Source: an optimization exercise on an open RTL-to-GDS flow (aim: small area). Production flows keep margins and buffers that such runs may drop. RTL that was checked went through simulation tests only; none was proved equivalent to the original. Some runs may be left out. An edit can pass the tests and still lose a function that they never use. Function not checked in runs 8 to 13: the RTL went through the layout flow alone. Power figures rest on the tool's default switching activity, not on a simulated workload.

## flow/design.v

```verilog
`timescale 1ns / 1ps
module pipeline_top(
    input         clk,
    input         reset,
    output [8:0]  imem_addr,
    input  [31:0] imem_rdata,
    output [7:0]  dmem_addr,
    input  [63:0] dmem_rdata,
    output [63:0] dmem_wdata,
    output        dmem_we
    );
    reg [8:0] pc;
    always @(posedge clk or posedge reset)
        if (reset) pc <= 9'd0;
        else       pc <= pc + 9'd1;
    assign imem_addr = pc;
    wire [3:0] f_op    = imem_rdata[31:28];
    wire       f_load  = (f_op == 4'b1010);
    wire       f_store = (f_op == 4'b1011);
    wire       f_wreg  = ~(f_store | (f_op == 4'b1111));
    wire       f_mem   = f_load | f_store;
    wire [1:0] f_dst   = f_load ? imem_rdata[27:26] : imem_rdata[23:22];
    reg       d_mem, d_wreg;
    reg [1:0] d_ra, d_dst;
    reg [7:0] d_addr;
    always @(posedge clk or posedge reset)
        if (reset) begin
            d_mem  <= 1'b0;
            d_wreg <= 1'b0;
        end else begin
            d_mem  <= f_mem;
            d_wreg <= f_wreg;
        end
    always @(posedge clk) begin
        d_ra   <= imem_rdata[27:26];
        d_dst  <= f_dst;
        d_addr <= imem_rdata[21:14];
    end
    reg [63:0] r0, r1, r2, r3;
    reg [3:0]  valid;
    wire [3:0] rsel;
    assign rsel[0] = valid[0] & (d_ra == 2'd0);
    assign rsel[1] = valid[1] & (d_ra == 2'd1);
    assign rsel[2] = valid[2] & (d_ra == 2'd2);
    assign rsel[3] = valid[3] & (d_ra == 2'd3);
    wire [63:0] rdata = ({64{rsel[0]}} & r0) | ({64{rsel[1]}} & r1) |
                        ({64{rsel[2]}} & r2) | ({64{rsel[3]}} & r3);
    reg        e_mem, e_wreg;
    reg [1:0]  e_dst;
    reg [7:0]  e_addr;
    reg [63:0] e_val;
    always @(posedge clk or posedge reset)
        if (reset) begin
            e_mem  <= 1'b0;
            e_wreg <= 1'b0;
        end else begin
            e_mem  <= d_mem;
            e_wreg <= d_wreg;
        end
    always @(posedge clk) begin
        e_dst  <= d_dst;
        e_addr <= d_addr;
        e_val  <= rdata;
    end
    reg        m_mem, m_wreg;
    reg [1:0]  m_dst;
    reg [7:0]  m_addr;
    reg [63:0] m_val;
    always @(posedge clk or posedge reset)
        if (reset) begin
            m_mem  <= 1'b0;
            m_wreg <= 1'b0;
        end else begin
            m_mem  <= e_mem;
            m_wreg <= e_wreg;
        end
    always @(posedge clk) begin
        m_dst  <= e_dst;
        m_addr <= e_addr;
        m_val  <= e_val;
    end
    wire   m_load     = m_mem & m_wreg;
    assign dmem_we    = m_mem & ~m_wreg;
    assign dmem_addr  = m_addr;
    assign dmem_wdata = m_val;
    reg        w_wreg;
    reg [1:0]  w_dst;
    reg [63:0] w_val;
    always @(posedge clk or posedge reset)
        if (reset) w_wreg <= 1'b0;
        else       w_wreg <= m_wreg;
    always @(posedge clk) begin
        w_dst <= m_dst;
        w_val <= m_load ? dmem_rdata : m_val;
    end
    wire [3:0] we;
    assign we[0] = w_wreg & (w_dst == 2'd0);
    assign we[1] = w_wreg & (w_dst == 2'd1);
    assign we[2] = w_wreg & (w_dst == 2'd2);
    assign we[3] = w_wreg & (w_dst == 2'd3);
    always @(posedge clk or posedge reset)
        if (reset) valid <= 4'b0;
        else       valid <= valid | we;
    always @(posedge clk) begin
        if (we[0]) r0 <= w_val;
        if (we[1]) r1 <= w_val;
        if (we[2]) r2 <= w_val;
        if (we[3]) r3 <= w_val;
    end
endmodule
```

## flow/run.sh

```bash
#!/bin/bash
# synth_recipe.tcl (not shown) runs the flow's synth.tcl, then flattens the netlist and writes it again
# the make line also repeats each setting of config.mk as NAME=value (left out here)
make -C /OpenROAD-flow-scripts/flow DESIGN_CONFIG=/design/flow/config.mk WORK_HOME=/design/flow/orfs CLKGATE_MAP_FILE= SYNTH_SCRIPT=/design/flow/synth_recipe.tcl finish
```

## flow/config.mk

```make
export PLATFORM = sky130hd
export DESIGN_NAME = pipeline_top
export DESIGN_NICKNAME = pipeline_top
export VERILOG_FILES = /design/flow/design.v
export SDC_FILE = /design/flow/constraint.sdc
export NUM_CORES = 4
export LEC_CHECK = 0
export CAP_MARGIN = 20
export CORE_MARGIN = 2
export CORE_UTILIZATION = 40
export CTS_BUF_LIST = sky130_fd_sc_hd__clkbuf_8
export CTS_CLUSTER_DIAMETER = 50
export CTS_CLUSTER_SIZE = 18
export SLEW_MARGIN = 20
```

## flow/constraint.sdc

```tcl
create_clock -name core_clock -period 5.0 [get_ports {clk}]
set_input_delay 1.0000 -clock core_clock [delete_from_list [all_inputs] [get_ports {clk}]]
set_output_delay 1.0000 -clock core_clock [all_outputs]
set_load 0.01 [all_outputs]
```

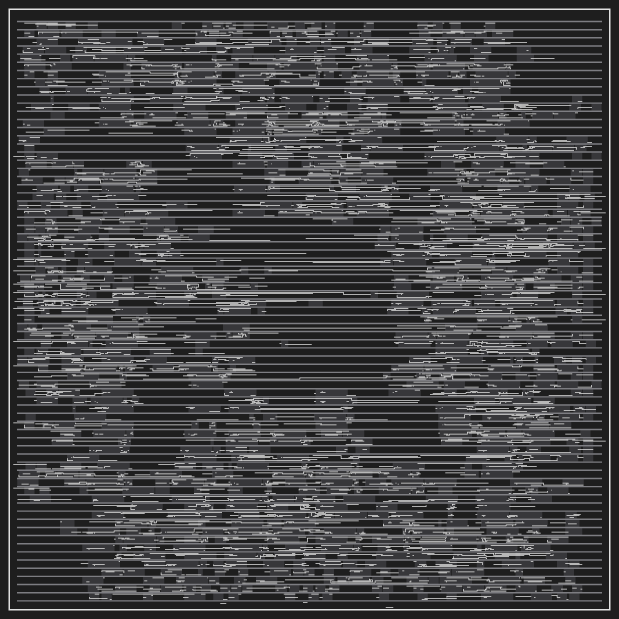
**Above:** run 1 (metal 1).
Drawn at 3 px/um. Supply wires on this layer in gray. Cells faint in the background.
share of all routed wire: 46%
nets with wire on the layer: 1024
main direction: horizontal

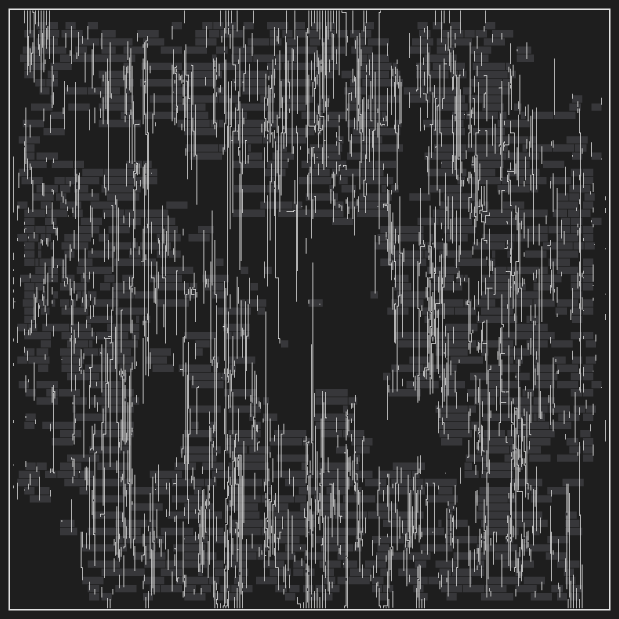
**Above:** run 1 (the metal 2 layer).
Drawn at 3 px/um. Cells faint in the background.
share of all routed wire: 47%
main direction: vertical
vias: 7550
M2 GR Usage: 24.81%
WL final: 29890 um

==> flow_summary.json, run 1 <==
{
  "antenna_found_initial": 0,
  "arrival_ps": 1790,
  "cts.hold.buffers_added": 0,
  "max_stage_delay_ps": 590,
  "nets": 1122,
  "ys_async_sr_fraction_pct": 3.984,
  "worst_slack_ps": 2213,
  "cts.htree.levels": 2,
  "clock-sinks": 502,
  "via_per_inst": 4.812,
  "worst_ep_required_time_ps": 4000,
  "max_freq_ghz": 0.3587,
  "yosysTopAreaCell": "edfxtp_1",
  "rsz0062_at_grt": "no",
  "slew-limit-headroom_pct": 32.56,
  "num_rows": 71,
  "setup_viol": 0,
  "synthTopCellsByArea": "edfxtp_1 (50%), dfxtp_1 (30%), a22oi_1 (5.8%)",
  "core_sq_um": 37670,
  "tritoncts": "built",
  "p_comb_share_pct": 6.7,
  "dr.pass1.iters": 4,
  "yosysWarningCount": 1,
  "synthSimpleGateAreaFrac_pct": 1.642,
  "die_h_um": 199.7,
  "muxShareOfSynthArea_pct": 4.853,
  "layout_commonest_cell": "edfxtp_1",
  "min_period_ps": 2787,
  "finalClockSkew_ps": 20.78,
  "leakagePower_nw": 6.608,
  "cts_root_buf": "clkbuf_8",
  "post_synth_fa_ha_maj_area_fraction_pct": 0.08169,
  "wl_met3_um": 1526,
  "grt_pass1_vias": 7765,
  "crit_fanout": 3,
  "synth_top_family_by_area": "compound AO/OA/AOI/OAI gates",
  "p_seq_share_pct": 61.3,
  "met2WireLength_um": 14070,
  "pre_cts_slack_ps": 2504,
  "synth-edff-count": 256,
  "n_antenna_cell": 0,
  "seq_area_frac_synth_pct": 83.00,
  "io_buffers": 163,
  "power_mw": 8.016,
  "crit_chain": "nor2b_1, clkdlybuf4s50_1",
  "timing.hold.ws_ps": 327.3,
  "avgSynthCellArea_sq_um": 18.15,
  "timing.final.hold_violations": 0,
  "dp_hpwl_um": 15880,
  "fin_util_pct": 49.02,
  "cap_violations": 0,
  "synth_xor_area_share_pct": 0.4003,
  "ir_drop_uv": 212.1,
  "grt_max_degree": 65,
  "status": "timing/DRC/antenna clean",
  "synth_cell_types": 31,
  "switching_power_mw": 1.826,
  "drtIter0Drc": 381,
  "syn_nets": 943,
  "area_growth_pct": 20.55,
  "syn_area_sq_um": 15320,
  "place_area_sq_um": 17430,
  "cts_setup_buffers": 0,
  "clkTransAtPathRegs_ps": 100,
  "ios": 180,
  "floorplan.initialDensity_pct": 40.66,
  "grt_use_met1_pct": 20.47,
  "clkPwrFrac_pct": 32.1,
  "synthesis.instances": 844,
  "synth_common_cells": "edfxtp_1 (256), dfxtp_1 (226), a22oi_1 (118)",
  "cp_num_buf_inv": 1,
  "cts_buffers": 43,
  "finalSetupTns_ps": 0,
  "slew_violations": 0,
  "cts_max_path_buffers": 3,
  "top_usage_layer": "met2",
  "ant_nets": 0,
  "drc": 0,
  "start_kind": "flip-flop",
  "yosysMostFrequentCell": "edfxtp_1",
  "synth_seq_cells": 502,
  "synth_compound_area_share_pct": 8.006,
  "internal-power_mw": 6.190,
  "hold_class": "reg -> reg",
  "drt-met1-wl_um": 13750,
  "clk-insertion-delay-late_ps": 630,
  "timing.final.crit_share_pct": 55.75,
  "drive_above_1_share_pct": 15.50,
  "cp_top_family": "buffers and inverters",
  "final_cells": 1569,
  "cp-end-kind": "output pin",
  "worst-setup-path-type": "reg -> out",
  "final_area_sq_um": 18460,
  "tightest_slew_ps": 1012,
  "top_layer_used": "met4",
  "wl_per_cell_um": 19.05,
  "track_usage_pct": 15.26,
  "gp_congestion": 0.6640,
  "dieWidth_um": 199.7,
  "power.density_nw_per_um2": 434.1,
  "yosys.area.top_type_share_pct": 50.19,
  "switching_share_pct": 22.77,
  "mostFrequentLayoutCells": "edfxtp_1 (256), dfxtp_1 (225), clkdlybuf4s50_1 (163)",
  "die_area_sq_um": 39870,
  "dp.cells": 1487,
  "yosys_most_used_dff": "edfxtp_1",
  "slowest_stage": "clkdlybuf4s50_1",
  "cts_resized": 0,
  "grt_overflow": 0,
  "grt_pass1_wl_um": 44940
}
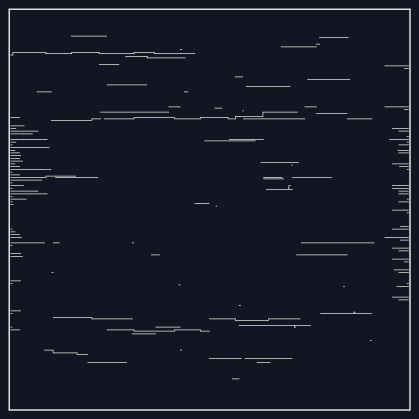
**Above:** run 1 (M3 wires).
Drawn at 2 px/um.
wire length on this layer: 1530 um
nets with wire on the layer: 99
share of all routed wire: 5.1%
met3 Use GR: 3.612%

## run 1: final timing paths
check,end,startpoint,slack [ps],depth (start not counted)
max,dmem_we,m_wreg,2210,2
min,m_dst[1],e_dst[1],330,0
max reg2reg,e_val[53],d_ra[1],2600,3
min reg2reg,m_dst[1],e_dst[1],330,0
max in group asynchronous,pc[4],reset,3680,2
min in group asynchronous,m_mem,reset,820,2
## run 1: power by group through the flow
stage | Clock [mW] | Sequential [mW] | Combinational, mW
after floorplan | 0 | 4.98 | 0.232
after global placement | 0 | 4.99 | 0.541
after detailed placement | 0 | 5.00 | 0.543
after CTS | 2.66 | 4.91 | 0.548
after global routing | 2.81 | 4.95 | 0.586
final | 2.57 | 4.91 | 0.537
## run 1: state kept, by name, indices dropped and copies added (netlist names), 9 cells and up
register,count
m_val,64
r0,64
r3,64
r2,64
e_val,64
w_val,64
r1,64
pc,9
## run 1: cell type report
cell class | instances | area (sq um)
inverters | 2 | 7.507
multi-input cells | 298 | 2344
well taps | 511 | 639.4
clock buffers | 45 | 619.3
clock inverters | 35 | 371.6
repair buffers | 176 | 1769
flip-flops and latches | 502 | 12710
fillers | 3211 | 19200
**Run 1: signal wires on met4**

Drawn at 3 px/um. Supply wires on this layer in gray.
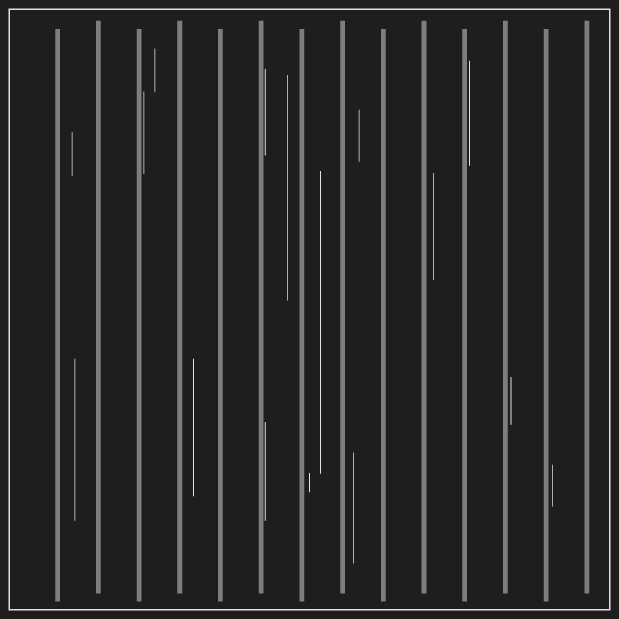

==> run 2, diff against run 1 <==
==> flow/flow/run.sh (new file) <==
#!/bin/bash
# Standard ORFS layout (standard.sh) with smaller port buffers and a tuned clock tree.
set -euo pipefail
bash standard.sh \
  BUFFER_PORTS_ARGS="-buffer_cell sky130_fd_sc_hd__buf_1" \
  CTS_ARGS="-sink_clustering_enable -repair_clock_nets -dont_use_dummy_load -buf_list sky130_fd_sc_hd__clkbuf_4 -sink_clustering_size 10 -sink_clustering_max_diameter 50"  \
  finish > standard_flow.log 2>&1
==> flow/standard.sh (new file) <==
#!/bin/bash
# synth_recipe.tcl (not shown) runs the flow's synth.tcl, then flattens the netlist and writes it again
# the make line also repeats each setting of config.mk as NAME=value (left out here)
make -C /OpenROAD-flow-scripts/flow DESIGN_CONFIG=/design/flow/config.mk WORK_HOME=/design/flow/orfs CLKGATE_MAP_FILE= SYNTH_SCRIPT=/design/flow/synth_recipe.tcl "${@:-finish}"
--- a/flow/config.mk
+++ b/flow/config.mk
@@ -9,6 +9,3 @@
 export CORE_MARGIN = 2
 export CORE_UTILIZATION = 40
-export CTS_BUF_LIST = sky130_fd_sc_hd__clkbuf_8
-export CTS_CLUSTER_DIAMETER = 50
-export CTS_CLUSTER_SIZE = 18
 export SLEW_MARGIN = 20
removed: flow/run.sh
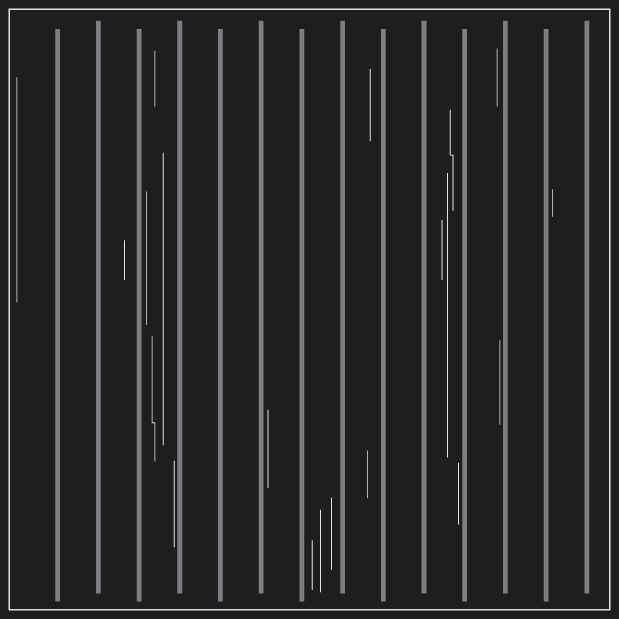
**Above:** run 2 (signal wires on met4).
Drawn at 3 px/um. Supply wires on this layer in gray.
longest straight run: 97.2 um
wire length on this layer: 676 um
nets with wire on the layer: 9

==> flow_summary.json, run 2 <==
{
  "slew-limit-headroom_pct": 33.25,
  "synth_xor_area_share_pct": 0.4003,
  "switching_power_mw": 1.579,
  "worst_slack_ps": 2512,
  "internal-power_mw": 5.430,
  "grt_max_degree": 65,
  "tritoncts": "built",
  "pg_seq_mw": 4.91,
  "timing.final.hold_violations": 0,
  "area_growth_pct": 10.01,
  "yosysTopAreaCell": "edfxtp_1",
  "setup_viol": 0,
  "slew_violations": 0,
  "met2WireLength_um": 13780,
  "drtIter0Drc": 289,
  "synthTopCellsByArea": "edfxtp_1 (50%), dfxtp_1 (30%), a22oi_1 (5.8%)",
  "syn_area_sq_um": 15320,
  "cts.htree.levels": 2,
  "min_period_ps": 2488,
  "wl_met3_um": 1485,
  "mostFrequentLayoutCells": "edfxtp_1 (256), dfxtp_1 (225), buf_1 (163)",
  "gp_congestion": 0.6812,
  "cts_resized": 0,
  "status": "timing/DRC/antenna clean",
  "clkTransAtPathRegs_ps": 100,
  "globalRouteMet2Util_pct": 23.79,
  "drive_above_1_share_pct": 14.45,
  "cts_setup_buffers": 0,
  "finalClockSkew_ps": 51.35,
  "syn_nets": 943,
  "switching_share_pct": 22.53,
  "dp_hpwl_um": 14820,
  "die_h_um": 199.7,
  "wl_per_cell_um": 18.98,
  "muxShareOfSynthArea_pct": 4.853,
  "layout_commonest_cell": "edfxtp_1",
  "die_area_sq_um": 39870,
  "track_usage_pct": 14.88,
  "ant_nets": 0,
  "num-fill-cells": 3357,
  "timing.final.crit_share_pct": 49.76,
  "crit_fanout": 3,
  "fin_util_pct": 44.73,
  "synth_common_cells": "edfxtp_1 (256), dfxtp_1 (226), a22oi_1 (118)",
  "ys_async_sr_fraction_pct": 3.984,
  "pre_cts_slack_ps": 2570,
  "cts.hold.buffers_added": 0,
  "p_clk_mw": 1.69,
  "tightest_slew_ps": 1001,
  "clock-sinks": 502,
  "synthesis.instances": 844,
  "hold_class": "reg -> reg",
  "num_rows": 71,
  "power-top-group": "sequential cells",
  "cts_max_path_buffers": 3,
  "yosys_most_used_dff": "edfxtp_1",
  "seq_area_frac_synth_pct": 83.00,
  "cp-end-kind": "output pin",
  "via_per_inst": 4.885,
  "top_layer_used": "met4",
  "cap_violations": 0,
  "ir_drop_uv": 270.7,
  "yosys.area.top_type_share_pct": 50.19,
  "grt_pass1_wl_um": 43780,
  "final_area_sq_um": 16850,
  "antenna_found_initial": 1,
  "p_comb_share_pct": 5.8,
  "rsz0062_at_grt": "no",
  "power.density_nw_per_um2": 416.0,
  "start_kind": "flip-flop",
  "p_seq_share_pct": 70.0,
  "top_usage_layer": "met2",
  "ios": 180,
  "max_freq_ghz": 0.4019,
  "grt_pass1_vias": 7593,
  "final_cells": 1544,
  "dr.pass1.iters": 5,
  "synth_cell_types": 31,
  "synth_compound_area_share_pct": 8.006,
  "grt_overflow": 0,
  "dieWidth_um": 199.7,
  "nets": 1132,
  "leakagePower_nw": 5.886,
  "synth_seq_cells": 502,
  "worst-setup-path-type": "reg -> out",
  "floorplan.initialDensity_pct": 40.66,
  "finalSetupTns_ps": 0
}
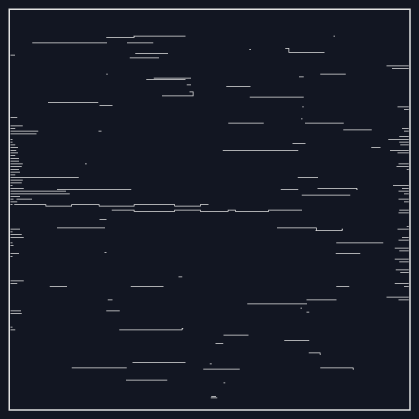
**Above:** run 2 (M3 wires).
Drawn at 2 px/um.
main direction: horizontal
wire length on this layer: 1490 um
nets with wire on the layer: 101
vias: 7542
met3 Use GR: 3.359%
WL final: 29310 um

[run 2: changes by cell type in the layout (fill, tap and decap cells not counted), moves of 5 or more]
cell / before / now
clkbuf_8: 45 / 0
buf_1: 0 / 163
bufinv_16: 5 / 0
clkbuf_4: 0 / 57
inv_1: 13 / 2
clkdlybuf4s50_1: 163 / 0
[run 2: area by class of cell]
| type | instances | area, sq um | area share (%) |
|---|---|---|---|
| sequential | 502 | 12710 | 75.46 |
| multi-input combinational | 298 | 2344 | 13.91 |
| timing repair buffer | 172 | 711.9 | 4.225 |
| tap | 511 | 639.4 | 3.795 |
| clock buffer | 57 | 427.9 | 2.540 |
| inverter | 2 | 7.507 | 0.04456 |
| antenna | 2 | 5.005 | 0.02970 |
[run 2: worst paths after layout]
path	from	endpoint	slack, ps	cells past startpoint
worst max-delay path	m_wreg	dmem_we	2510	2
worst min-delay path	e_val[28]	m_val[28]	330	0
worst max register to register	d_ra[1]	e_val[12]	2600	5
worst min register to register	e_val[28]	m_val[28]	330	0
max in group asynchronous	reset	valid[0]	4150	2
min in group asynchronous	reset	e_wreg	350	2
[run 2: worst max-delay path, stage by stage (launching register included)]
cell and delay, ps:
dfrtp_1 430, nor2b_1 120, buf_1 190
**Run 2: metal 1**

Drawn at 3 px/um. Supply wires on this layer in gray. Cells faint in the background.
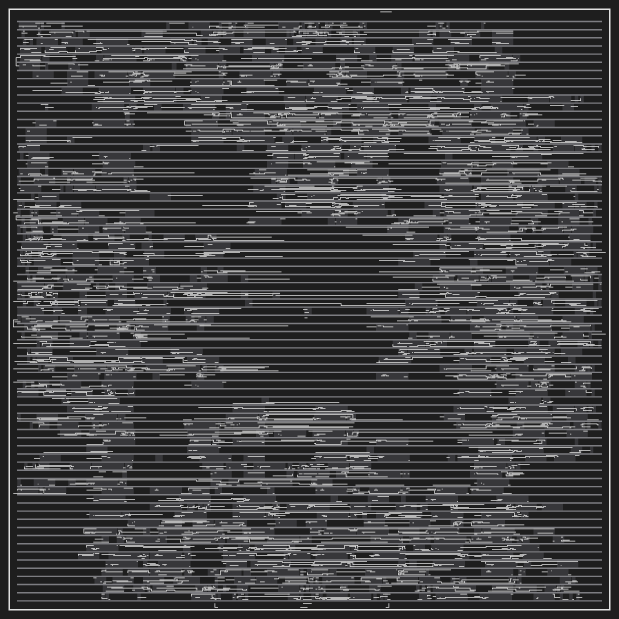

==> run 3, diff against run 2 <==
--- a/flow/config.mk
+++ b/flow/config.mk
@@ -6,6 +6,6 @@
 export NUM_CORES = 4
 export LEC_CHECK = 0
-export CAP_MARGIN = 20
+export CAP_MARGIN = 0
 export CORE_MARGIN = 2
 export CORE_UTILIZATION = 40
-export SLEW_MARGIN = 20
+export SLEW_MARGIN = 0
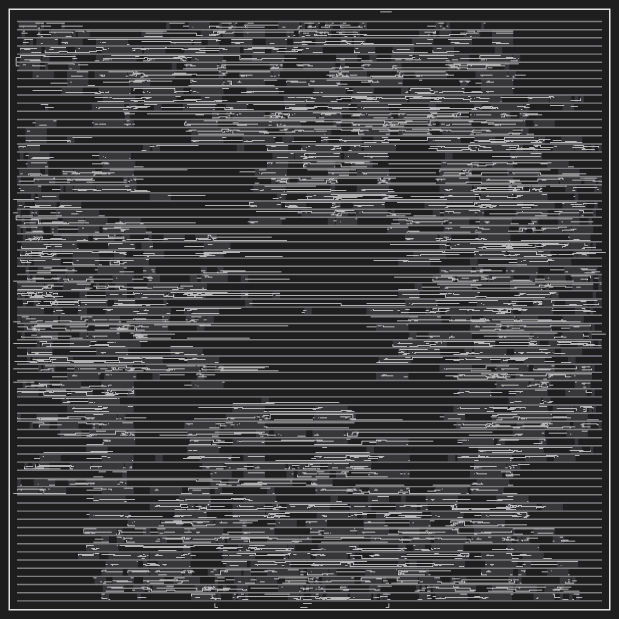
**Above:** run 3 (metal 1).
Drawn at 3 px/um. Supply wires on this layer in gray. Cells faint in the background.
main direction: horizontal
longest straight run: 98.0 um

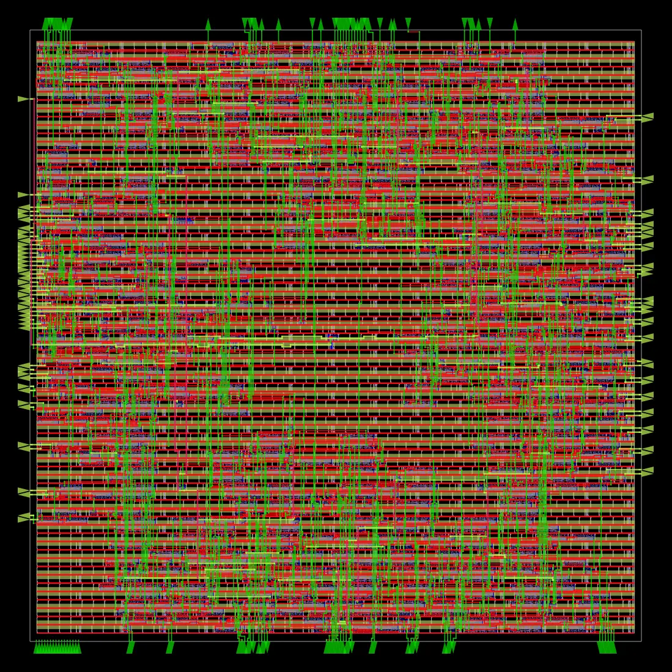
**Above:** run 3 (wires after detailed routing).
vias: 7520
Tot GR Track Use: 14.88%

==> flow_summary.json, run 3 <==
{
  "max_stage_delay_ps": 430,
  "seq_area_frac_synth_pct": 83.00,
  "globalRouteMet2Util_pct": 23.79,
  "cap_violations": 0,
  "finalSetupTns_ps": 0,
  "num_rows": 71,
  "ant_nets": 0,
  "die_area_sq_um": 39870,
  "pre_cts_slack_ps": 2570,
  "grt_max_degree": 65,
  "clkPwrFrac_pct": 24.1,
  "slew_violations": 0,
  "cts_buffers": 57,
  "dieWidth_um": 199.7,
  "worst-setup-path-type": "reg -> out",
  "synth_compound_area_share_pct": 8.006,
  "met2WireLength_um": 13810,
  "nets": 1131,
  "synth_cell_types": 31,
  "startpoint": "m_wreg",
  "syn_area_sq_um": 15320,
  "leakagePower_nw": 5.872,
  "rsz0062_at_grt": "no",
  "grt_pass1_wl_um": 43780,
  "arrival_ps": 1480,
  "synth_top_family_by_area": "compound AO/OA/AOI/OAI gates",
  "setup_viol": 0,
  "post_synth_fa_ha_maj_area_fraction_pct": 0.08169,
  "timing.rr.start": "d_ra[1]",
  "syn_nets": 943,
  "synthTopCellsByArea": "edfxtp_1 (50%), dfxtp_1 (30%), a22oi_1 (5.8%)",
  "wl_met3_um": 1520,
  "antenna_found_initial": 1,
  "cts_resized": 0,
  "cts.hold.buffers_added": 0,
  "ios": 180,
  "num-fill-cells": 3360,
  "crit_chain": "nor2b_1, buf_1",
  "avgSynthCellArea_sq_um": 18.15,
  "cp_top_family": "flip-flops",
  "switching_power_mw": 1.574,
  "dp_hpwl_um": 14820,
  "io_buffers": 163,
  "timing.final.crit_share_pct": 49.66,
  "power.density_nw_per_um2": 416.3,
  "grt_overflow": 0,
  "cp_num_buf_inv": 1,
  "start_kind": "flip-flop",
  "clkTransAtPathRegs_ps": 100,
  "p_seq_share_pct": 70.1,
  "yosys_most_used_dff": "edfxtp_1",
  "slowest_stage": "dfrtp_1",
  "cts_root_buf": "clkbuf_4",
  "max_freq_ghz": 0.4027,
  "postRouteWirelength_um": 29260,
  "status": "timing/DRC/antenna clean",
  "ir_drop_uv": 270.6,
  "synthesis.instances": 844,
  "regToRegEndpoint": "e_val[12]",
  "area_growth_pct": 9.827,
  "layout_commonest_cell": "edfxtp_1",
  "drc": 0,
  "slew-limit-headroom_pct": 29.50,
  "drt-met1-wl_um": 13300,
  "rrSetupSlack_ps": 2600,
  "via_per_inst": 4.874,
  "crit_end": "dmem_we",
  "clk-insertion-delay-late_ps": 770,
  "clock-sinks": 502,
  "cp_num_cells": 2,
  "yosysWarningCount": 1,
  "yosysTopAreaCell": "edfxtp_1",
  "dr.pass1.iters": 4,
  "core_sq_um": 37670,
  "worst_slack_ps": 2517,
  "cts.htree.levels": 2,
  "top_usage_layer": "met2"
}
-- run 3: power groups by stage --
stage	registers, mW	logic (mW)	clock network [mW]
2_1_floorplan	4.98	0.232	0
3_3_place_gp	4.99	0.420	0
3_5_place_dp	5.00	0.419	0
4_1_cts	4.91	0.422	1.80
5_1_grt	4.95	0.455	1.93
6_report	4.91	0.407	1.69
-- run 3: area by class of cell --
type	count	area, sq um	area share (%)
Antenna cell	2	5.005	0.02975
Multi-Input combinational cell	298	2344	13.93
Inverter	2	7.507	0.04463
Timing Repair Buffer	171	684.4	4.069
Sequential cell	502	12710	75.58
Tap cell	511	639.4	3.801
Clock buffer	57	427.9	2.544
-- run 3: stage by stage --
stage / hold slack (ps) / util, % / cell area (sq um) / std cells / total power [mW]
floorplan: 309.6 / - / 15320 / 844 / 5.217
global placement: 310.1 / 43.51 / 16390 / 1484 / 5.409
detailed placement: 312.1 / 43.51 / 16390 / 1484 / 5.422
CTS: 195.3 / 44.65 / 16820 / 1541 / 7.134
global route: 225.1 / 44.66 / 16820 / 1543 / 7.339
finish: 324.6 / 44.66 / 16820 / 1543 / 7.003
**Run 3: critical path on the layout**

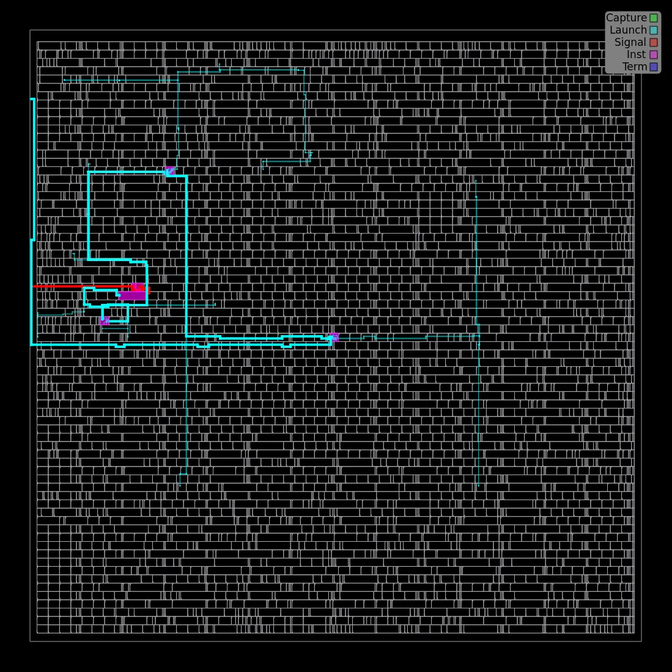

==> run 4, diff against run 3 <==
--- a/flow/config.mk
+++ b/flow/config.mk
@@ -8,4 +8,5 @@
 export CAP_MARGIN = 0
 export CORE_MARGIN = 2
-export CORE_UTILIZATION = 40
+export CORE_UTILIZATION = 55
+export PLACE_DENSITY = 0.7
 export SLEW_MARGIN = 0
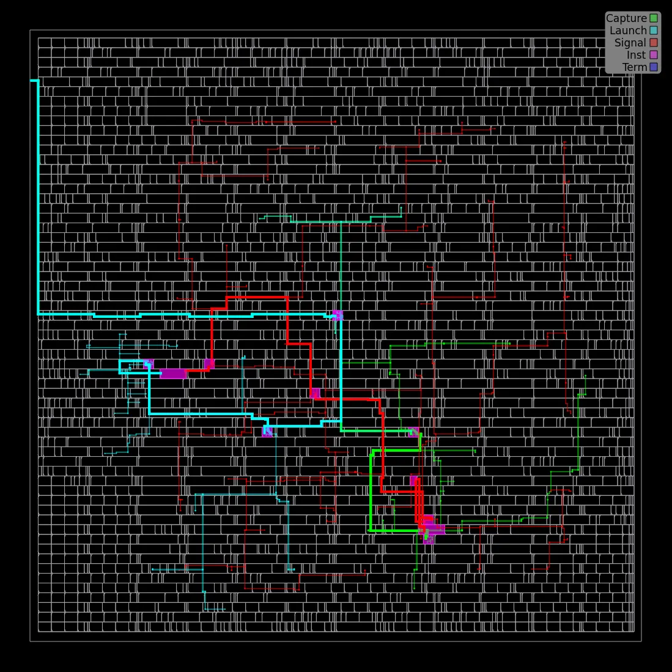
**Above:** run 4 (critical path on the layout).
final core occ: 60.24%
final setup margin: 2479 ps
post-route setup TNS: 0 ps

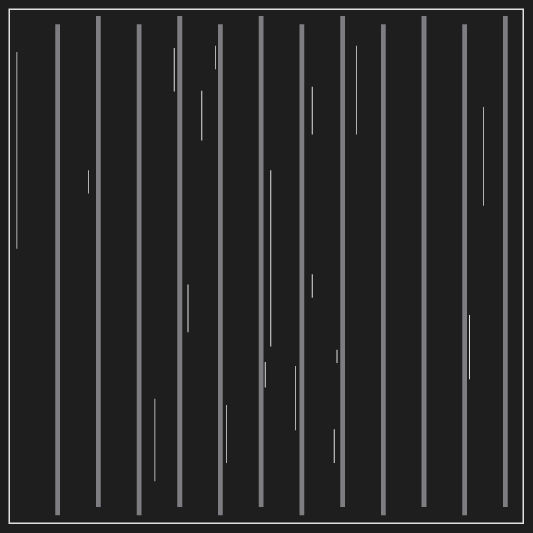
**Above:** run 4 (signal wires on met4).
Drawn at 3 px/um. Supply wires on this layer in gray.
longest straight run: 65.3 um
share of all routed wire: 1.5%
nets with wire on the layer: 7
main direction: vertical
wire length on this layer: 382 um

==> flow_summary.json, run 4 <==
{
  "yosys.area.top_type_share_pct": 50.19,
  "whs_path_depth": 0,
  "core_sq_um": 27630,
  "dp.cells": 1351,
  "rrSetupSlack_ps": 2480,
  "multi_input_area_sq_um": 2340,
  "power.density_nw_per_um2": 417.3,
  "min_period_ps": 2521,
  "clkTransAtPathRegs_ps": 110,
  "dr.pass1.iters": 5,
  "synth_top_family_by_area": "compound AO/OA/AOI/OAI gates",
  "synthTopCellsByArea": "edfxtp_1 (50%), dfxtp_1 (30%), a22oi_1 (5.8%)",
  "timing.rr.start": "d_ra[0]",
  "dp_hpwl_um": 13710,
  "start_kind": "flip-flop",
  "tightest_slew_ps": 1101,
  "leakagePower_nw": 5.869,
  "clock-sinks": 502,
  "antenna_found_initial": 1,
  "ir_drop_uv": 213.3,
  "status": "timing/DRC/antenna clean",
  "dieWidth_um": 170.9,
  "cts_buffers": 56,
  "synth_seq_cells": 502,
  "slew-limit-headroom_pct": 26.41,
  "whs_endpoint": "m_val[25]",
  "post_synth_fa_ha_maj_area_fraction_pct": 0.08169,
  "wl_per_cell_um": 18.52,
  "clk-insertion-delay-late_ps": 680,
  "nets": 1130,
  "ant_nets": 0,
  "grt_pass1_vias": 7279,
  "die_area_sq_um": 29200,
  "hp-start": "e_val[25]",
  "floorplan.initialDensity_pct": 55.43,
  "worst-setup-path-type": "reg -> reg",
  "cts_resized": 0,
  "grt_max_degree": 66,
  "cts.hold.buffers_added": 0,
  "yosys_most_used_dff": "edfxtp_1",
  "drtIter0Drc": 464,
  "cap_violations": 0,
  "synth_compound_area_share_pct": 8.006,
  "max_freq_ghz": 0.3966,
  "final_cells": 1409,
  "gp_congestion": 0.6799,
  "grt_pass1_wl_um": 39650,
  "ys_async_sr_fraction_pct": 3.984,
  "reg2regPathDepth": 4,
  "syn_nets": 943,
  "synthSimpleGateAreaFrac_pct": 1.642,
  "track_usage_pct": 17.98,
  "timing.final.hold_violations": 0,
  "timing.final.crit_share_pct": 50.42,
  "synth-edff-count": 256,
  "rsz0062_at_grt": "no",
  "yosysMostFrequentCell": "edfxtp_1",
  "synth_xor_area_share_pct": 0.4003,
  "mostFrequentLayoutCells": "edfxtp_1 (256), dfxtp_1 (225), buf_1 (163)",
  "vias": 7483,
  "via_per_inst": 5.311,
  "muxShareOfSynthArea_pct": 4.853,
  "cts_max_path_buffers": 3,
  "regToRegEndpoint": "e_val[36]",
  "worst_ep_required_time_ps": 5610,
  "crit_fanout": 38,
  "drive_above_1_share_pct": 14.29,
  "num-fill-cells": 2099,
  "tritoncts": "built",
  "area_growth_pct": 8.668,
  "grt_overflow": 0,
  "cts_root_buf": "clkbuf_4",
  "crit_end": "e_val[36]",
  "slew_violations": 0,
  "cts.htree.levels": 2,
  "synthesis.instances": 844,
  "layout_commonest_cell": "edfxtp_1",
  "postRouteWirelength_um": 26090,
  "die_h_um": 170.9,
  "avgSynthCellArea_sq_um": 18.15,
  "timing.hold.ws_ps": 325.5,
  "drc": 0,
  "yosysWarningCount": 1,
  "final_area_sq_um": 16640,
  "register_area_sq_um": 12710,
  "syn_area_sq_um": 15320,
  "seq_area_frac_synth_pct": 83.00,
  "ios": 180,
  "yosysTopAreaCell": "edfxtp_1",
  "finalClockSkew_ps": 51.16,
  "setup_viol": 0
}
[run 4: worst max-delay path: stages (launching register included)]
cell     delay [ps]
dfxtp_1         800
and3_2          780
buf_4           570
a22oi_1         180
o21ai_1         110
[run 4: where the power goes]
part	switching (mW)	leakage, nW	internal (mW)
Clock	1.12	0.258	0.515
Combinational	0.248	1.06	0.157
Sequential	0.160	4.55	4.75
[run 4: layout make-up]
cell class	instances	share of cell area (%)
Multi-Input combinational cell	298	14.06
Timing Repair Buffer	171	4.112
Inverter	2	0.04511
Sequential cell	502	76.39
Clock buffer	56	2.526
Tap cell	378	2.842
Antenna cell	2	0.03007
[run 4: per-stage QoR]
step / total power [mW] / util (%) / setup slack [ps]
finish: 6.946 / 60.24 / 2479
global route: 7.265 / 60.24 / 2279
CTS: 7.019 / 60.22 / 2452
detailed placement: 5.412 / 58.70 / 2465
global placement: 5.396 / 58.70 / 2522
floorplan: 5.217 / - / 1400
[run 4: metal layers]
layer	GRT usage [%]	part of all wire [%]	wire (um)	up-vias
li1	-	-	-	3556
met1	26.03	46	12080	3633
met2	27.92	46	11930	251
met3	4.025	6.5	1704	43
met4	4.679	1.5	381	0
met5	0	0	0	-
**Run 4: the metal 2 layer**

Drawn at 3 px/um. Cells faint in the background.
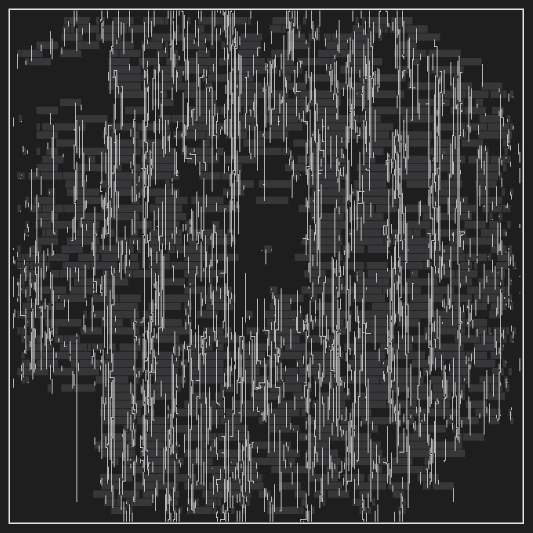

==> run 5, diff against run 4 <==
==> flow/flow/run.sh (replaced) <==
#!/bin/bash
# Standard ORFS layout (standard.sh) with smaller port buffers and a tuned clock tree.
set -euo pipefail
bash standard.sh \
  BUFFER_PORTS_ARGS="-buffer_cell sky130_fd_sc_hd__buf_1" \
  CTS_ARGS="-sink_clustering_enable -repair_clock_nets -dont_use_dummy_load -buf_list sky130_fd_sc_hd__clkbuf_8 -sink_clustering_size 24 -sink_clustering_max_diameter 40"  \
  finish > standard_flow.log 2>&1
--- a/flow/config.mk
+++ b/flow/config.mk
@@ -6,7 +6,6 @@
 export NUM_CORES = 4
 export LEC_CHECK = 0
-export CAP_MARGIN = 0
+export CAP_MARGIN = 20
 export CORE_MARGIN = 2
-export CORE_UTILIZATION = 55
-export PLACE_DENSITY = 0.7
-export SLEW_MARGIN = 0
+export CORE_UTILIZATION = 70
+export SLEW_MARGIN = 20
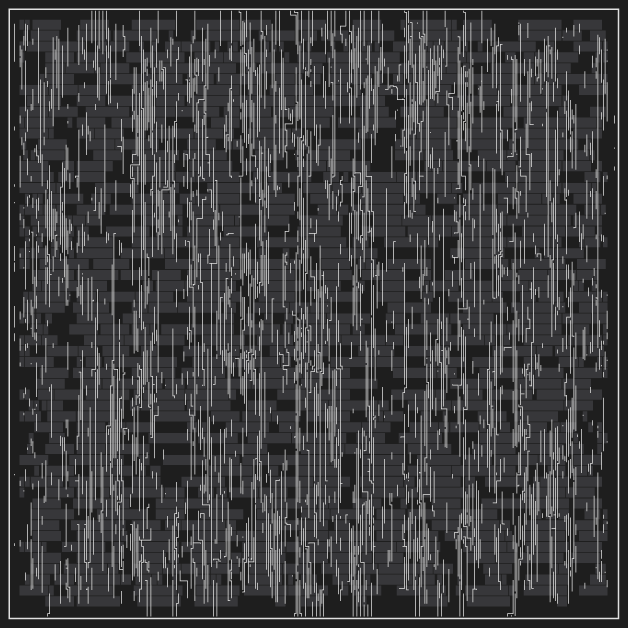
**Above:** run 5 (the metal 2 layer).
Drawn at 4 px/um. Cells faint in the background.
wire length on this layer: 13300 um
main direction: vertical
nets with wire on the layer: 960
vias: 7630
WL final: 27340 um
M2 GR Usage: 38.82%

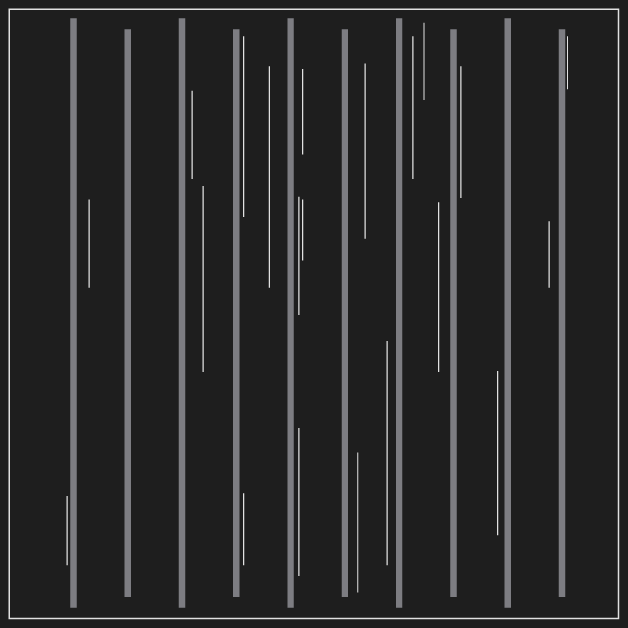
**Above:** run 5 (signal wires on met4).
Drawn at 4 px/um. Supply wires on this layer in gray.
nets with wire on the layer: 15
longest straight run: 55.8 um

==> flow_summary.json, run 5 <==
{
  "status": "timing/DRC/antenna clean",
  "nets": 1115,
  "avgSynthCellArea_sq_um": 18.15,
  "power-top-group": "sequential cells",
  "ys_async_sr_fraction_pct": 3.984,
  "grt_pass1_wl_um": 42680,
  "whs_path_depth": 0,
  "slowest_stage": "and3_2",
  "p_comb_share_pct": 5.7,
  "dieWidth_um": 151.9,
  "cp_top_family": "buffers and inverters",
  "grt_use_met1_pct": 32.87,
  "num-fill-cells": 1273,
  "max_stage_delay_ps": 1030,
  "worst_ep_required_time_ps": 5450,
  "rsz0062_at_grt": "no",
  "switching_power_mw": 1.535,
  "ir_drop_uv": 284.3,
  "cts_buffers": 42,
  "mostFrequentLayoutCells": "edfxtp_1 (256), dfxtp_1 (225), buf_1 (163)",
  "final_area_sq_um": 16650,
  "hp-start": "e_val[22]",
  "grt_pass1_vias": 8041,
  "num_rows": 54,
  "yosysTopAreaCell": "edfxtp_1",
  "syn_area_sq_um": 15320,
  "cp-end-kind": "flip-flop",
  "clkPwrFrac_pct": 26.0,
  "p_clk_mw": 1.87,
  "clk-insertion-delay-late_ps": 570,
  "top_layer_used": "met4",
  "leakagePower_nw": 5.904,
  "fin_util_pct": 77.03,
  "die_area_sq_um": 23080,
  "drt-met1-wl_um": 11550,
  "antenna_found_initial": 0,
  "crit_chain": "buf_4, and3_2, buf_4, a22oi_1, o21ai_1",
  "finalSetupTns_ps": 0,
  "grt_overflow": 0,
  "whs_endpoint": "m_val[22]",
  "yosys_most_used_dff": "edfxtp_1",
  "synth-edff-count": 256,
  "track_usage_pct": 23.62,
  "synth_cell_types": 31,
  "cts.htree.levels": 2,
  "rrSetupSlack_ps": 2220,
  "io_buffers": 163,
  "register_area_sq_um": 12710,
  "ant_nets": 0,
  "dr.pass1.iters": 4,
  "crit_end": "e_val[22]",
  "crit_fanout": 54,
  "clock-sinks": 502,
  "synthesis.instances": 844,
  "finalClockSkew_ps": 43.00,
  "synth_seq_cells": 502,
  "met2WireLength_um": 13280,
  "power.density_nw_per_um2": 432.1,
  "grt_max_degree": 66,
  "seq_area_frac_synth_pct": 83.00,
  "cp_num_buf_inv": 2,
  "yosysWarningCount": 1,
  "via_per_inst": 5.896,
  "start_kind": "flip-flop",
  "setup_viol": 0,
  "wl_per_cell_um": 21.12,
  "synth_common_cells": "edfxtp_1 (256), dfxtp_1 (226), a22oi_1 (118)",
  "tritoncts": "built",
  "wl_met3_um": 1842,
  "regToRegEndpoint": "e_val[22]",
  "drc": 0,
  "tightest_slew_ps": 1150,
  "arrival_ps": 3220,
  "reg2regPathDepth": 5,
  "yosysMostFrequentCell": "edfxtp_1",
  "timing.final.hold_violations": 0,
  "place_area_sq_um": 16080,
  "cts_setup_buffers": 0,
  "ios": 180,
  "clkTransAtPathRegs_ps": 90,
  "multi_input_area_sq_um": 2341,
  "hold_class": "reg -> reg",
  "powerComb_mw": 0.407,
  "switching_share_pct": 21.34,
  "cts_max_path_buffers": 3,
  "max_freq_ghz": 0.3601,
  "use_met3_pct": 4.050,
  "internal-power_mw": 5.661,
  "layout_commonest_cell": "edfxtp_1",
  "startpoint": "d_ra[1]",
  "drive_above_1_share_pct": 13.12,
  "syn_nets": 943,
  "n_antenna_cell": 0,
  "timing.rr.start": "d_ra[1]",
  "cap_violations": 0,
  "slew-limit-headroom_pct": 23.35,
  "top_usage_layer": "met2",
  "path_common_cell": "buf_4",
  "p_seq_share_pct": 68.4,
  "core_sq_um": 21620,
  "synthTopCellsByArea": "edfxtp_1 (50%), dfxtp_1 (30%), a22oi_1 (5.8%)",
  "pg_seq_mw": 4.92,
  "min_period_ps": 2777,
  "worst-setup-path-type": "reg -> reg",
  "slew_violations": 0,
  "cts.hold.buffers_added": 0,
  "cts_root_buf": "clkbuf_8",
  "die_h_um": 151.9,
  "timing.final.crit_share_pct": 55.54,
  "gp_congestion": 0.7238,
  "floorplan.initialDensity_pct": 70.84,
  "yosys.area.top_type_share_pct": 50.19,
  "cp_num_cells": 5,
  "cts_resized": 0,
  "drtIter0Drc": 522,
  "area_growth_pct": 8.741,
  "dp_hpwl_um": 14920
}
run 5: logic make-up (layout without fill, tap and decap cells):
| group | count (synthesis) | after routing | share of synthesized area, % |
|---|---|---|---|
| AO/OA/AOI/OAI | 177 | 177 | 8.006 |
| AND/OR/NAND/NOR | 47 | 47 | 1.642 |
| adder cells (fa/ha/maj) | 1 | 1 | 0.08168 |
| flip-flops | 502 | 502 | 83.00 |
| multiplexers | 66 | 66 | 4.853 |
| XOR/XNOR | 7 | 7 | 0.4003 |
| buffers and inverters | 44 | 214 | 2.018 |
run 5: per-stage QoR:
step / worst slack, ps / hold slack, ps / power, mW / std cells
after floorplan: 1400 / 309.6 / 5.217 / 844
after global placement: 2251 / 309.7 / 5.378 / 1252
after detailed placement: 2257 / 312.1 / 5.418 / 1252
after CTS: 2232 / 303.4 / 7.246 / 1294
after global routing: 2035 / 303.1 / 7.459 / 1294
final: 2223 / 299.9 / 7.196 / 1294
run 5: cell type report:
class | count | share of cell area [%]
sequential | 502 | 76.34
multi-input combinational | 298 | 14.06
clock buffer | 42 | 3.471
tap | 280 | 2.104
timing repair buffer | 170 | 3.989
inverter | 2 | 0.04508
**Run 5: M3 wires**

Drawn at 3 px/um.
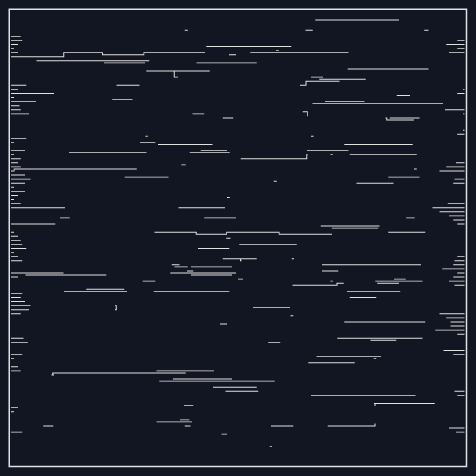

==> run 6, diff against run 5 <==
==> flow/flow/run.sh (replaced) <==
#!/bin/bash
# Standard ORFS layout (standard.sh) with smaller port buffers and a tuned clock tree.
set -euo pipefail
bash standard.sh \
  BUFFER_PORTS_ARGS="-buffer_cell sky130_fd_sc_hd__buf_1" \
  CTS_ARGS="-sink_clustering_enable -repair_clock_nets -dont_use_dummy_load -buf_list sky130_fd_sc_hd__clkbuf_4 -sink_clustering_size 12 -sink_clustering_max_diameter 40"  \
  finish > standard_flow.log 2>&1
--- a/flow/config.mk
+++ b/flow/config.mk
@@ -8,4 +8,4 @@
 export CAP_MARGIN = 20
 export CORE_MARGIN = 2
-export CORE_UTILIZATION = 70
+export CORE_UTILIZATION = 60
 export SLEW_MARGIN = 20
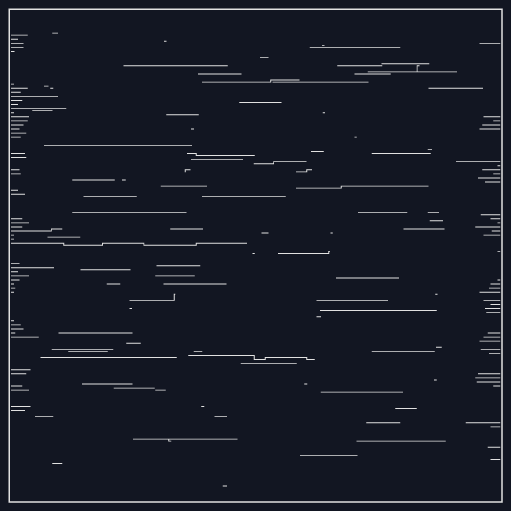
**Above:** run 6 (M3 wires).
Drawn at 3 px/um.
nets with wire on the layer: 117
main direction: horizontal
longest straight run: 49.0 um
share of all routed wire: 5.9%

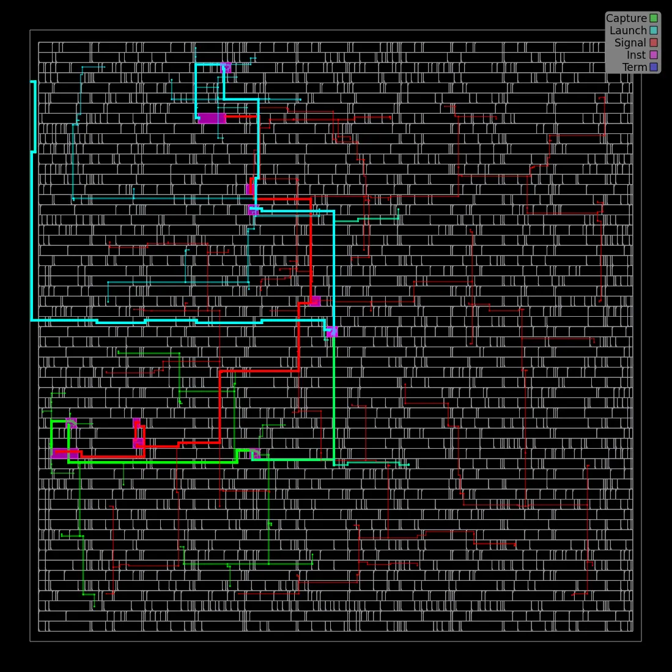
**Above:** run 6 (critical path on the layout).
final setup margin: 2416 ps
min cycle time layout: 2584 ps
Post-Layout Cell Count: 1357
final core occ: 65.94%

==> flow_summary.json, run 6 <==
{
  "ir_drop_uv": 245.1,
  "power_mw": 6.925,
  "n_antenna_cell": 3,
  "pg_seq_mw": 4.91,
  "die_h_um": 163.8,
  "cap_violations": 0,
  "cp_num_buf_inv": 1,
  "signal_buffers": 170,
  "crit_chain": "and3_2, buf_4, a22oi_1, o21ai_1",
  "synth-edff-count": 256,
  "p_clk_mw": 1.60,
  "multi_input_gates": 298,
  "hold_class": "reg -> reg",
  "cts_buffers": 52,
  "dp_hpwl_um": 15060,
  "synth_cell_types": 31,
  "yosys.area.top_type_share_pct": 50.19,
  "internal-power_mw": 5.387,
  "crit_fanout": 35,
  "mostFrequentLayoutCells": "edfxtp_1 (256), dfxtp_1 (225), buf_1 (163)",
  "p_comb_share_pct": 6.0,
  "synthesis.instances": 844,
  "seq_share_pct": 76.79,
  "muxShareOfSynthArea_pct": 4.853,
  "die_area_sq_um": 26820,
  "drtIter0Drc": 440,
  "multi_input_area_sq_um": 2341,
  "switching_power_mw": 1.538,
  "nets": 1125,
  "final-clk-cell-share_pct": 2.358,
  "gp_congestion": 0.7333,
  "seq_area_frac_synth_pct": 83.00,
  "clkTransAtPathRegs_ps": 110,
  "clk-insertion-delay-late_ps": 690,
  "multi_input_area_share_pct": 14.14,
  "status": "timing/DRC/antenna clean",
  "finalSetupTns_ps": 0,
  "drive_above_1_share_pct": 13.96,
  "io_buffers": 163,
  "leakagePower_nw": 5.849,
  "finalClockSkew_ps": 42.71,
  "dieWidth_um": 163.8,
  "seq_cell_count": 502,
  "yosys_most_used_dff": "edfxtp_1",
  "dominant_cells": "registers",
  "cts_resized": 0,
  "synth_seq_cells": 502,
  "vias": 7635,
  "cts.htree.levels": 2,
  "grt_overflow": 0,
  "antenna_found_initial": 1,
  "timing.final.hold_violations": 0,
  "post_synth_fa_ha_maj_area_fraction_pct": 0.08169,
  "timing.hold.ws_ps": 315.5,
  "tightest_slew_ps": 1121,
  "yosysMostFrequentCell": "edfxtp_1",
  "slowest_stage": "and3_2",
  "num-fill-cells": 1849,
  "ant_nets": 0,
  "p_seq_share_pct": 70.9,
  "yosysTopAreaCell": "edfxtp_1",
  "power-top-group": "sequential cells",
  "yosysWarningCount": 1,
  "cts.hold.buffers_added": 0,
  "floorplan.initialDensity_pct": 61.00,
  "synth_common_cells": "edfxtp_1 (256), dfxtp_1 (226), a22oi_1 (118)",
  "worst-setup-path-type": "reg -> reg",
  "setup_viol": 0,
  "worst_ep_required_time_ps": 5590,
  "ios": 180,
  "grt_pass1_wl_um": 43150,
  "layout_commonest_cell": "edfxtp_1",
  "cp-end-kind": "flip-flop",
  "ys_async_sr_fraction_pct": 3.984,
  "via_per_inst": 5.626,
  "power.density_nw_per_um2": 418.3,
  "avgSynthCellArea_sq_um": 18.15,
  "synth_top_family_by_area": "compound AO/OA/AOI/OAI gates",
  "grt_pass1_vias": 7992,
  "syn_area_sq_um": 15320,
  "register_area_sq_um": 12710,
  "core_sq_um": 25110,
  "dr.pass1.iters": 4,
  "slew_violations": 0,
  "syn_nets": 943,
  "drc": 0,
  "track_usage_pct": 21.34,
  "clkbuf_count": 52,
  "synthSimpleGateAreaFrac_pct": 1.642,
  "cp_top_family": "simple AND/OR/NAND/NOR gates",
  "wl_per_cell_um": 20.93,
  "cts_setup_buffers": 0,
  "powerComb_mw": 0.414,
  "cts_root_buf": "clkbuf_4",
  "synth_compound_area_share_pct": 8.006,
  "switching_share_pct": 22.21,
  "num_rows": 58,
  "slew-limit-headroom_pct": 25.30,
  "clkPwrFrac_pct": 23.1,
  "clock-sinks": 502,
  "grt_max_degree": 66,
  "max_stage_delay_ps": 920,
  "inverters": 2,
  "arrival_ps": 3180,
  "start_kind": "flip-flop",
  "cts_max_path_buffers": 3,
  "synth_xor_area_share_pct": 0.4003,
  "taps": 330,
  "rsz0062_at_grt": "no",
  "area_growth_pct": 8.104,
  "synthTopCellsByArea": "edfxtp_1 (50%), dfxtp_1 (30%), a22oi_1 (5.8%)",
  "bufAreaShareNonClock_pct": 4.134,
  "max_freq_ghz": 0.3870,
  "tritoncts": "built",
  "timing.final.crit_share_pct": 51.67,
  "postRouteWirelength_um": 28400
}
[run 6: cell types whose count changed in the layout (fill, tap and decap cells not counted)]
cell / delta
clkbuf_4: +52
clkbuf_8: -42
diode_2: +3
buf_16: +1
buf_4: -1
[run 6: per-stage QoR]
stage	std cells	worst slack, ps	instance area, sq um
after global placement	1301	2416	16130
after detailed placement	1301	2422	16130
final	1357	2416	16560
after floorplan	844	1400	15320
after CTS	1353	2384	16520
after global routing	1357	2206	16560
[run 6: path summary, 6_finish.rpt]
| kind | end | slack [ps] | startpoint | cells after the start |
|---|---|---|---|---|
| worst min register to register | m_val[36] | 320 | e_val[36] | 0 |
| worst min-delay path | m_val[36] | 320 | e_val[36] | 0 |
| worst max register to register | e_val[17] | 2420 | d_ra[0] | 4 |
| min in group asynchronous | w_wreg | 410 | reset | 2 |
| max in group asynchronous | valid[0] | 4090 | reset | 2 |
| worst max-delay path | e_val[17] | 2420 | d_ra[0] | 4 |
[run 6: layer usage]
layer	GRT usage [%]	vias up	wire length (um)
li1	-	3550	-
met1	29.35	3787	12370
met2	35.41	246	13800
met3	4.015	52	1684
met4	5.821	0	557
met5	0	-	0
**Run 6: the metal 2 layer**

Drawn at 3 px/um. Cells faint in the background.
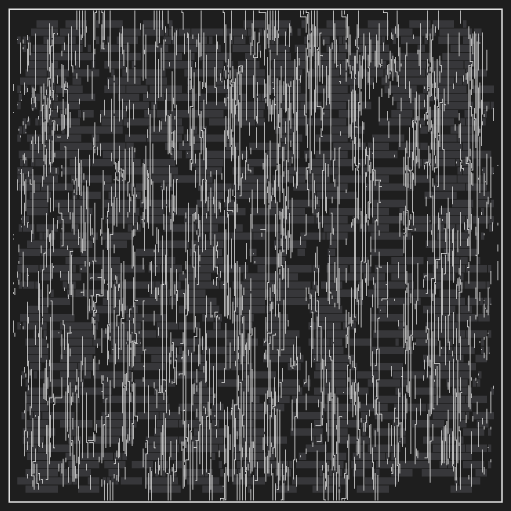

==> run 7, diff against run 6 <==
==> flow/flow/run.sh (replaced) <==
#!/bin/bash
# Standard ORFS layout (standard.sh) with smaller port buffers and a tuned clock tree.
set -euo pipefail
bash standard.sh \
  BUFFER_PORTS_ARGS="-buffer_cell sky130_fd_sc_hd__buf_1" \
  CTS_ARGS="-sink_clustering_enable -repair_clock_nets -dont_use_dummy_load -buf_list sky130_fd_sc_hd__clkbuf_16 -sink_clustering_size 40 -sink_clustering_max_diameter 50"  \
  finish > standard_flow.log 2>&1
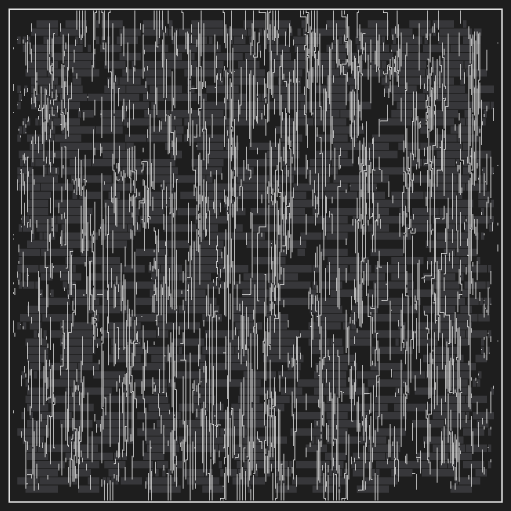
**Above:** run 7 (the metal 2 layer).
Drawn at 3 px/um. Cells faint in the background.
main direction: vertical
longest straight run: 77.5 um
vias: 7522
WL final: 28260 um
M2 GR Usage: 35.66%

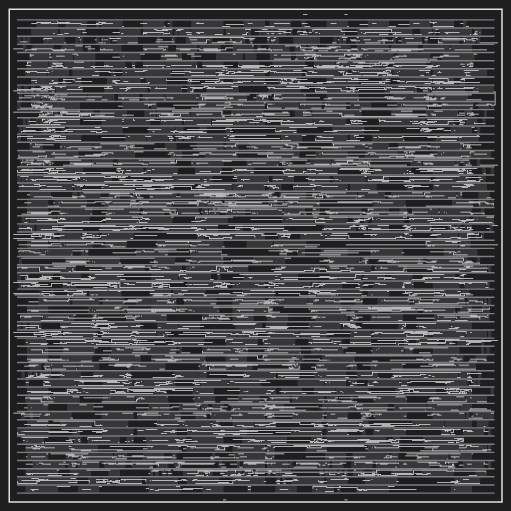
**Above:** run 7 (metal 1).
Drawn at 3 px/um. Supply wires on this layer in gray. Cells faint in the background.
main direction: horizontal
share of all routed wire: 44%
longest straight run: 50.6 um
M1 GR Usage: 29.19%

==> flow_summary.json, run 7 <==
{
  "arrival_ps": 2990,
  "grt_pass1_wl_um": 42820,
  "start_kind": "flip-flop",
  "drtIter0Drc": 496,
  "rsz0062_at_grt": "no",
  "final_cells": 1338,
  "regToRegEndpoint": "e_val[30]",
  "synth_common_cells": "edfxtp_1 (256), dfxtp_1 (226), a22oi_1 (118)",
  "synth_cell_types": 31,
  "grt_pass1_vias": 7853,
  "cap_violations": 0,
  "startpoint": "d_ra[0]",
  "cts_resized": 0,
  "slew-limit-headroom_pct": 27.25,
  "power_mw": 7.843,
  "worst-setup-path-type": "reg -> reg",
  "slowest_stage": "and3_2",
  "cp-end-kind": "flip-flop",
  "ant_nets": 0,
  "n_antenna_cell": 0,
  "core_sq_um": 25110,
  "seq_area_frac_synth_pct": 83.00,
  "antenna_found_initial": 0,
  "tightest_slew_ps": 1091,
  "worst_slack_ps": 2430,
  "cts_max_path_buffers": 3,
  "crit_end": "e_val[30]",
  "clkTransAtPathRegs_ps": 90,
  "slew_violations": 0,
  "cp_num_buf_inv": 1,
  "timing.final.hold_violations": 0,
  "top_usage_layer": "met2",
  "clock-sinks": 502,
  "reg2regPathDepth": 4,
  "syn_area_sq_um": 15320,
  "yosysWarningCount": 1,
  "gp_congestion": 0.7333,
  "max_freq_ghz": 0.3892,
  "worst_ep_required_time_ps": 5420,
  "max_stage_delay_ps": 930,
  "hp-start": "e_val[33]",
  "clk-insertion-delay-late_ps": 520,
  "fin_util_pct": 67.94,
  "hold_class": "reg -> reg",
  "leakagePower_nw": 6.055,
  "crit_fanout": 35,
  "ys_async_sr_fraction_pct": 3.984,
  "setup_viol": 0,
  "track_usage_pct": 21.13,
  "synth-edff-count": 256,
  "syn_nets": 943,
  "rrSetupSlack_ps": 2430,
  "use_met3_pct": 3.258,
  "cts_root_buf": "clkbuf_16",
  "cp_num_cells": 4,
  "grt_overflow": 0,
  "die_area_sq_um": 26820,
  "timing.rr.start": "d_ra[0]",
  "finalClockSkew_ps": 28.90,
  "power.density_nw_per_um2": 459.7,
  "grt_max_degree": 66,
  "drive_above_1_share_pct": 12.60,
  "cp_top_family": "simple AND/OR/NAND/NOR gates",
  "yosysMostFrequentCell": "edfxtp_1",
  "floorplan.initialDensity_pct": 61.00,
  "cts_buffers": 37,
  "final_area_sq_um": 17060,
  "yosys.area.top_type_share_pct": 50.19,
  "mostFrequentLayoutCells": "edfxtp_1 (256), dfxtp_1 (225), buf_1 (163)",
  "tritoncts": "built",
  "area_growth_pct": 11.38,
  "whs_path_depth": 0,
  "dr.pass1.iters": 5,
  "ir_drop_uv": 394.8,
  "dp_hpwl_um": 15060,
  "cts.htree.levels": 2,
  "synthTopCellsByArea": "edfxtp_1 (50%), dfxtp_1 (30%), a22oi_1 (5.8%)",
  "crit_chain": "and3_2, buf_4, a22oi_1, o21ai_1",
  "drc": 0,
  "cts.hold.buffers_added": 0,
  "cts_setup_buffers": 0,
  "layout_commonest_cell": "edfxtp_1",
  "avgSynthCellArea_sq_um": 18.15,
  "synth_seq_cells": 502,
  "finalSetupTns_ps": 0,
  "synthesis.instances": 844,
  "timing.hold.ws_ps": 303.3,
  "whs_endpoint": "m_val[33]",
  "pre_cts_slack_ps": 2422,
  "wl_per_cell_um": 21.12,
  "dieWidth_um": 163.8,
  "place_area_sq_um": 16130,
  "io_buffers": 163,
  "via_per_inst": 5.622,
  "status": "timing/DRC/antenna clean",
  "num_rows": 58,
  "nets": 1109,
  "yosysTopAreaCell": "edfxtp_1",
  "die_h_um": 163.8,
  "timing.final.crit_share_pct": 51.39,
  "yosys_most_used_dff": "edfxtp_1",
  "ios": 180,
  "dp.cells": 1301,
  "min_period_ps": 2570
}
==> run 7: cell count changes in the layout (fill, tap and decap cells not counted), sizes merged <==
cell    previous run  this run
buf              170       169
diode              3         0
clkbuf            52        37
==> run 7: logic make-up (layout without fill, tap and decap cells) <==
logic type | Yosys count | in the layout | synth area share [%]
buf+inv | 44 | 208 | 2.018
compound gates | 177 | 177 | 8.006
xor+xnor | 7 | 7 | 0.4003
flops | 502 | 502 | 83.00
mux | 66 | 66 | 4.853
fa+ha+maj | 1 | 1 | 0.08168
simple gates | 47 | 47 | 1.642
==> run 7: area by class of cell <==
type | count | area, sq um
tap | 330 | 412.9
multi-input combinational | 298 | 2342
fill | 1766 | 8050
timing repair buffer | 169 | 656.9
clock buffer | 37 | 925.9
inverter | 2 | 7.507
sequential | 502 | 12710
==> run 7: routing by layer <==
layer | part of all wire, % | wire length, um | up-vias
met4 | 1.7 | 487 | 0
met3 | 4.8 | 1362 | 38
li1 | - | - | 3500
met1 | 44 | 12480 | 3777
met5 | 0 | 0 | -
met2 | 49 | 13940 | 207
==> run 7: where the power goes <==
part           switching (mW)  internal [mW]
Clock                    1.20           1.31
Sequential              0.162           4.76
Combinational           0.257          0.155
Total                    1.62           6.22
**Run 7: critical path on the layout**

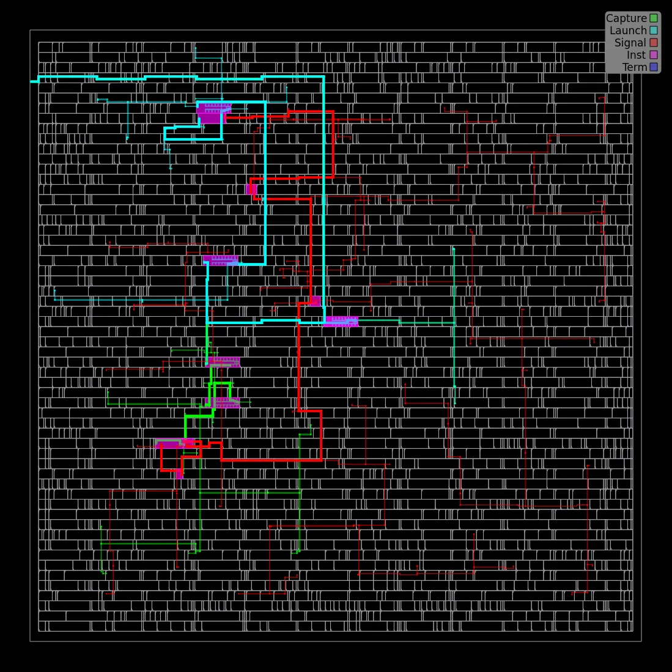

==> run 8, diff against run 7 <==
--- a/flow/design.v
+++ b/flow/design.v
@@ -19,18 +19,19 @@
     wire       f_store = (f_op == 4'b1011);
     wire       f_wreg  = ~(f_store | (f_op == 4'b1111));
-    wire       f_mem   = f_load | f_store;
     wire [1:0] f_dst   = f_load ? imem_rdata[27:26] : imem_rdata[23:22];
-    reg       d_mem, d_wreg;
+    reg       d_store, d_wreg;
+    reg       d_load;
     reg [1:0] d_ra, d_dst;
     reg [7:0] d_addr;
     always @(posedge clk or posedge reset)
         if (reset) begin
-            d_mem  <= 1'b0;
-            d_wreg <= 1'b0;
+            d_store <= 1'b0;
+            d_wreg  <= 1'b0;
         end else begin
-            d_mem  <= f_mem;
-            d_wreg <= f_wreg;
+            d_store <= f_store;
+            d_wreg  <= f_wreg;
         end
     always @(posedge clk) begin
+        d_load <= f_load;
         d_ra   <= imem_rdata[27:26];
         d_dst  <= f_dst;
@@ -46,5 +47,6 @@
     wire [63:0] rdata = ({64{rsel[0]}} & r0) | ({64{rsel[1]}} & r1) |
                         ({64{rsel[2]}} & r2) | ({64{rsel[3]}} & r3);
-    reg        e_mem, e_wreg;
+    reg        e_store, e_wreg;
+    reg        e_load;
     reg [1:0]  e_dst;
     reg [7:0]  e_addr;
@@ -52,16 +54,18 @@
     always @(posedge clk or posedge reset)
         if (reset) begin
-            e_mem  <= 1'b0;
-            e_wreg <= 1'b0;
+            e_store <= 1'b0;
+            e_wreg  <= 1'b0;
         end else begin
-            e_mem  <= d_mem;
-            e_wreg <= d_wreg;
+            e_store <= d_store;
+            e_wreg  <= d_wreg;
         end
     always @(posedge clk) begin
+        e_load <= d_load;
         e_dst  <= d_dst;
         e_addr <= d_addr;
         e_val  <= rdata;
     end
-    reg        m_mem, m_wreg;
+    reg        m_store, m_wreg;
+    reg        m_load;
     reg [1:0]  m_dst;
     reg [7:0]  m_addr;
@@ -69,17 +73,17 @@
     always @(posedge clk or posedge reset)
         if (reset) begin
-            m_mem  <= 1'b0;
-            m_wreg <= 1'b0;
+            m_store <= 1'b0;
+            m_wreg  <= 1'b0;
         end else begin
-            m_mem  <= e_mem;
-            m_wreg <= e_wreg;
+            m_store <= e_store;
+            m_wreg  <= e_wreg;
         end
     always @(posedge clk) begin
+        m_load <= e_load;
         m_dst  <= e_dst;
         m_addr <= e_addr;
         m_val  <= e_val;
     end
-    wire   m_load     = m_mem & m_wreg;
-    assign dmem_we    = m_mem & ~m_wreg;
+    assign dmem_we    = m_store;
     assign dmem_addr  = m_addr;
     assign dmem_wdata = m_val;
==> flow/run.sh (new file) <==
#!/bin/bash
# synth_recipe.tcl (not shown) runs the flow's synth.tcl, then flattens the netlist and writes it again
# the make line also repeats each setting of config.mk as NAME=value (left out here)
make -C /OpenROAD-flow-scripts/flow DESIGN_CONFIG=/design/flow/config.mk WORK_HOME=/design/flow/orfs CLKGATE_MAP_FILE= SYNTH_SCRIPT=/design/flow/synth_recipe.tcl finish
--- a/flow/config.mk
+++ b/flow/config.mk
@@ -8,4 +8,4 @@
 export CAP_MARGIN = 20
 export CORE_MARGIN = 2
-export CORE_UTILIZATION = 60
+export CORE_UTILIZATION = 40
 export SLEW_MARGIN = 20
removed: flow/flow/run.sh
removed: flow/standard.sh
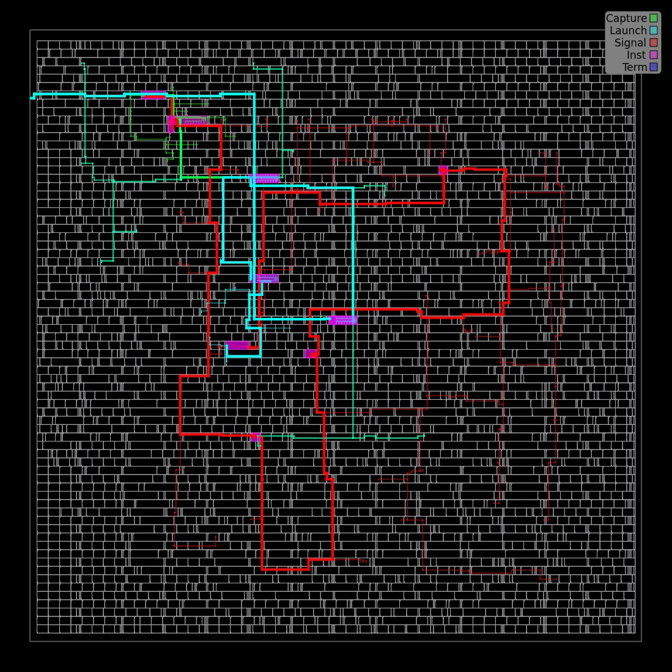
**Above:** run 8 (critical path on the layout).
final core occ: 50.42%
final setup margin: 2131 ps

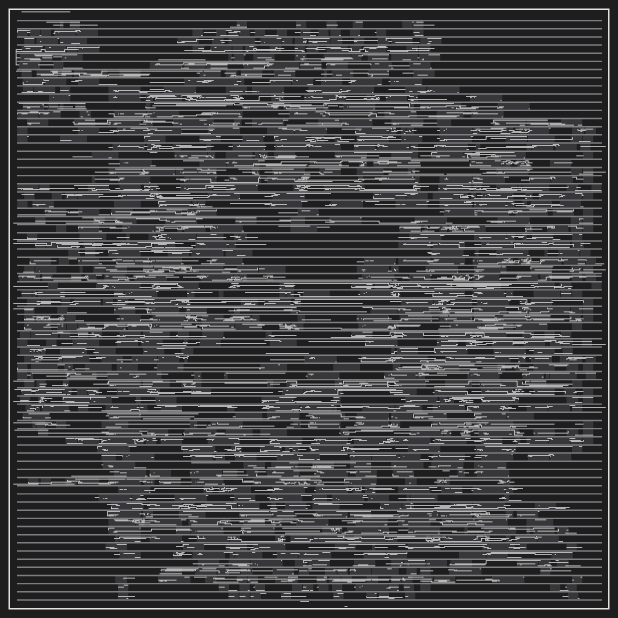
**Above:** run 8 (metal 1).
Drawn at 3 px/um. Supply wires on this layer in gray. Cells faint in the background.
main direction: horizontal
nets with wire on the layer: 1003
vias: 7413
WL final: 28910 um
M1 GR Usage: 20.79%

==> flow_summary.json, run 8 <==
{
  "status": "timing/DRC/antenna clean",
  "grt_overflow": 0,
  "multi_input_area_share_pct": 12.16,
  "rsz0062_at_grt": "no",
  "die_area_sq_um": 39750,
  "whs_endpoint": "m_val[55]",
  "synth_top_family_by_area": "compound AO/OA/AOI/OAI gates",
  "dr.pass1.iters": 5,
  "synth_compound_area_share_pct": 8.268,
  "gp_congestion": 0.6539,
  "cp-end-kind": "flip-flop",
  "muxShareOfSynthArea_pct": 4.868,
  "die_h_um": 199.4,
  "clock-sinks": 505,
  "clkbuf_count": 75,
  "cts_buffers": 49,
  "slowest_stage": "and3b_2",
  "cp_top_family": "buffers and inverters",
  "signal_buffers": 175,
  "timing.rr.start": "d_ra[1]",
  "yosysWarningCount": 1,
  "path_common_cell": "buf_4",
  "seq_share_pct": 67.28,
  "post_synth_fa_ha_maj_area_fraction_pct": 0.08195,
  "avgSynthCellArea_sq_um": 18.37,
  "slew-limit-headroom_pct": 27.26,
  "min_period_ps": 2869,
  "syn_area_sq_um": 15270,
  "grt_pass1_vias": 7570,
  "max_stage_delay_ps": 850,
  "cts_root_buf": "clkbuf_16",
  "yosysTopAreaCell": "edfxtp_1",
  "dp.cells": 1476,
  "synth_cell_types": 31,
  "power.density_nw_per_um2": 466.3,
  "dominant_cells": "registers",
  "worst_ep_required_time_ps": 5450,
  "core_sq_um": 37670,
  "cts_setup_buffers": 0,
  "seq_cell_count": 505,
  "layout_commonest_cell": "edfxtp_1",
  "ant_nets": 0,
  "final_cells": 1564,
  "synth_common_cells": "edfxtp_1 (256), dfxtp_1 (229), a22oi_1 (98)",
  "p_comb_share_pct": 5.8,
  "ir_drop_uv": 217.9,
  "rrSetupSlack_ps": 2130,
  "hp-start": "e_val[55]",
  "leakagePower_nw": 6.803,
  "cts.htree.levels": 2,
  "crit_fanout": 38,
  "yosysMostFrequentCell": "edfxtp_1",
  "mostFrequentLayoutCells": "edfxtp_1 (256), dfxtp_1 (228), clkdlybuf4s50_1 (163)",
  "whs_path_depth": 0,
  "switching_share_pct": 20.52,
  "yosys.area.top_type_share_pct": 50.35,
  "seq_area_frac_synth_pct": 83.65,
  "start_kind": "flip-flop",
  "setup_viol": 0,
  "cap_violations": 0,
  "grt_max_degree": 66,
  "multi_input_area_sq_um": 2308,
  "area_growth_pct": 24.37,
  "timing.hold.ws_ps": 322.3,
  "drc": 0,
  "clk-insertion-delay-late_ps": 540,
  "yosys_most_used_dff": "edfxtp_1",
  "synthesis.instances": 831,
  "final-clk-cell-share_pct": 7.940,
  "clkPwrFrac_pct": 38.6,
  "cts.hold.buffers_added": 0,
  "drtIter0Drc": 462,
  "p_seq_share_pct": 55.6,
  "nets": 1115,
  "track_usage_pct": 14.66,
  "arrival_ps": 3310,
  "bufAreaShareNonClock_pct": 9.198,
  "switching_power_mw": 1.816,
  "timing.final.hold_violations": 0,
  "dp_hpwl_um": 15610,
  "cts_max_path_buffers": 3,
  "regToRegEndpoint": "e_val[16]",
  "cp_num_buf_inv": 2,
  "synth-edff-count": 256,
  "hold_class": "reg -> reg",
  "place_area_sq_um": 17480,
  "synth_xor_area_share_pct": 0.4015,
  "floorplan.initialDensity_pct": 40.54,
  "wl_per_cell_um": 18.48,
  "synthTopCellsByArea": "edfxtp_1 (50%), dfxtp_1 (30%), mux2_2 (4.9%)",
  "max_freq_ghz": 0.3485,
  "tightest_slew_ps": 1091,
  "clkTransAtPathRegs_ps": 60,
  "dieWidth_um": 199.4,
  "grt_pass1_wl_um": 44110,
  "tritoncts": "built",
  "io_buffers": 163,
  "num_rows": 71,
  "ios": 180,
  "taps": 511
}
## run 8: cell types whose count changed after synthesis, moves of 3 or more
cell and delta:
a22oi_1 -20, a32oi_1 -8, o21ai_0 +31, a221o_1 +15, o21ai_1 -31, nand2_1 -13, a22o_1 +15, dfxtp_1 +3
buf_2 +9, buf_6 -11
## run 8: worst max-delay path by stage
stage                     cells past startpoint   endpoint  slack, ps     start
final                                         5  e_val[16]       2130   d_ra[1]
after global routing                          5  e_val[33]       1890   d_ra[1]
after CTS                                     5  e_val[16]       2060   d_ra[1]
after detailed placement                      5  e_val[16]       2080   d_ra[1]
after global placement                        5  e_val[33]       2110   d_ra[1]
after floorplan                               2      r1[0]       1390  w_dst[0]
## run 8: layer usage
layer	up-vias	wire [um]	GRT usage (%)
met3	45	1603	3.342
met1	3645	13630	20.79
met2	193	13100	22.80
li1	3530	-	-
met4	0	570	4.005
met5	-	0	0
## run 8: power by group through the flow
stage               Combinational (mW)  Sequential [mW]  Clock [mW]
finish                           0.510             4.92        3.42
floorplan                        0.214             4.99           0
global placement                 0.515             5.00           0
global route                     0.555             4.96        3.68
CTS                              0.522             4.93        3.51
detailed placement               0.517             5.01           0
**Run 8: wires after detailed routing**

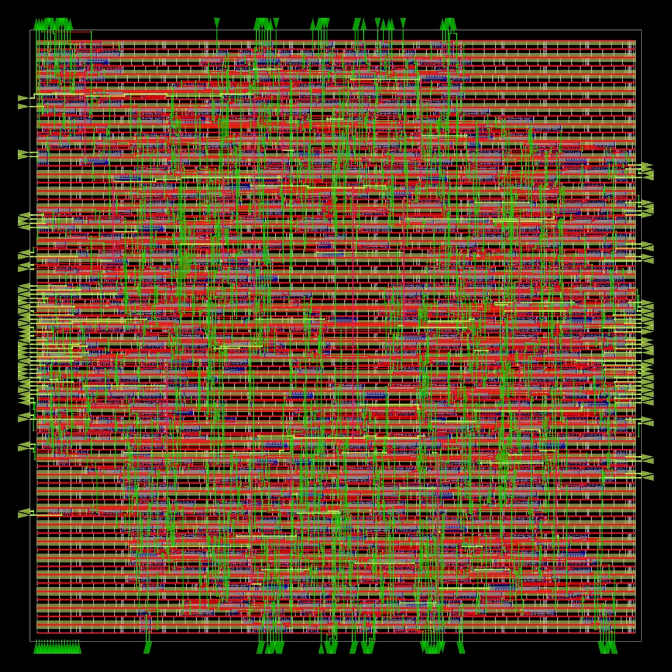

==> run 9, diff against run 8 <==
--- a/flow/config.mk
+++ b/flow/config.mk
@@ -6,4 +6,5 @@
 export NUM_CORES = 4
 export LEC_CHECK = 0
+export ABC_AREA = 1
 export CAP_MARGIN = 20
 export CORE_MARGIN = 2
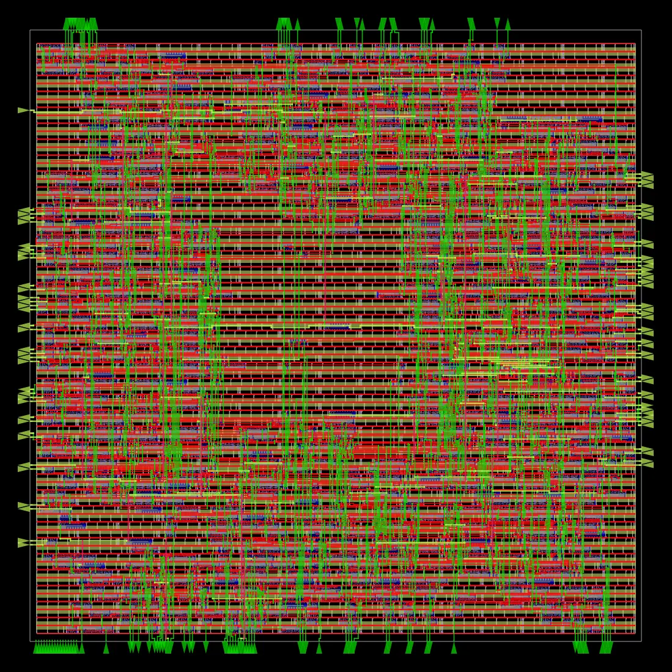
**Above:** run 9 (wires after detailed routing).
WL final: 33980 um
vias: 9579
wl on met1: 15320 um

==> flow_summary.json, run 9 <==
{
  "cp_top_family": "buffers and inverters",
  "globalRouteMet2Util_pct": 25.94,
  "num-fill-cells": 3529,
  "ir_drop_uv": 271.8,
  "synth_common_cells": "edfxtp_1 (256), dfxtp_1 (229), inv_1 (190)",
  "yosysMostFrequentCell": "edfxtp_1",
  "crit_end": "imem_addr[4]",
  "top_usage_layer": "met2",
  "pre_cts_slack_ps": 2368,
  "ys_async_sr_fraction_pct": 3.960,
  "cts_root_buf": "clkbuf_16",
  "whs_path_depth": 0,
  "multi_input_area_share_pct": 14.72,
  "regToRegEndpoint": "e_val[51]",
  "synthesis.instances": 1323,
  "multi_input_area_sq_um": 3040,
  "setup_viol": 0,
  "core_sq_um": 41110,
  "seq_share_pct": 61.88,
  "slowest_stage": "clkdlybuf4s50_1",
  "crit_fanout": 5,
  "startpoint": "pc[4]",
  "dp.cells": 1969,
  "n_antenna_cell": 1,
  "inverters": 190,
  "final-clk-cell-share_pct": 8.383,
  "timing.final.hold_violations": 0,
  "floorplan.initialDensity_pct": 40.74,
  "dp_hpwl_um": 17900,
  "finalClockSkew_ps": 15.43,
  "yosysTopAreaCell": "edfxtp_1",
  "fin_util_pct": 50.25,
  "max_freq_ghz": 0.3881,
  "final_area_sq_um": 20660,
  "cts_resized": 0,
  "yosys.area.top_type_share_pct": 45.90,
  "avgSynthCellArea_sq_um": 12.66,
  "yosysWarningCount": 1,
  "start_kind": "flip-flop",
  "taps": 532,
  "seq_cell_count": 505,
  "tightest_slew_ps": 1063,
  "cts.htree.levels": 2,
  "drtIter0Drc": 610,
  "slew-limit-headroom_pct": 29.12,
  "tritoncts": "built",
  "final_cells": 2064,
  "arrival_ps": 1580,
  "cts_max_path_buffers": 3,
  "io_buffers": 163,
  "drive_above_1_share_pct": 11.69,
  "synth_cell_types": 21,
  "synth_seq_cells": 505,
  "drc": 0,
  "yosys_most_used_dff": "edfxtp_1",
  "synthTopCellsByArea": "edfxtp_1 (46%), dfxtp_1 (27%), mux2_2 (4.3%)",
  "reg2regPathDepth": 5,
  "power.density_nw_per_um2": 454.6,
  "clkTransAtPathRegs_ps": 60,
  "bufAreaShareNonClock_pct": 8.334,
  "grt_use_met1_pct": 20.49,
  "via_per_inst": 4.641,
  "nets": 1589,
  "clock-sinks": 505,
  "met2WireLength_um": 15990,
  "worst-setup-path-type": "reg -> out",
  "mostFrequentLayoutCells": "edfxtp_1 (256), dfxtp_1 (226), inv_1 (188)",
  "syn_nets": 1422,
  "timing.rr.start": "d_ra[0]",
  "power_mw": 9.391,
  "wl_per_cell_um": 16.46,
  "timing.hold.ws_ps": 318.2,
  "grt_pass1_wl_um": 53110,
  "cap_violations": 0,
  "slew_violations": 0,
  "clkbuf_count": 62,
  "max_stage_delay_ps": 570,
  "place_area_sq_um": 18920,
  "gp_congestion": 0.6921,
  "use_met3_pct": 2.991,
  "cts_setup_buffers": 0,
  "area_growth_pct": 23.33,
  "timing.final.crit_share_pct": 51.54,
  "crit_chain": "clkdlybuf4s50_1",
  "register_area_sq_um": 12780,
  "seq_area_frac_synth_pct": 76.25,
  "synth-edff-count": 256,
  "dr.pass1.iters": 5,
  "dominant_cells": "registers",
  "cts_buffers": 51,
  "track_usage_pct": 15.69,
  "ios": 180,
  "finalSetupTns_ps": 0,
  "whs_endpoint": "m_addr[1]",
  "cp_num_buf_inv": 1,
  "dieWidth_um": 208.6,
  "status": "timing/DRC/antenna clean",
  "signal_buffers": 175,
  "hold_class": "reg -> reg",
  "min_period_ps": 2577,
  "cts.hold.buffers_added": 0
}
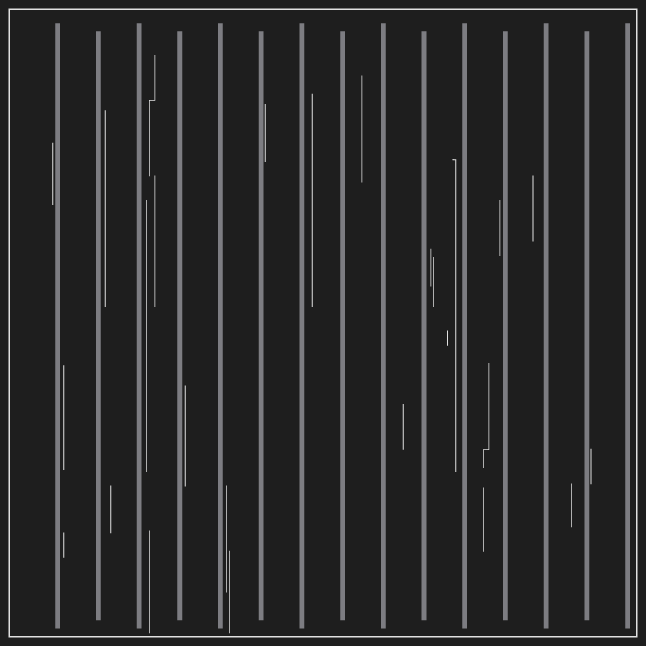
**Above:** run 9 (signal wires on met4).
Drawn at 3 px/um. Supply wires on this layer in gray.
main direction: vertical
wire length on this layer: 852 um
longest straight run: 104 um

-- run 9: cell count changes after synthesis, moves of 9 or more --
| cell | delta |
|---|---|
| inv_1 | +187 |
| nand2_1 | +161 |
| nor2_1 | +153 |
| a22oi_1 | -98 |
| nand4_1 | +95 |
| nand3_1 | +66 |
| o21ai_0 | -43 |
| a221o_1 | -15 |
| a22o_1 | -15 |
| buf_1 | +9 |
-- run 9: power breakdown --
group | internal [mW] | switching, mW | total (mW)
combinational | 0.283 | 0.300 | 0.583
clock | 2.31 | 1.55 | 3.86
sequential | 4.78 | 0.167 | 4.95
-- run 9: cells by family (layout without fill, tap and decap cells) --
| family | after synthesis | after routing | synth area share, % |
|---|---|---|---|
| xor gates and xnor gates | 3 | 3 | 0.1569 |
| other | 0 | 1 | 0 |
| muxes | 64 | 64 | 4.303 |
| DFF | 505 | 505 | 76.25 |
| buffers and inverters | 251 | 459 | 5.909 |
| AOI/OAI and AO/OA | 2 | 2 | 0.05976 |
| and+or+nand+nor | 497 | 497 | 13.24 |
| adders and majority gates | 1 | 1 | 0.07469 |
**Run 9: critical path on the layout**

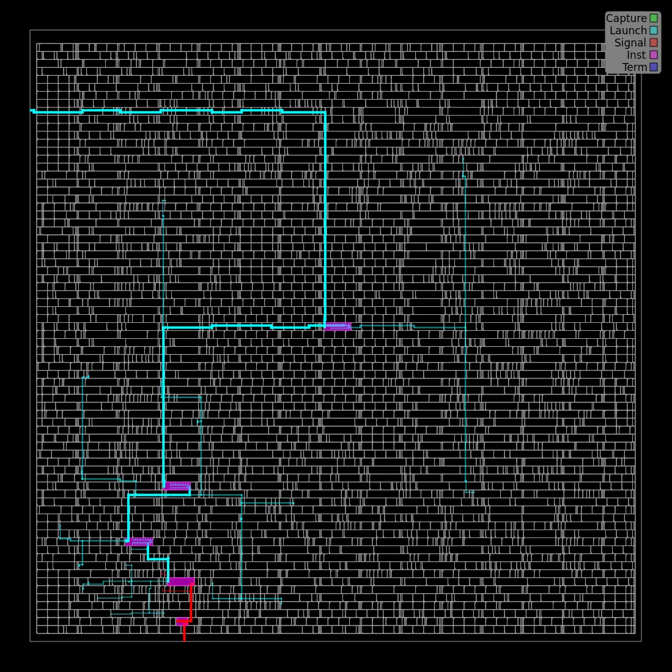

==> run 10, diff against run 9 <==
--- a/flow/config.mk
+++ b/flow/config.mk
@@ -6,7 +6,7 @@
 export NUM_CORES = 4
 export LEC_CHECK = 0
-export ABC_AREA = 1
 export CAP_MARGIN = 20
 export CORE_MARGIN = 2
 export CORE_UTILIZATION = 40
+export CTS_BUF_LIST = sky130_fd_sc_hd__clkbuf_4
 export SLEW_MARGIN = 20
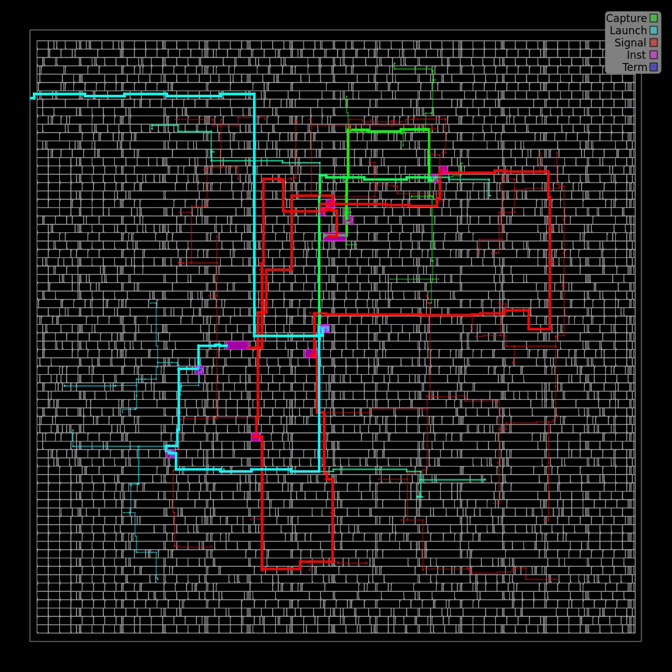
**Above:** run 10 (critical path on the layout).
final core occ: 50.74%
min cycle time layout: 2836 ps

==> flow_summary.json, run 10 <==
{
  "clk-insertion-delay-late_ps": 770,
  "final_cells": 1698,
  "track_usage_pct": 15.24,
  "grt_pass1_wl_um": 45560,
  "ios": 180,
  "synth_compound_area_share_pct": 8.268,
  "ir_drop_uv": 203.4,
  "crit_fanout": 38,
  "arrival_ps": 3490,
  "dp_hpwl_um": 15610,
  "dieWidth_um": 199.4,
  "status": "timing/DRC/antenna clean",
  "num-fill-cells": 3247,
  "synth_seq_cells": 505,
  "worst-setup-path-type": "reg -> reg",
  "nets": 1185,
  "core_sq_um": 37670,
  "muxShareOfSynthArea_pct": 4.868,
  "floorplan.initialDensity_pct": 40.54,
  "cts_root_buf": "clkbuf_4",
  "worst_slack_ps": 2164,
  "slew_violations": 0,
  "yosys_most_used_dff": "edfxtp_1",
  "die_area_sq_um": 39750,
  "timing.hold.ws_ps": 318.5,
  "globalRouteMet2Util_pct": 23.13,
  "postRouteWirelength_um": 29590,
  "io_buffers": 163,
  "cts_max_path_buffers": 3,
  "avgSynthCellArea_sq_um": 18.37,
  "grt_use_met1_pct": 20.42,
  "yosys.area.top_type_share_pct": 50.35,
  "area_growth_pct": 25.17,
  "via_per_inst": 4.663,
  "mostFrequentLayoutCells": "edfxtp_1 (256), dfxtp_1 (228), clkbuf_4 (205)",
  "vias": 7918,
  "num_rows": 71,
  "tightest_slew_ps": 1087,
  "power_mw": 8.803,
  "grt_pass1_vias": 8207,
  "drtIter0Drc": 417,
  "syn_area_sq_um": 15270,
  "synthSimpleGateAreaFrac_pct": 1.180,
  "gp_congestion": 0.6539,
  "cts_buffers": 119,
  "die_h_um": 199.4,
  "post_synth_fa_ha_maj_area_fraction_pct": 0.08195,
  "synthesis.instances": 831,
  "yosysMostFrequentCell": "edfxtp_1",
  "start_kind": "flip-flop",
  "finalClockSkew_ps": 35.07,
  "yosysTopAreaCell": "edfxtp_1",
  "drc": 0,
  "timing.final.hold_violations": 0,
  "tritoncts": "built",
  "max_freq_ghz": 0.3527,
  "cts.htree.levels": 3,
  "cts_resized": 0,
  "hold_class": "reg -> reg",
  "synth_xor_area_share_pct": 0.4015,
  "grt_max_degree": 66,
  "drive_above_1_share_pct": 25.38,
  "place_area_sq_um": 17480,
  "final_area_sq_um": 19110,
  "dr.pass1.iters": 5,
  "finalSetupTns_ps": 0,
  "synth-edff-count": 256,
  "leakagePower_nw": 7.050,
  "cts_setup_buffers": 0,
  "timing.final.crit_share_pct": 56.71,
  "cts.hold.buffers_added": 0,
  "ant_nets": 0,
  "dp.cells": 1476,
  "ys_async_sr_fraction_pct": 3.960,
  "register_area_sq_um": 12780,
  "synth_cell_types": 31,
  "multi_input_area_sq_um": 2308,
  "rsz0062_at_grt": "no",
  "synth_common_cells": "edfxtp_1 (256), dfxtp_1 (229), a22oi_1 (98)",
  "clock-sinks": 505,
  "cap_violations": 0,
  "rrSetupSlack_ps": 2160,
  "yosysWarningCount": 1,
  "worst_ep_required_time_ps": 5660,
  "wl_per_cell_um": 17.43,
  "synthTopCellsByArea": "edfxtp_1 (50%), dfxtp_1 (30%), mux2_2 (4.9%)",
  "top_usage_layer": "met2",
  "clkTransAtPathRegs_ps": 70,
  "slew-limit-headroom_pct": 27.56,
  "seq_area_frac_synth_pct": 83.65,
  "grt_overflow": 0,
  "syn_nets": 930,
  "layout_commonest_cell": "edfxtp_1",
  "antenna_found_initial": 1,
  "setup_viol": 0,
  "power.density_nw_per_um2": 460.6,
  "cp-end-kind": "flip-flop",
  "synth_top_family_by_area": "compound AO/OA/AOI/OAI gates",
  "pre_cts_slack_ps": 2080,
  "use_met3_pct": 4.743
}
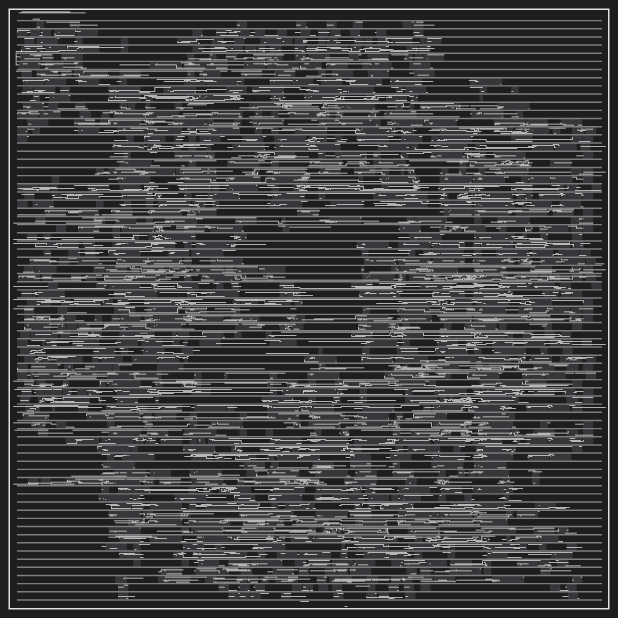
**Above:** run 10 (metal 1).
Drawn at 3 px/um. Supply wires on this layer in gray. Cells faint in the background.
nets with wire on the layer: 1079
longest straight run: 73.6 um

run 10: power breakdown:
part           total, mW  leakage (nW)  internal, mW  switching [mW]
registers           4.92          4.57          4.76           0.162
clock network       3.37         0.988          1.88            1.50
logic              0.510          1.49         0.273           0.237
total               8.80          7.05          6.91            1.89
run 10: final timing paths:
check,startpoint,to,cells past startpoint
setup / recovery,d_ra[1],e_val[22],5
hold / removal,e_val[5],m_val[5],0
setup reg to reg,d_ra[1],e_val[22],5
hold reg to reg,e_val[5],m_val[5],0
max in group asynchronous,reset,pc[1],2
min in group asynchronous,reset,valid[3],2
run 10: metal layers:
metal / vias up / part of all wire (%)
met1: 3867 / 46
met3: 53 / 6.1
met5: - / 0
li1: 3769 / -
met4: 0 / 2.0
met2: 229 / 46
run 10: worst max-delay path: stages (launching register included):
cell and delay, ps:
dfxtp_1 720, buf_4 360, and3b_2 850, buf_4 500
a22oi_1 140, o21ai_0 130
run 10: cell type report:
cell class	instances	share of cell area (%)
Clock inverter	16	0.4648
Multi-Input combinational cell	282	12.08
Antenna cell	1	0.01309
Clock buffer	205	8.052
Tap cell	511	3.345
Inverter	3	0.05892
Sequential cell	505	66.85
Timing Repair Buffer	175	9.139
**Run 10: M3 wires**

Drawn at 2 px/um.
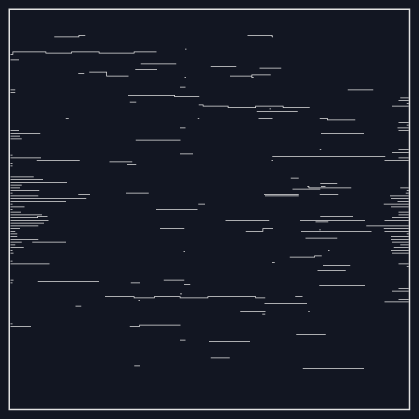

==> run 11, diff against run 10 <==
--- a/flow/config.mk
+++ b/flow/config.mk
@@ -10,3 +10,5 @@
 export CORE_UTILIZATION = 40
 export CTS_BUF_LIST = sky130_fd_sc_hd__clkbuf_4
+export CTS_CLUSTER_DIAMETER = 50
+export CTS_CLUSTER_SIZE = 10
 export SLEW_MARGIN = 20
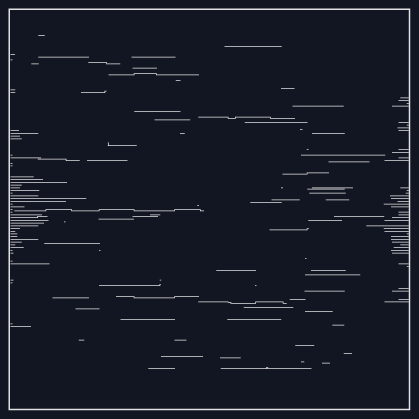
**Above:** run 11 (M3 wires).
Drawn at 2 px/um.
main direction: horizontal
share of all routed wire: 6.6%

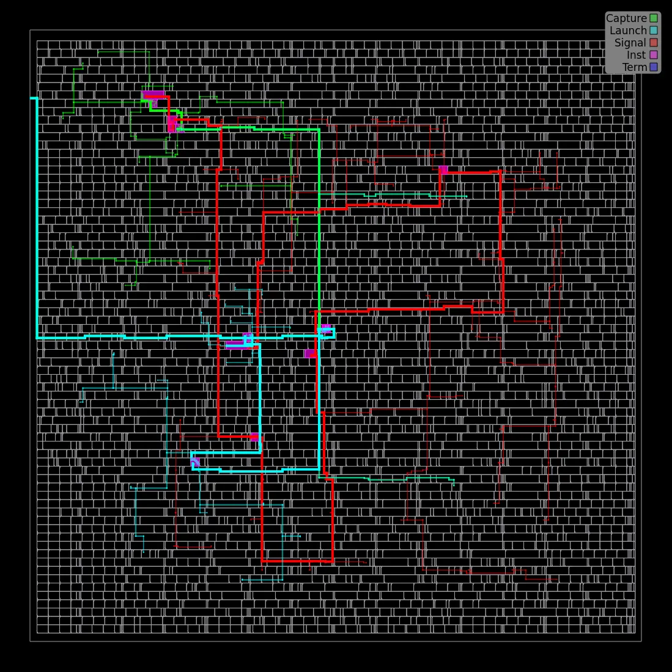
**Above:** run 11 (critical path on the layout).
final setup margin: 2141 ps
min cycle time layout: 2859 ps

==> flow_summary.json, run 11 <==
{
  "status": "timing/DRC/antenna clean",
  "drt-met1-wl_um": 13420,
  "powerComb_mw": 0.512,
  "grt_pass1_vias": 7610,
  "syn_area_sq_um": 15270,
  "gp_congestion": 0.6539,
  "power_mw": 7.614,
  "synth-edff-count": 256,
  "synthesis.instances": 831,
  "cp_top_family": "simple AND/OR/NAND/NOR gates",
  "clkTransAtPathRegs_ps": 120,
  "top_usage_layer": "met2",
  "antenna_found_initial": 1,
  "clkPwrFrac_pct": 28.7,
  "cts.hold.buffers_added": 0,
  "leakagePower_nw": 6.554,
  "globalRouteMet2Util_pct": 22.47,
  "die_h_um": 199.4,
  "p_comb_share_pct": 6.7,
  "max_stage_delay_ps": 860,
  "rrSetupSlack_ps": 2140,
  "cts_root_buf": "clkbuf_4",
  "p_clk_mw": 2.19,
  "clock-sinks": 505,
  "power.density_nw_per_um2": 416.1,
  "area_growth_pct": 19.86,
  "start_kind": "flip-flop",
  "setup_viol": 0,
  "vias": 7483,
  "syn_nets": 930,
  "synth_cell_types": 31,
  "yosysWarningCount": 1,
  "num-fill-cells": 3246,
  "dp.cells": 1476,
  "power-top-group": "sequential cells",
  "worst-setup-path-type": "reg -> reg",
  "slew_violations": 0,
  "grt_max_degree": 66,
  "pg_seq_mw": 4.91,
  "timing.final.hold_violations": 0,
  "timing.final.crit_share_pct": 57.18,
  "wl_met3_um": 1911,
  "dr.pass1.iters": 5,
  "crit_fanout": 38,
  "via_per_inst": 4.727,
  "die_area_sq_um": 39750,
  "clk-insertion-delay-late_ps": 780,
  "reg2regPathDepth": 5,
  "tritoncts": "built",
  "yosys_most_used_dff": "edfxtp_1",
  "cap_violations": 0,
  "cp_num_buf_inv": 2,
  "final_cells": 1583,
  "arrival_ps": 3540,
  "synth_common_cells": "edfxtp_1 (256), dfxtp_1 (229), a22oi_1 (98)",
  "io_buffers": 163,
  "ys_async_sr_fraction_pct": 3.960,
  "hold_class": "reg -> reg",
  "dp_hpwl_um": 15610,
  "timing.rr.start": "d_ra[1]",
  "yosysTopAreaCell": "edfxtp_1",
  "tightest_slew_ps": 991.0,
  "grt_use_met1_pct": 20.84,
  "layout_commonest_cell": "edfxtp_1",
  "grt_pass1_wl_um": 44270,
  "track_usage_pct": 14.84,
  "top_layer_used": "met4",
  "hp-start": "e_val[5]",
  "finalClockSkew_ps": 34.41,
  "drc": 0,
  "crit_chain": "buf_4, and3b_2, buf_4, a22oi_1, o21ai_0",
  "ir_drop_uv": 192.2,
  "wl_per_cell_um": 18.22,
  "synth_seq_cells": 505,
  "floorplan.initialDensity_pct": 40.54,
  "worst_ep_required_time_ps": 5680,
  "p_seq_share_pct": 64.5,
  "ios": 180,
  "whs_path_depth": 0,
  "final_area_sq_um": 18300,
  "cp-end-kind": "flip-flop",
  "ant_nets": 0,
  "yosys.area.top_type_share_pct": 50.35,
  "drive_above_1_share_pct": 18.11,
  "cts.htree.levels": 2,
  "slowest_stage": "and3b_2",
  "grt_overflow": 0,
  "synthTopCellsByArea": "edfxtp_1 (50%), dfxtp_1 (30%), mux2_2 (4.9%)",
  "num_rows": 71,
  "use_met3_pct": 4.186,
  "core_sq_um": 37670,
  "met2WireLength_um": 13010,
  "switching_share_pct": 21.77,
  "cts_max_path_buffers": 3
}
[run 11: worst max-delay path by stage]
stage / from / endpoint / slack (ps)
2_1_floorplan: w_dst[0] / r1[0] / 1390
3_3_place_gp: d_ra[1] / e_val[33] / 2110
3_5_place_dp: d_ra[1] / e_val[16] / 2080
4_1_cts: d_ra[1] / e_val[16] / 2040
5_1_grt: d_ra[1] / e_val[10] / 1880
6_report: d_ra[1] / e_val[16] / 2140
[run 11: kinds of logic after synthesis]
family                   share of synthesized area [%]
adder cells (fa/ha/maj)                        0.08193
AO/OA/AOI/OAI                                    8.269
flip-flops                                       83.65
buffers and inverters                            1.549
XOR/XNOR                                        0.4015
AND/OR/NAND/NOR                                  1.180
multiplexers                                     4.868
[run 11: final cells by class]
type | instances | area, sq um | share of cell area (%)
Multi-Input combinational cell | 282 | 2308 | 12.61
Antenna cell | 1 | 2.502 | 0.01367
Clock inverter | 7 | 52.55 | 0.2872
Clock buffer | 98 | 735.7 | 4.020
Sequential cell | 505 | 12780 | 69.81
Inverter | 3 | 11.26 | 0.06153
Timing Repair Buffer | 176 | 1774 | 9.695
Tap cell | 511 | 639.4 | 3.494
**Run 11: wires after detailed routing**

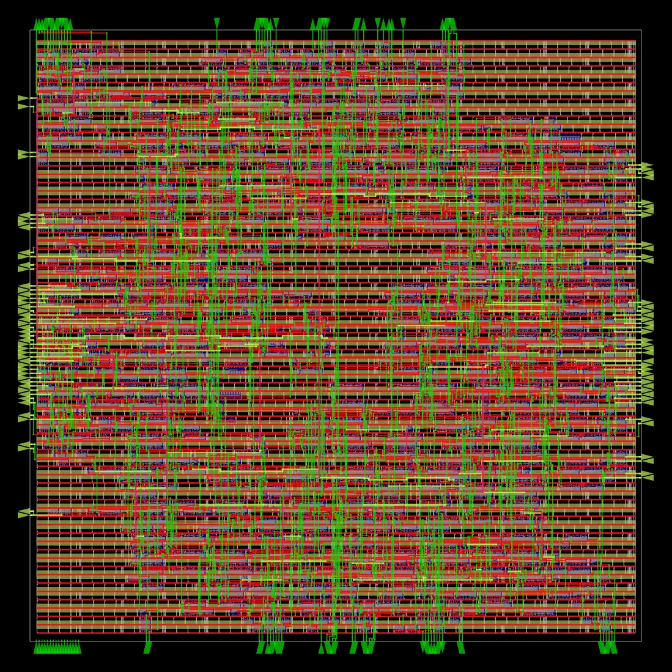

==> run 12, diff against run 11 <==
--- a/flow/config.mk
+++ b/flow/config.mk
@@ -9,6 +9,4 @@
 export CORE_MARGIN = 2
 export CORE_UTILIZATION = 40
-export CTS_BUF_LIST = sky130_fd_sc_hd__clkbuf_4
-export CTS_CLUSTER_DIAMETER = 50
-export CTS_CLUSTER_SIZE = 10
+export CTS_BUF_LIST = sky130_fd_sc_hd__clkbuf_8
 export SLEW_MARGIN = 20
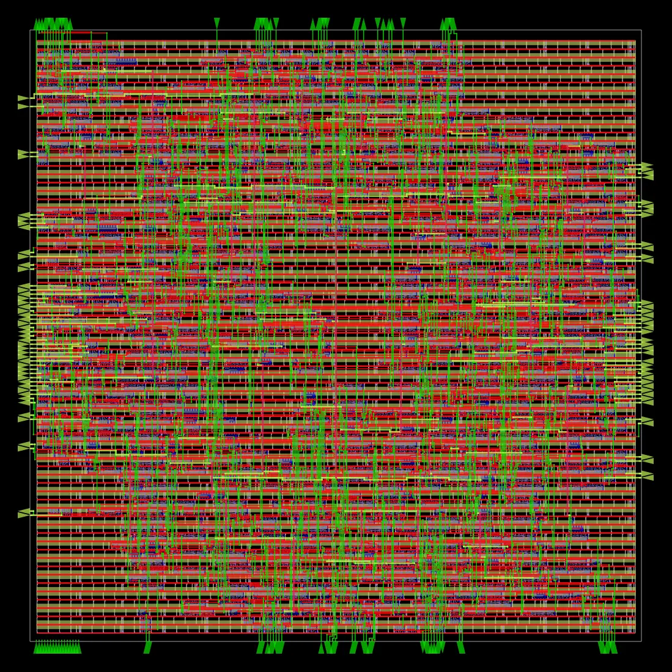
**Above:** run 12 (wires after detailed routing).
wl on met1: 13710 um
wire per inst: 18.16 um
routed length on met2: 13220 um

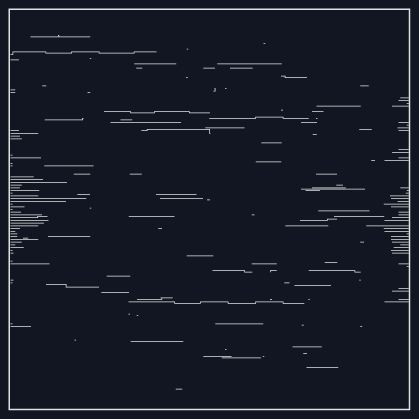
**Above:** run 12 (M3 wires).
Drawn at 2 px/um.
nets with wire on the layer: 118
main direction: horizontal
share of all routed wire: 6.2%
wire length on this layer: 1830 um
longest straight run: 37.5 um

==> flow_summary.json, run 12 <==
{
  "final-clk-cell-share_pct": 8.775,
  "pre_cts_slack_ps": 2080,
  "synth_cell_types": 31,
  "yosysWarningCount": 1,
  "reg2regPathDepth": 5,
  "multi_input_area_share_pct": 12.05,
  "syn_area_sq_um": 15270,
  "whs_endpoint": "m_val[5]",
  "grt_pass1_vias": 7872,
  "leakagePower_nw": 7.006,
  "regToRegEndpoint": "e_val[34]",
  "top_usage_layer": "met2",
  "yosys.area.top_type_share_pct": 50.35,
  "clock-sinks": 505,
  "cts_max_path_buffers": 3,
  "p_comb_share_pct": 5.7,
  "synth-edff-count": 256,
  "dp_hpwl_um": 15610,
  "yosysTopAreaCell": "edfxtp_1",
  "grt_use_met1_pct": 20.74,
  "slew_violations": 0,
  "signal_buffers": 175,
  "worst-setup-path-type": "reg -> reg",
  "cts.hold.buffers_added": 0,
  "layout_commonest_cell": "edfxtp_1",
  "dieWidth_um": 199.4,
  "drtIter0Drc": 470,
  "switching_power_mw": 1.911,
  "finalClockSkew_ps": 15.94,
  "use_met3_pct": 4.186,
  "power.density_nw_per_um2": 467.9,
  "status": "timing/DRC/antenna clean",
  "synthesis.instances": 831,
  "dominant_cells": "registers",
  "gp_congestion": 0.6539,
  "seq_cell_count": 505,
  "area_growth_pct": 25.51,
  "ant_nets": 0,
  "antenna_found_initial": 0,
  "multi_input_gates": 282,
  "crit_fanout": 38,
  "avgSynthCellArea_sq_um": 18.37,
  "p_seq_share_pct": 54.9,
  "clkbuf_count": 97,
  "core_sq_um": 37670,
  "postRouteWirelength_um": 29450,
  "drc": 0,
  "clk-insertion-delay-late_ps": 600,
  "tritoncts": "built",
  "mostFrequentLayoutCells": "edfxtp_1 (256), dfxtp_1 (228), clkdlybuf4s50_1 (163)",
  "vias": 7635,
  "min_period_ps": 2841,
  "cp-end-kind": "flip-flop",
  "num_rows": 71,
  "io_buffers": 163,
  "whs_path_depth": 0,
  "taps": 511,
  "synth_seq_cells": 505,
  "cts_buffers": 78,
  "final_cells": 1622,
  "via_per_inst": 4.707,
  "multi_input_area_sq_um": 2308,
  "synth_common_cells": "edfxtp_1 (256), dfxtp_1 (229), a22oi_1 (98)",
  "nets": 1144,
  "worst_ep_required_time_ps": 5520,
  "n_antenna_cell": 0,
  "slew-limit-headroom_pct": 25.98,
  "seq_area_frac_synth_pct": 83.65,
  "setup_viol": 0,
  "ir_drop_uv": 237.6,
  "syn_nets": 930,
  "ios": 180,
  "yosys_most_used_dff": "edfxtp_1",
  "rsz0062_at_grt": "no",
  "internal-power_mw": 7.056,
  "timing.hold.ws_ps": 315.7,
  "seq_share_pct": 66.67,
  "powerComb_mw": 0.511,
  "clkTransAtPathRegs_ps": 60,
  "timing.final.crit_share_pct": 56.81,
  "hold_class": "reg -> reg",
  "switching_share_pct": 21.31,
  "power_mw": 8.966,
  "top_layer_used": "met4",
  "yosysMostFrequentCell": "edfxtp_1",
  "ys_async_sr_fraction_pct": 3.960,
  "start_kind": "flip-flop",
  "dp.cells": 1476,
  "grt_overflow": 0,
  "globalRouteMet2Util_pct": 23.02,
  "die_area_sq_um": 39750,
  "grt_max_degree": 66,
  "tightest_slew_ps": 1110,
  "timing.rr.start": "d_ra[1]",
  "cts_resized": 0,
  "max_freq_ghz": 0.3520,
  "drive_above_1_share_pct": 19.08,
  "cts.htree.levels": 3,
  "cap_violations": 0,
  "die_h_um": 199.4,
  "rrSetupSlack_ps": 2160,
  "register_area_sq_um": 12780,
  "timing.final.hold_violations": 0,
  "hp-start": "e_val[5]",
  "clkPwrFrac_pct": 39.4,
  "floorplan.initialDensity_pct": 40.54,
  "finalSetupTns_ps": 0,
  "cts_setup_buffers": 0,
  "bufAreaShareNonClock_pct": 9.115,
  "cts_root_buf": "clkbuf_8",
  "grt_pass1_wl_um": 44820,
  "synthTopCellsByArea": "edfxtp_1 (50%), dfxtp_1 (30%), mux2_2 (4.9%)",
  "num-fill-cells": 3184,
  "power-top-group": "sequential cells",
  "pg_seq_mw": 4.92,
  "worst_slack_ps": 2159,
  "inverters": 3,
  "dr.pass1.iters": 5,
  "p_clk_mw": 3.53,
  "arrival_ps": 3360,
  "track_usage_pct": 15.07,
  "wl_met3_um": 1825
}
run 12: cell counts after synthesis:
No cell type changed its count.
run 12: stage by stage:
step	utilization, %	area [sq um]
CTS	50.88	19160
finish	50.88	19160
floorplan	-	15270
global placement	46.36	17460
detailed placement	46.41	17480
global route	50.88	19160
run 12: worst max-delay path by stage:
stage / start / to / slack (ps) / cells after the start
2_1_floorplan: w_dst[0] / r1[0] / 1390 / 2
3_3_place_gp: d_ra[1] / e_val[33] / 2110 / 5
3_5_place_dp: d_ra[1] / e_val[16] / 2080 / 5
4_1_cts: d_ra[1] / e_val[16] / 2080 / 5
5_1_grt: d_ra[1] / e_val[10] / 1880 / 5
6_report: d_ra[1] / e_val[34] / 2160 / 5
run 12: kinds of logic (layout without fill, tap and decap cells):
group	count (synthesis)	after routing	share of synthesized area, %
xor+xnor	7	7	0.4015
buf+inv	44	324	1.549
flops	505	505	83.65
compound gates	177	177	8.269
simple gates	31	31	1.180
mux	66	66	4.868
fa+ha+maj	1	1	0.08193
run 12: worst max-delay path, stage by stage, from the launching register on:
cell     delay [ps]
dfxtp_1         710
buf_4           360
and3b_2         860
buf_4           510
a22oi_1         160
o21ai_1         120
**Run 12: the metal 2 layer**

Drawn at 3 px/um. Cells faint in the background.
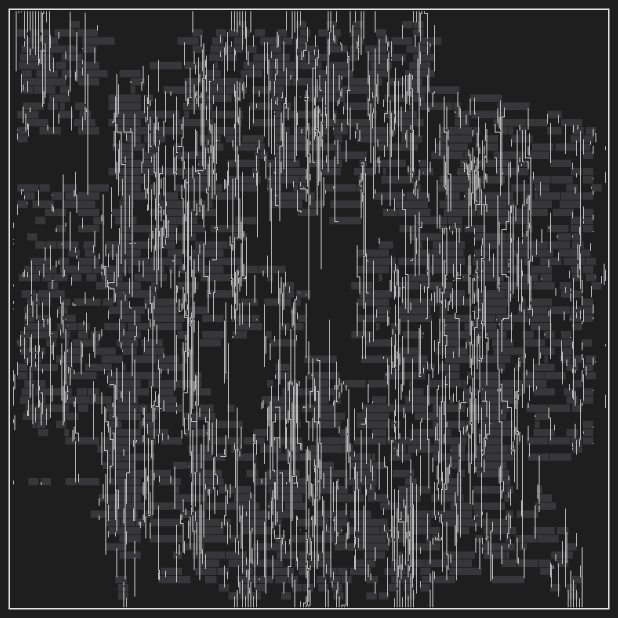

==> run 13, diff against run 12 <==
--- a/flow/config.mk
+++ b/flow/config.mk
@@ -10,3 +10,5 @@
 export CORE_UTILIZATION = 40
 export CTS_BUF_LIST = sky130_fd_sc_hd__clkbuf_8
+export CTS_CLUSTER_DIAMETER = 50
+export CTS_CLUSTER_SIZE = 18
 export SLEW_MARGIN = 20
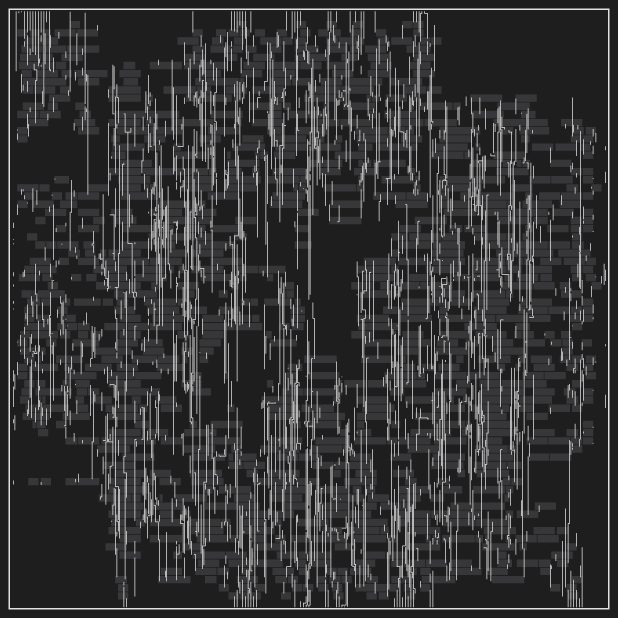
**Above:** run 13 (the metal 2 layer).
Drawn at 3 px/um. Cells faint in the background.
nets with wire on the layer: 896
main direction: vertical
wire length on this layer: 13100 um

==> flow_summary.json, run 13 <==
{
  "io_buffers": 163,
  "tightest_slew_ps": 1082,
  "setup_viol": 0,
  "grt_pass1_vias": 7511,
  "seq_cell_count": 505,
  "rrSetupSlack_ps": 2120,
  "syn_nets": 930,
  "rsz0062_at_grt": "no",
  "power_mw": 7.768,
  "pre_cts_slack_ps": 2080,
  "cts_buffers": 42,
  "track_usage_pct": 14.51,
  "grt_max_degree": 66,
  "p_comb_share_pct": 6.6,
  "n_antenna_cell": 0,
  "finalSetupTns_ps": 0,
  "via_per_inst": 4.791,
  "multi_input_gates": 282,
  "power-top-group": "sequential cells",
  "drive_above_1_share_pct": 15.53,
  "multi_input_area_sq_um": 2308,
  "drt-met1-wl_um": 13360,
  "min_period_ps": 2881,
  "die_area_sq_um": 39750,
  "globalRouteMet2Util_pct": 22.65,
  "met2WireLength_um": 13060,
  "dp.cells": 1476,
  "final_cells": 1554,
  "timing.rr.start": "d_ra[1]",
  "grt_use_met1_pct": 20.74,
  "p_seq_share_pct": 63.3,
  "avgSynthCellArea_sq_um": 18.37,
  "status": "timing/DRC/antenna clean",
  "yosys_most_used_dff": "edfxtp_1",
  "start_kind": "flip-flop",
  "synth-edff-count": 256,
  "synth_seq_cells": 505,
  "use_met3_pct": 2.852,
  "clkbuf_count": 44,
  "whs_path_depth": 0,
  "cts_max_path_buffers": 3,
  "clock-sinks": 505,
  "core_sq_um": 37670,
  "synth_common_cells": "edfxtp_1 (256), dfxtp_1 (229), a22oi_1 (98)",
  "ys_async_sr_fraction_pct": 3.960,
  "ios": 180,
  "switching_share_pct": 23.11,
  "yosysTopAreaCell": "edfxtp_1",
  "signal_buffers": 175,
  "hp-start": "e_load",
  "gp_congestion": 0.6539,
  "grt_pass1_wl_um": 43630,
  "internal-power_mw": 5.973,
  "num-fill-cells": 3232,
  "clkPwrFrac_pct": 30.2,
  "drtIter0Drc": 497,
  "yosys.area.top_type_share_pct": 50.35,
  "crit_fanout": 38,
  "place_area_sq_um": 17480,
  "postRouteWirelength_um": 28810,
  "worst_slack_ps": 2119,
  "final_area_sq_um": 18370,
  "cts.hold.buffers_added": 0
}
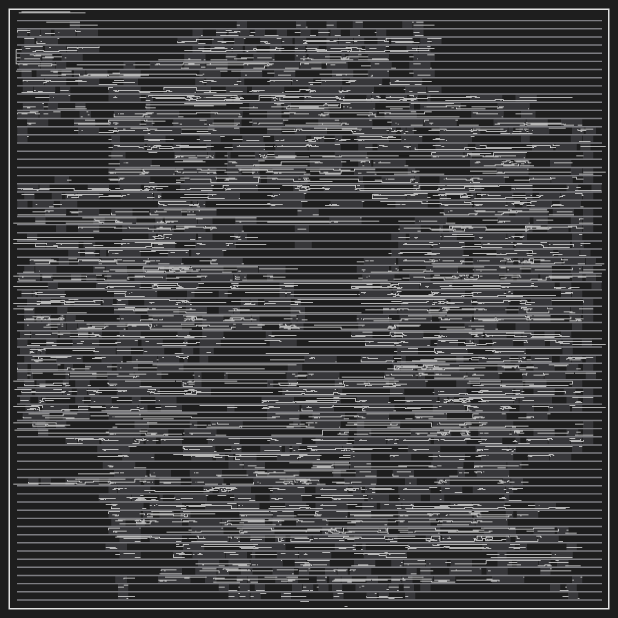
**Above:** run 13 (metal 1).
Drawn at 3 px/um. Supply wires on this layer in gray. Cells faint in the background.
nets with wire on the layer: 992
wire length on this layer: 13400 um
main direction: horizontal
longest straight run: 58.0 um
share of all routed wire: 46%

-- run 13: cell types whose count changed in the layout (fill, tap and decap cells not counted), moves of 6 or more --
cell,before,now
clkbuf_8,97,44
clkinv_2,15,3
inv_1,22,10
clkinv_1,7,1
clkinv_4,0,6
inv_6,1,7
-- run 13: worst max-delay path, stage by stage (launching register included) --
cell,delay [ps]
dfxtp_1,750
buf_4,360
and3b_2,860
buf_4,510
a22oi_1,150
o21ai_0,130
-- run 13: logic make-up (layout without fill, tap and decap cells) --
kind of cell,count (synthesis),in the layout,synth area share (%)
xor+xnor,7,7,0.4015
simple gates,31,31,1.180
mux,66,66,4.868
flops,505,505,83.65
fa+ha+maj,1,1,0.08193
buf+inv,44,256,1.549
compound gates,177,177,8.269
-- run 13: how the worst max path moves through the flow --
stage                     cells past startpoint  slack [ps]        end
after floorplan                               2        1390      r1[0]
after global placement                        5        2110  e_val[33]
after detailed placement                      5        2080  e_val[16]
after CTS                                     5        2070  e_val[16]
after global routing                          5        1890  e_val[10]
final                                         5        2120  e_val[16]

==> layout pictures side by side <==
The metal 2 layer.
Drawn at 3 px/um. Cells faint in the background.
picture 1
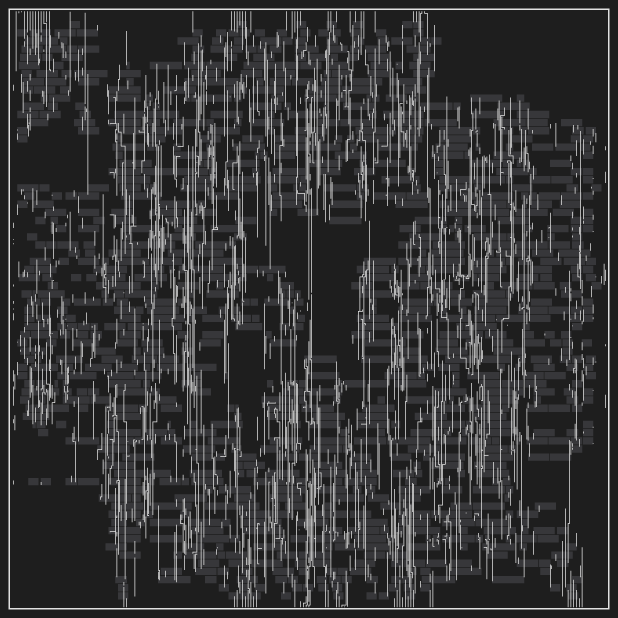
picture 2
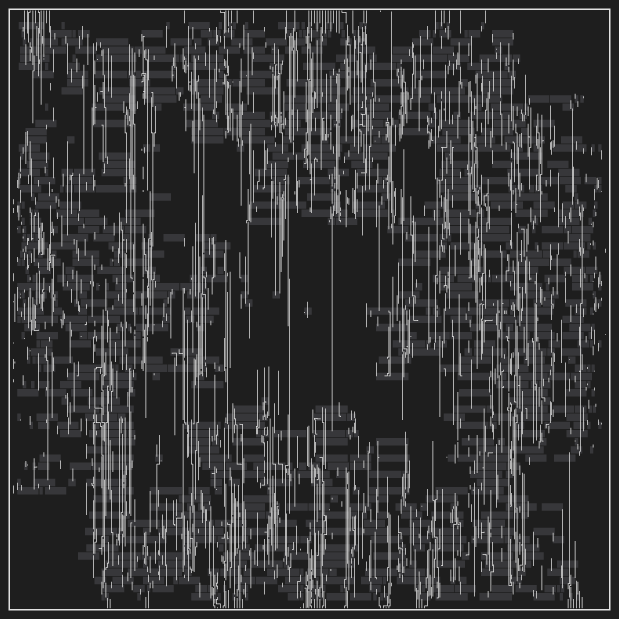
picture 3
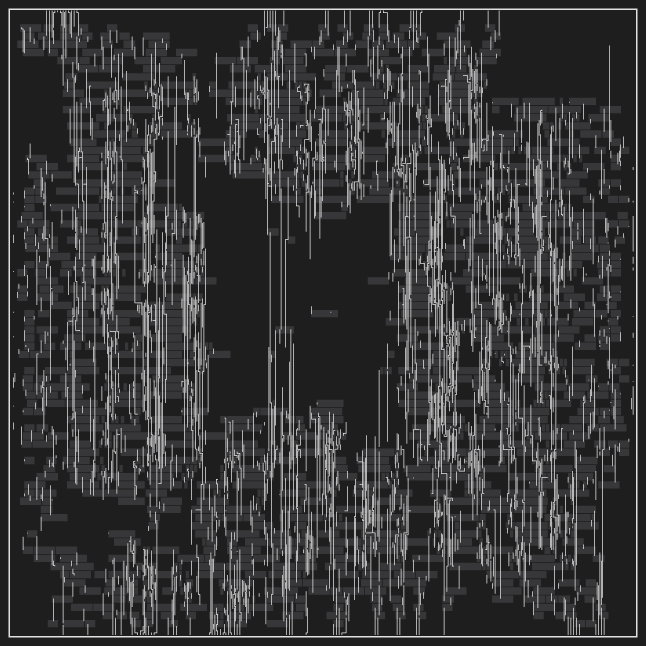
| from | picture |
|---|---|
| run 2 | picture 2 |
| run 9 | picture 3 |
| run 11 | picture 1 |

Key to picture 1:
nets with wire on the layer: 912
share of all routed wire: 45%
wire length on this layer: 13000 um
longest straight run: 59.5 um


==> layout pictures side by side <==
M3 wires.
image #1
Drawn at 2 px/um.
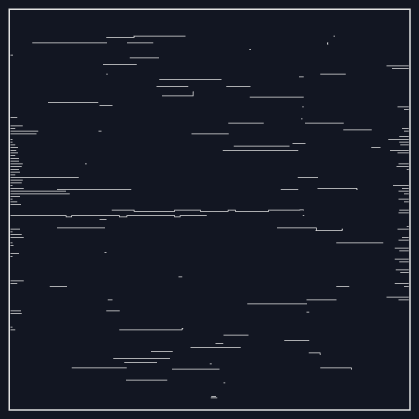
image #2
Drawn at 2 px/um.
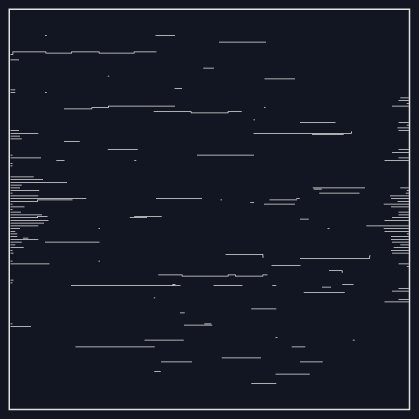
image #3
Drawn at 3 px/um.
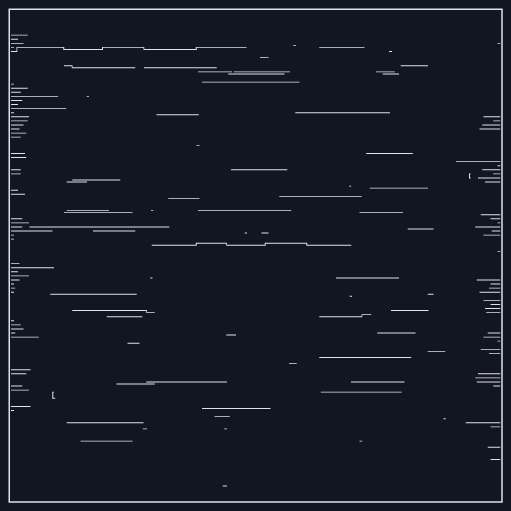
image #4
Drawn at 2 px/um.
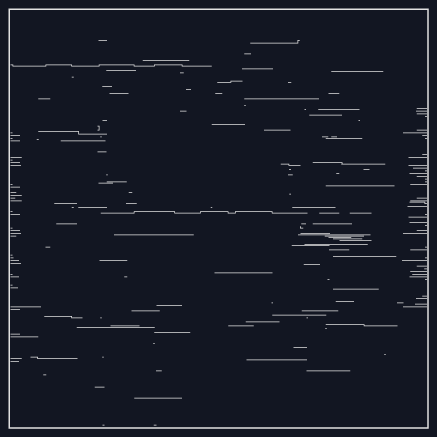
image #5
Drawn at 3 px/um.
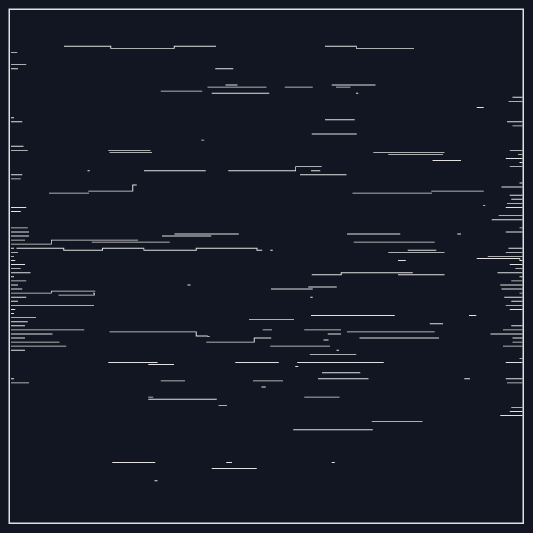
| from | picture |
|---|---|
| run 8 | image #2 |
| run 9 | image #4 |
| run 3 | image #1 |
| run 4 | image #5 |
| run 7 | image #3 |

Key to image #2:
share of all routed wire: 5.6%
wire length on this layer: 1600 um
longest straight run: 54.5 um

-- re-timing with driven ports --
In the flow no input, the clock included, has a driving cell. The finished layouts below were timed again as built, in two steps. Step 1 assumes that a clkbuf_16 drives the clock port and a buf_2 every other input. Step 2, shift: input delay + t, output delay - t, t = (earliest + latest rising clock arrival at the registers) / 2. This alone moves slack from input paths to output paths. a / b / c = ideal / step 1 / step 2; a / b = the first two.
| run | t, ns | setup slack, ns | worst hold slack (ns) | worst setup path after step 2 |
|---|---|---|---|---|
| run 1 | 0.661 | 2.213 / 2.165 / 2.599 | 0.327 / 0.327 / 0.327 | register to register |
| run 2 | 0.793 | 2.512 / 2.464 / 2.600 | 0.326 / 0.316 / 0.326 | register to register |
| run 3 | 0.788 | 2.517 / 2.471 / 2.596 | 0.325 / 0.323 / 0.325 | register to register |
| run 4 | 0.701 | 2.479 / 2.479 / 2.479 | 0.326 / 0.326 / 0.326 | register to register |
| run 5 | 0.590 | 2.223 / 2.223 / 2.223 | 0.300 / 0.300 / 0.300 | register to register |
| run 6 | 0.714 | 2.416 / 2.416 / 2.416 | 0.315 / 0.315 / 0.315 | register to register |
| run 7 | 0.551 | 2.430 / 2.430 / 2.430 | 0.303 / 0.303 / 0.303 | register to register |
| run 8 | 0.589 | 2.131 / 2.131 / 2.131 | 0.322 / 0.322 / 0.322 | register to register |
| run 9 | 0.625 | 2.423 / 2.370 / 2.430 | 0.318 / 0.318 / 0.318 | register to register |
| run 10 | 0.805 | 2.164 / 2.164 / 2.164 | 0.319 / 0.319 / 0.319 | register to register |
| run 11 | 0.814 | 2.141 / 2.141 / 2.141 | 0.313 / 0.313 / 0.313 | register to register |
| run 12 | 0.639 | 2.159 / 2.159 / 2.159 | 0.316 / 0.316 / 0.316 | register to register |
| run 13 | 0.622 | 2.119 / 2.119 / 2.119 | 0.323 / 0.323 / 0.323 | register to register |
After both steps every run listed still meets setup and hold.
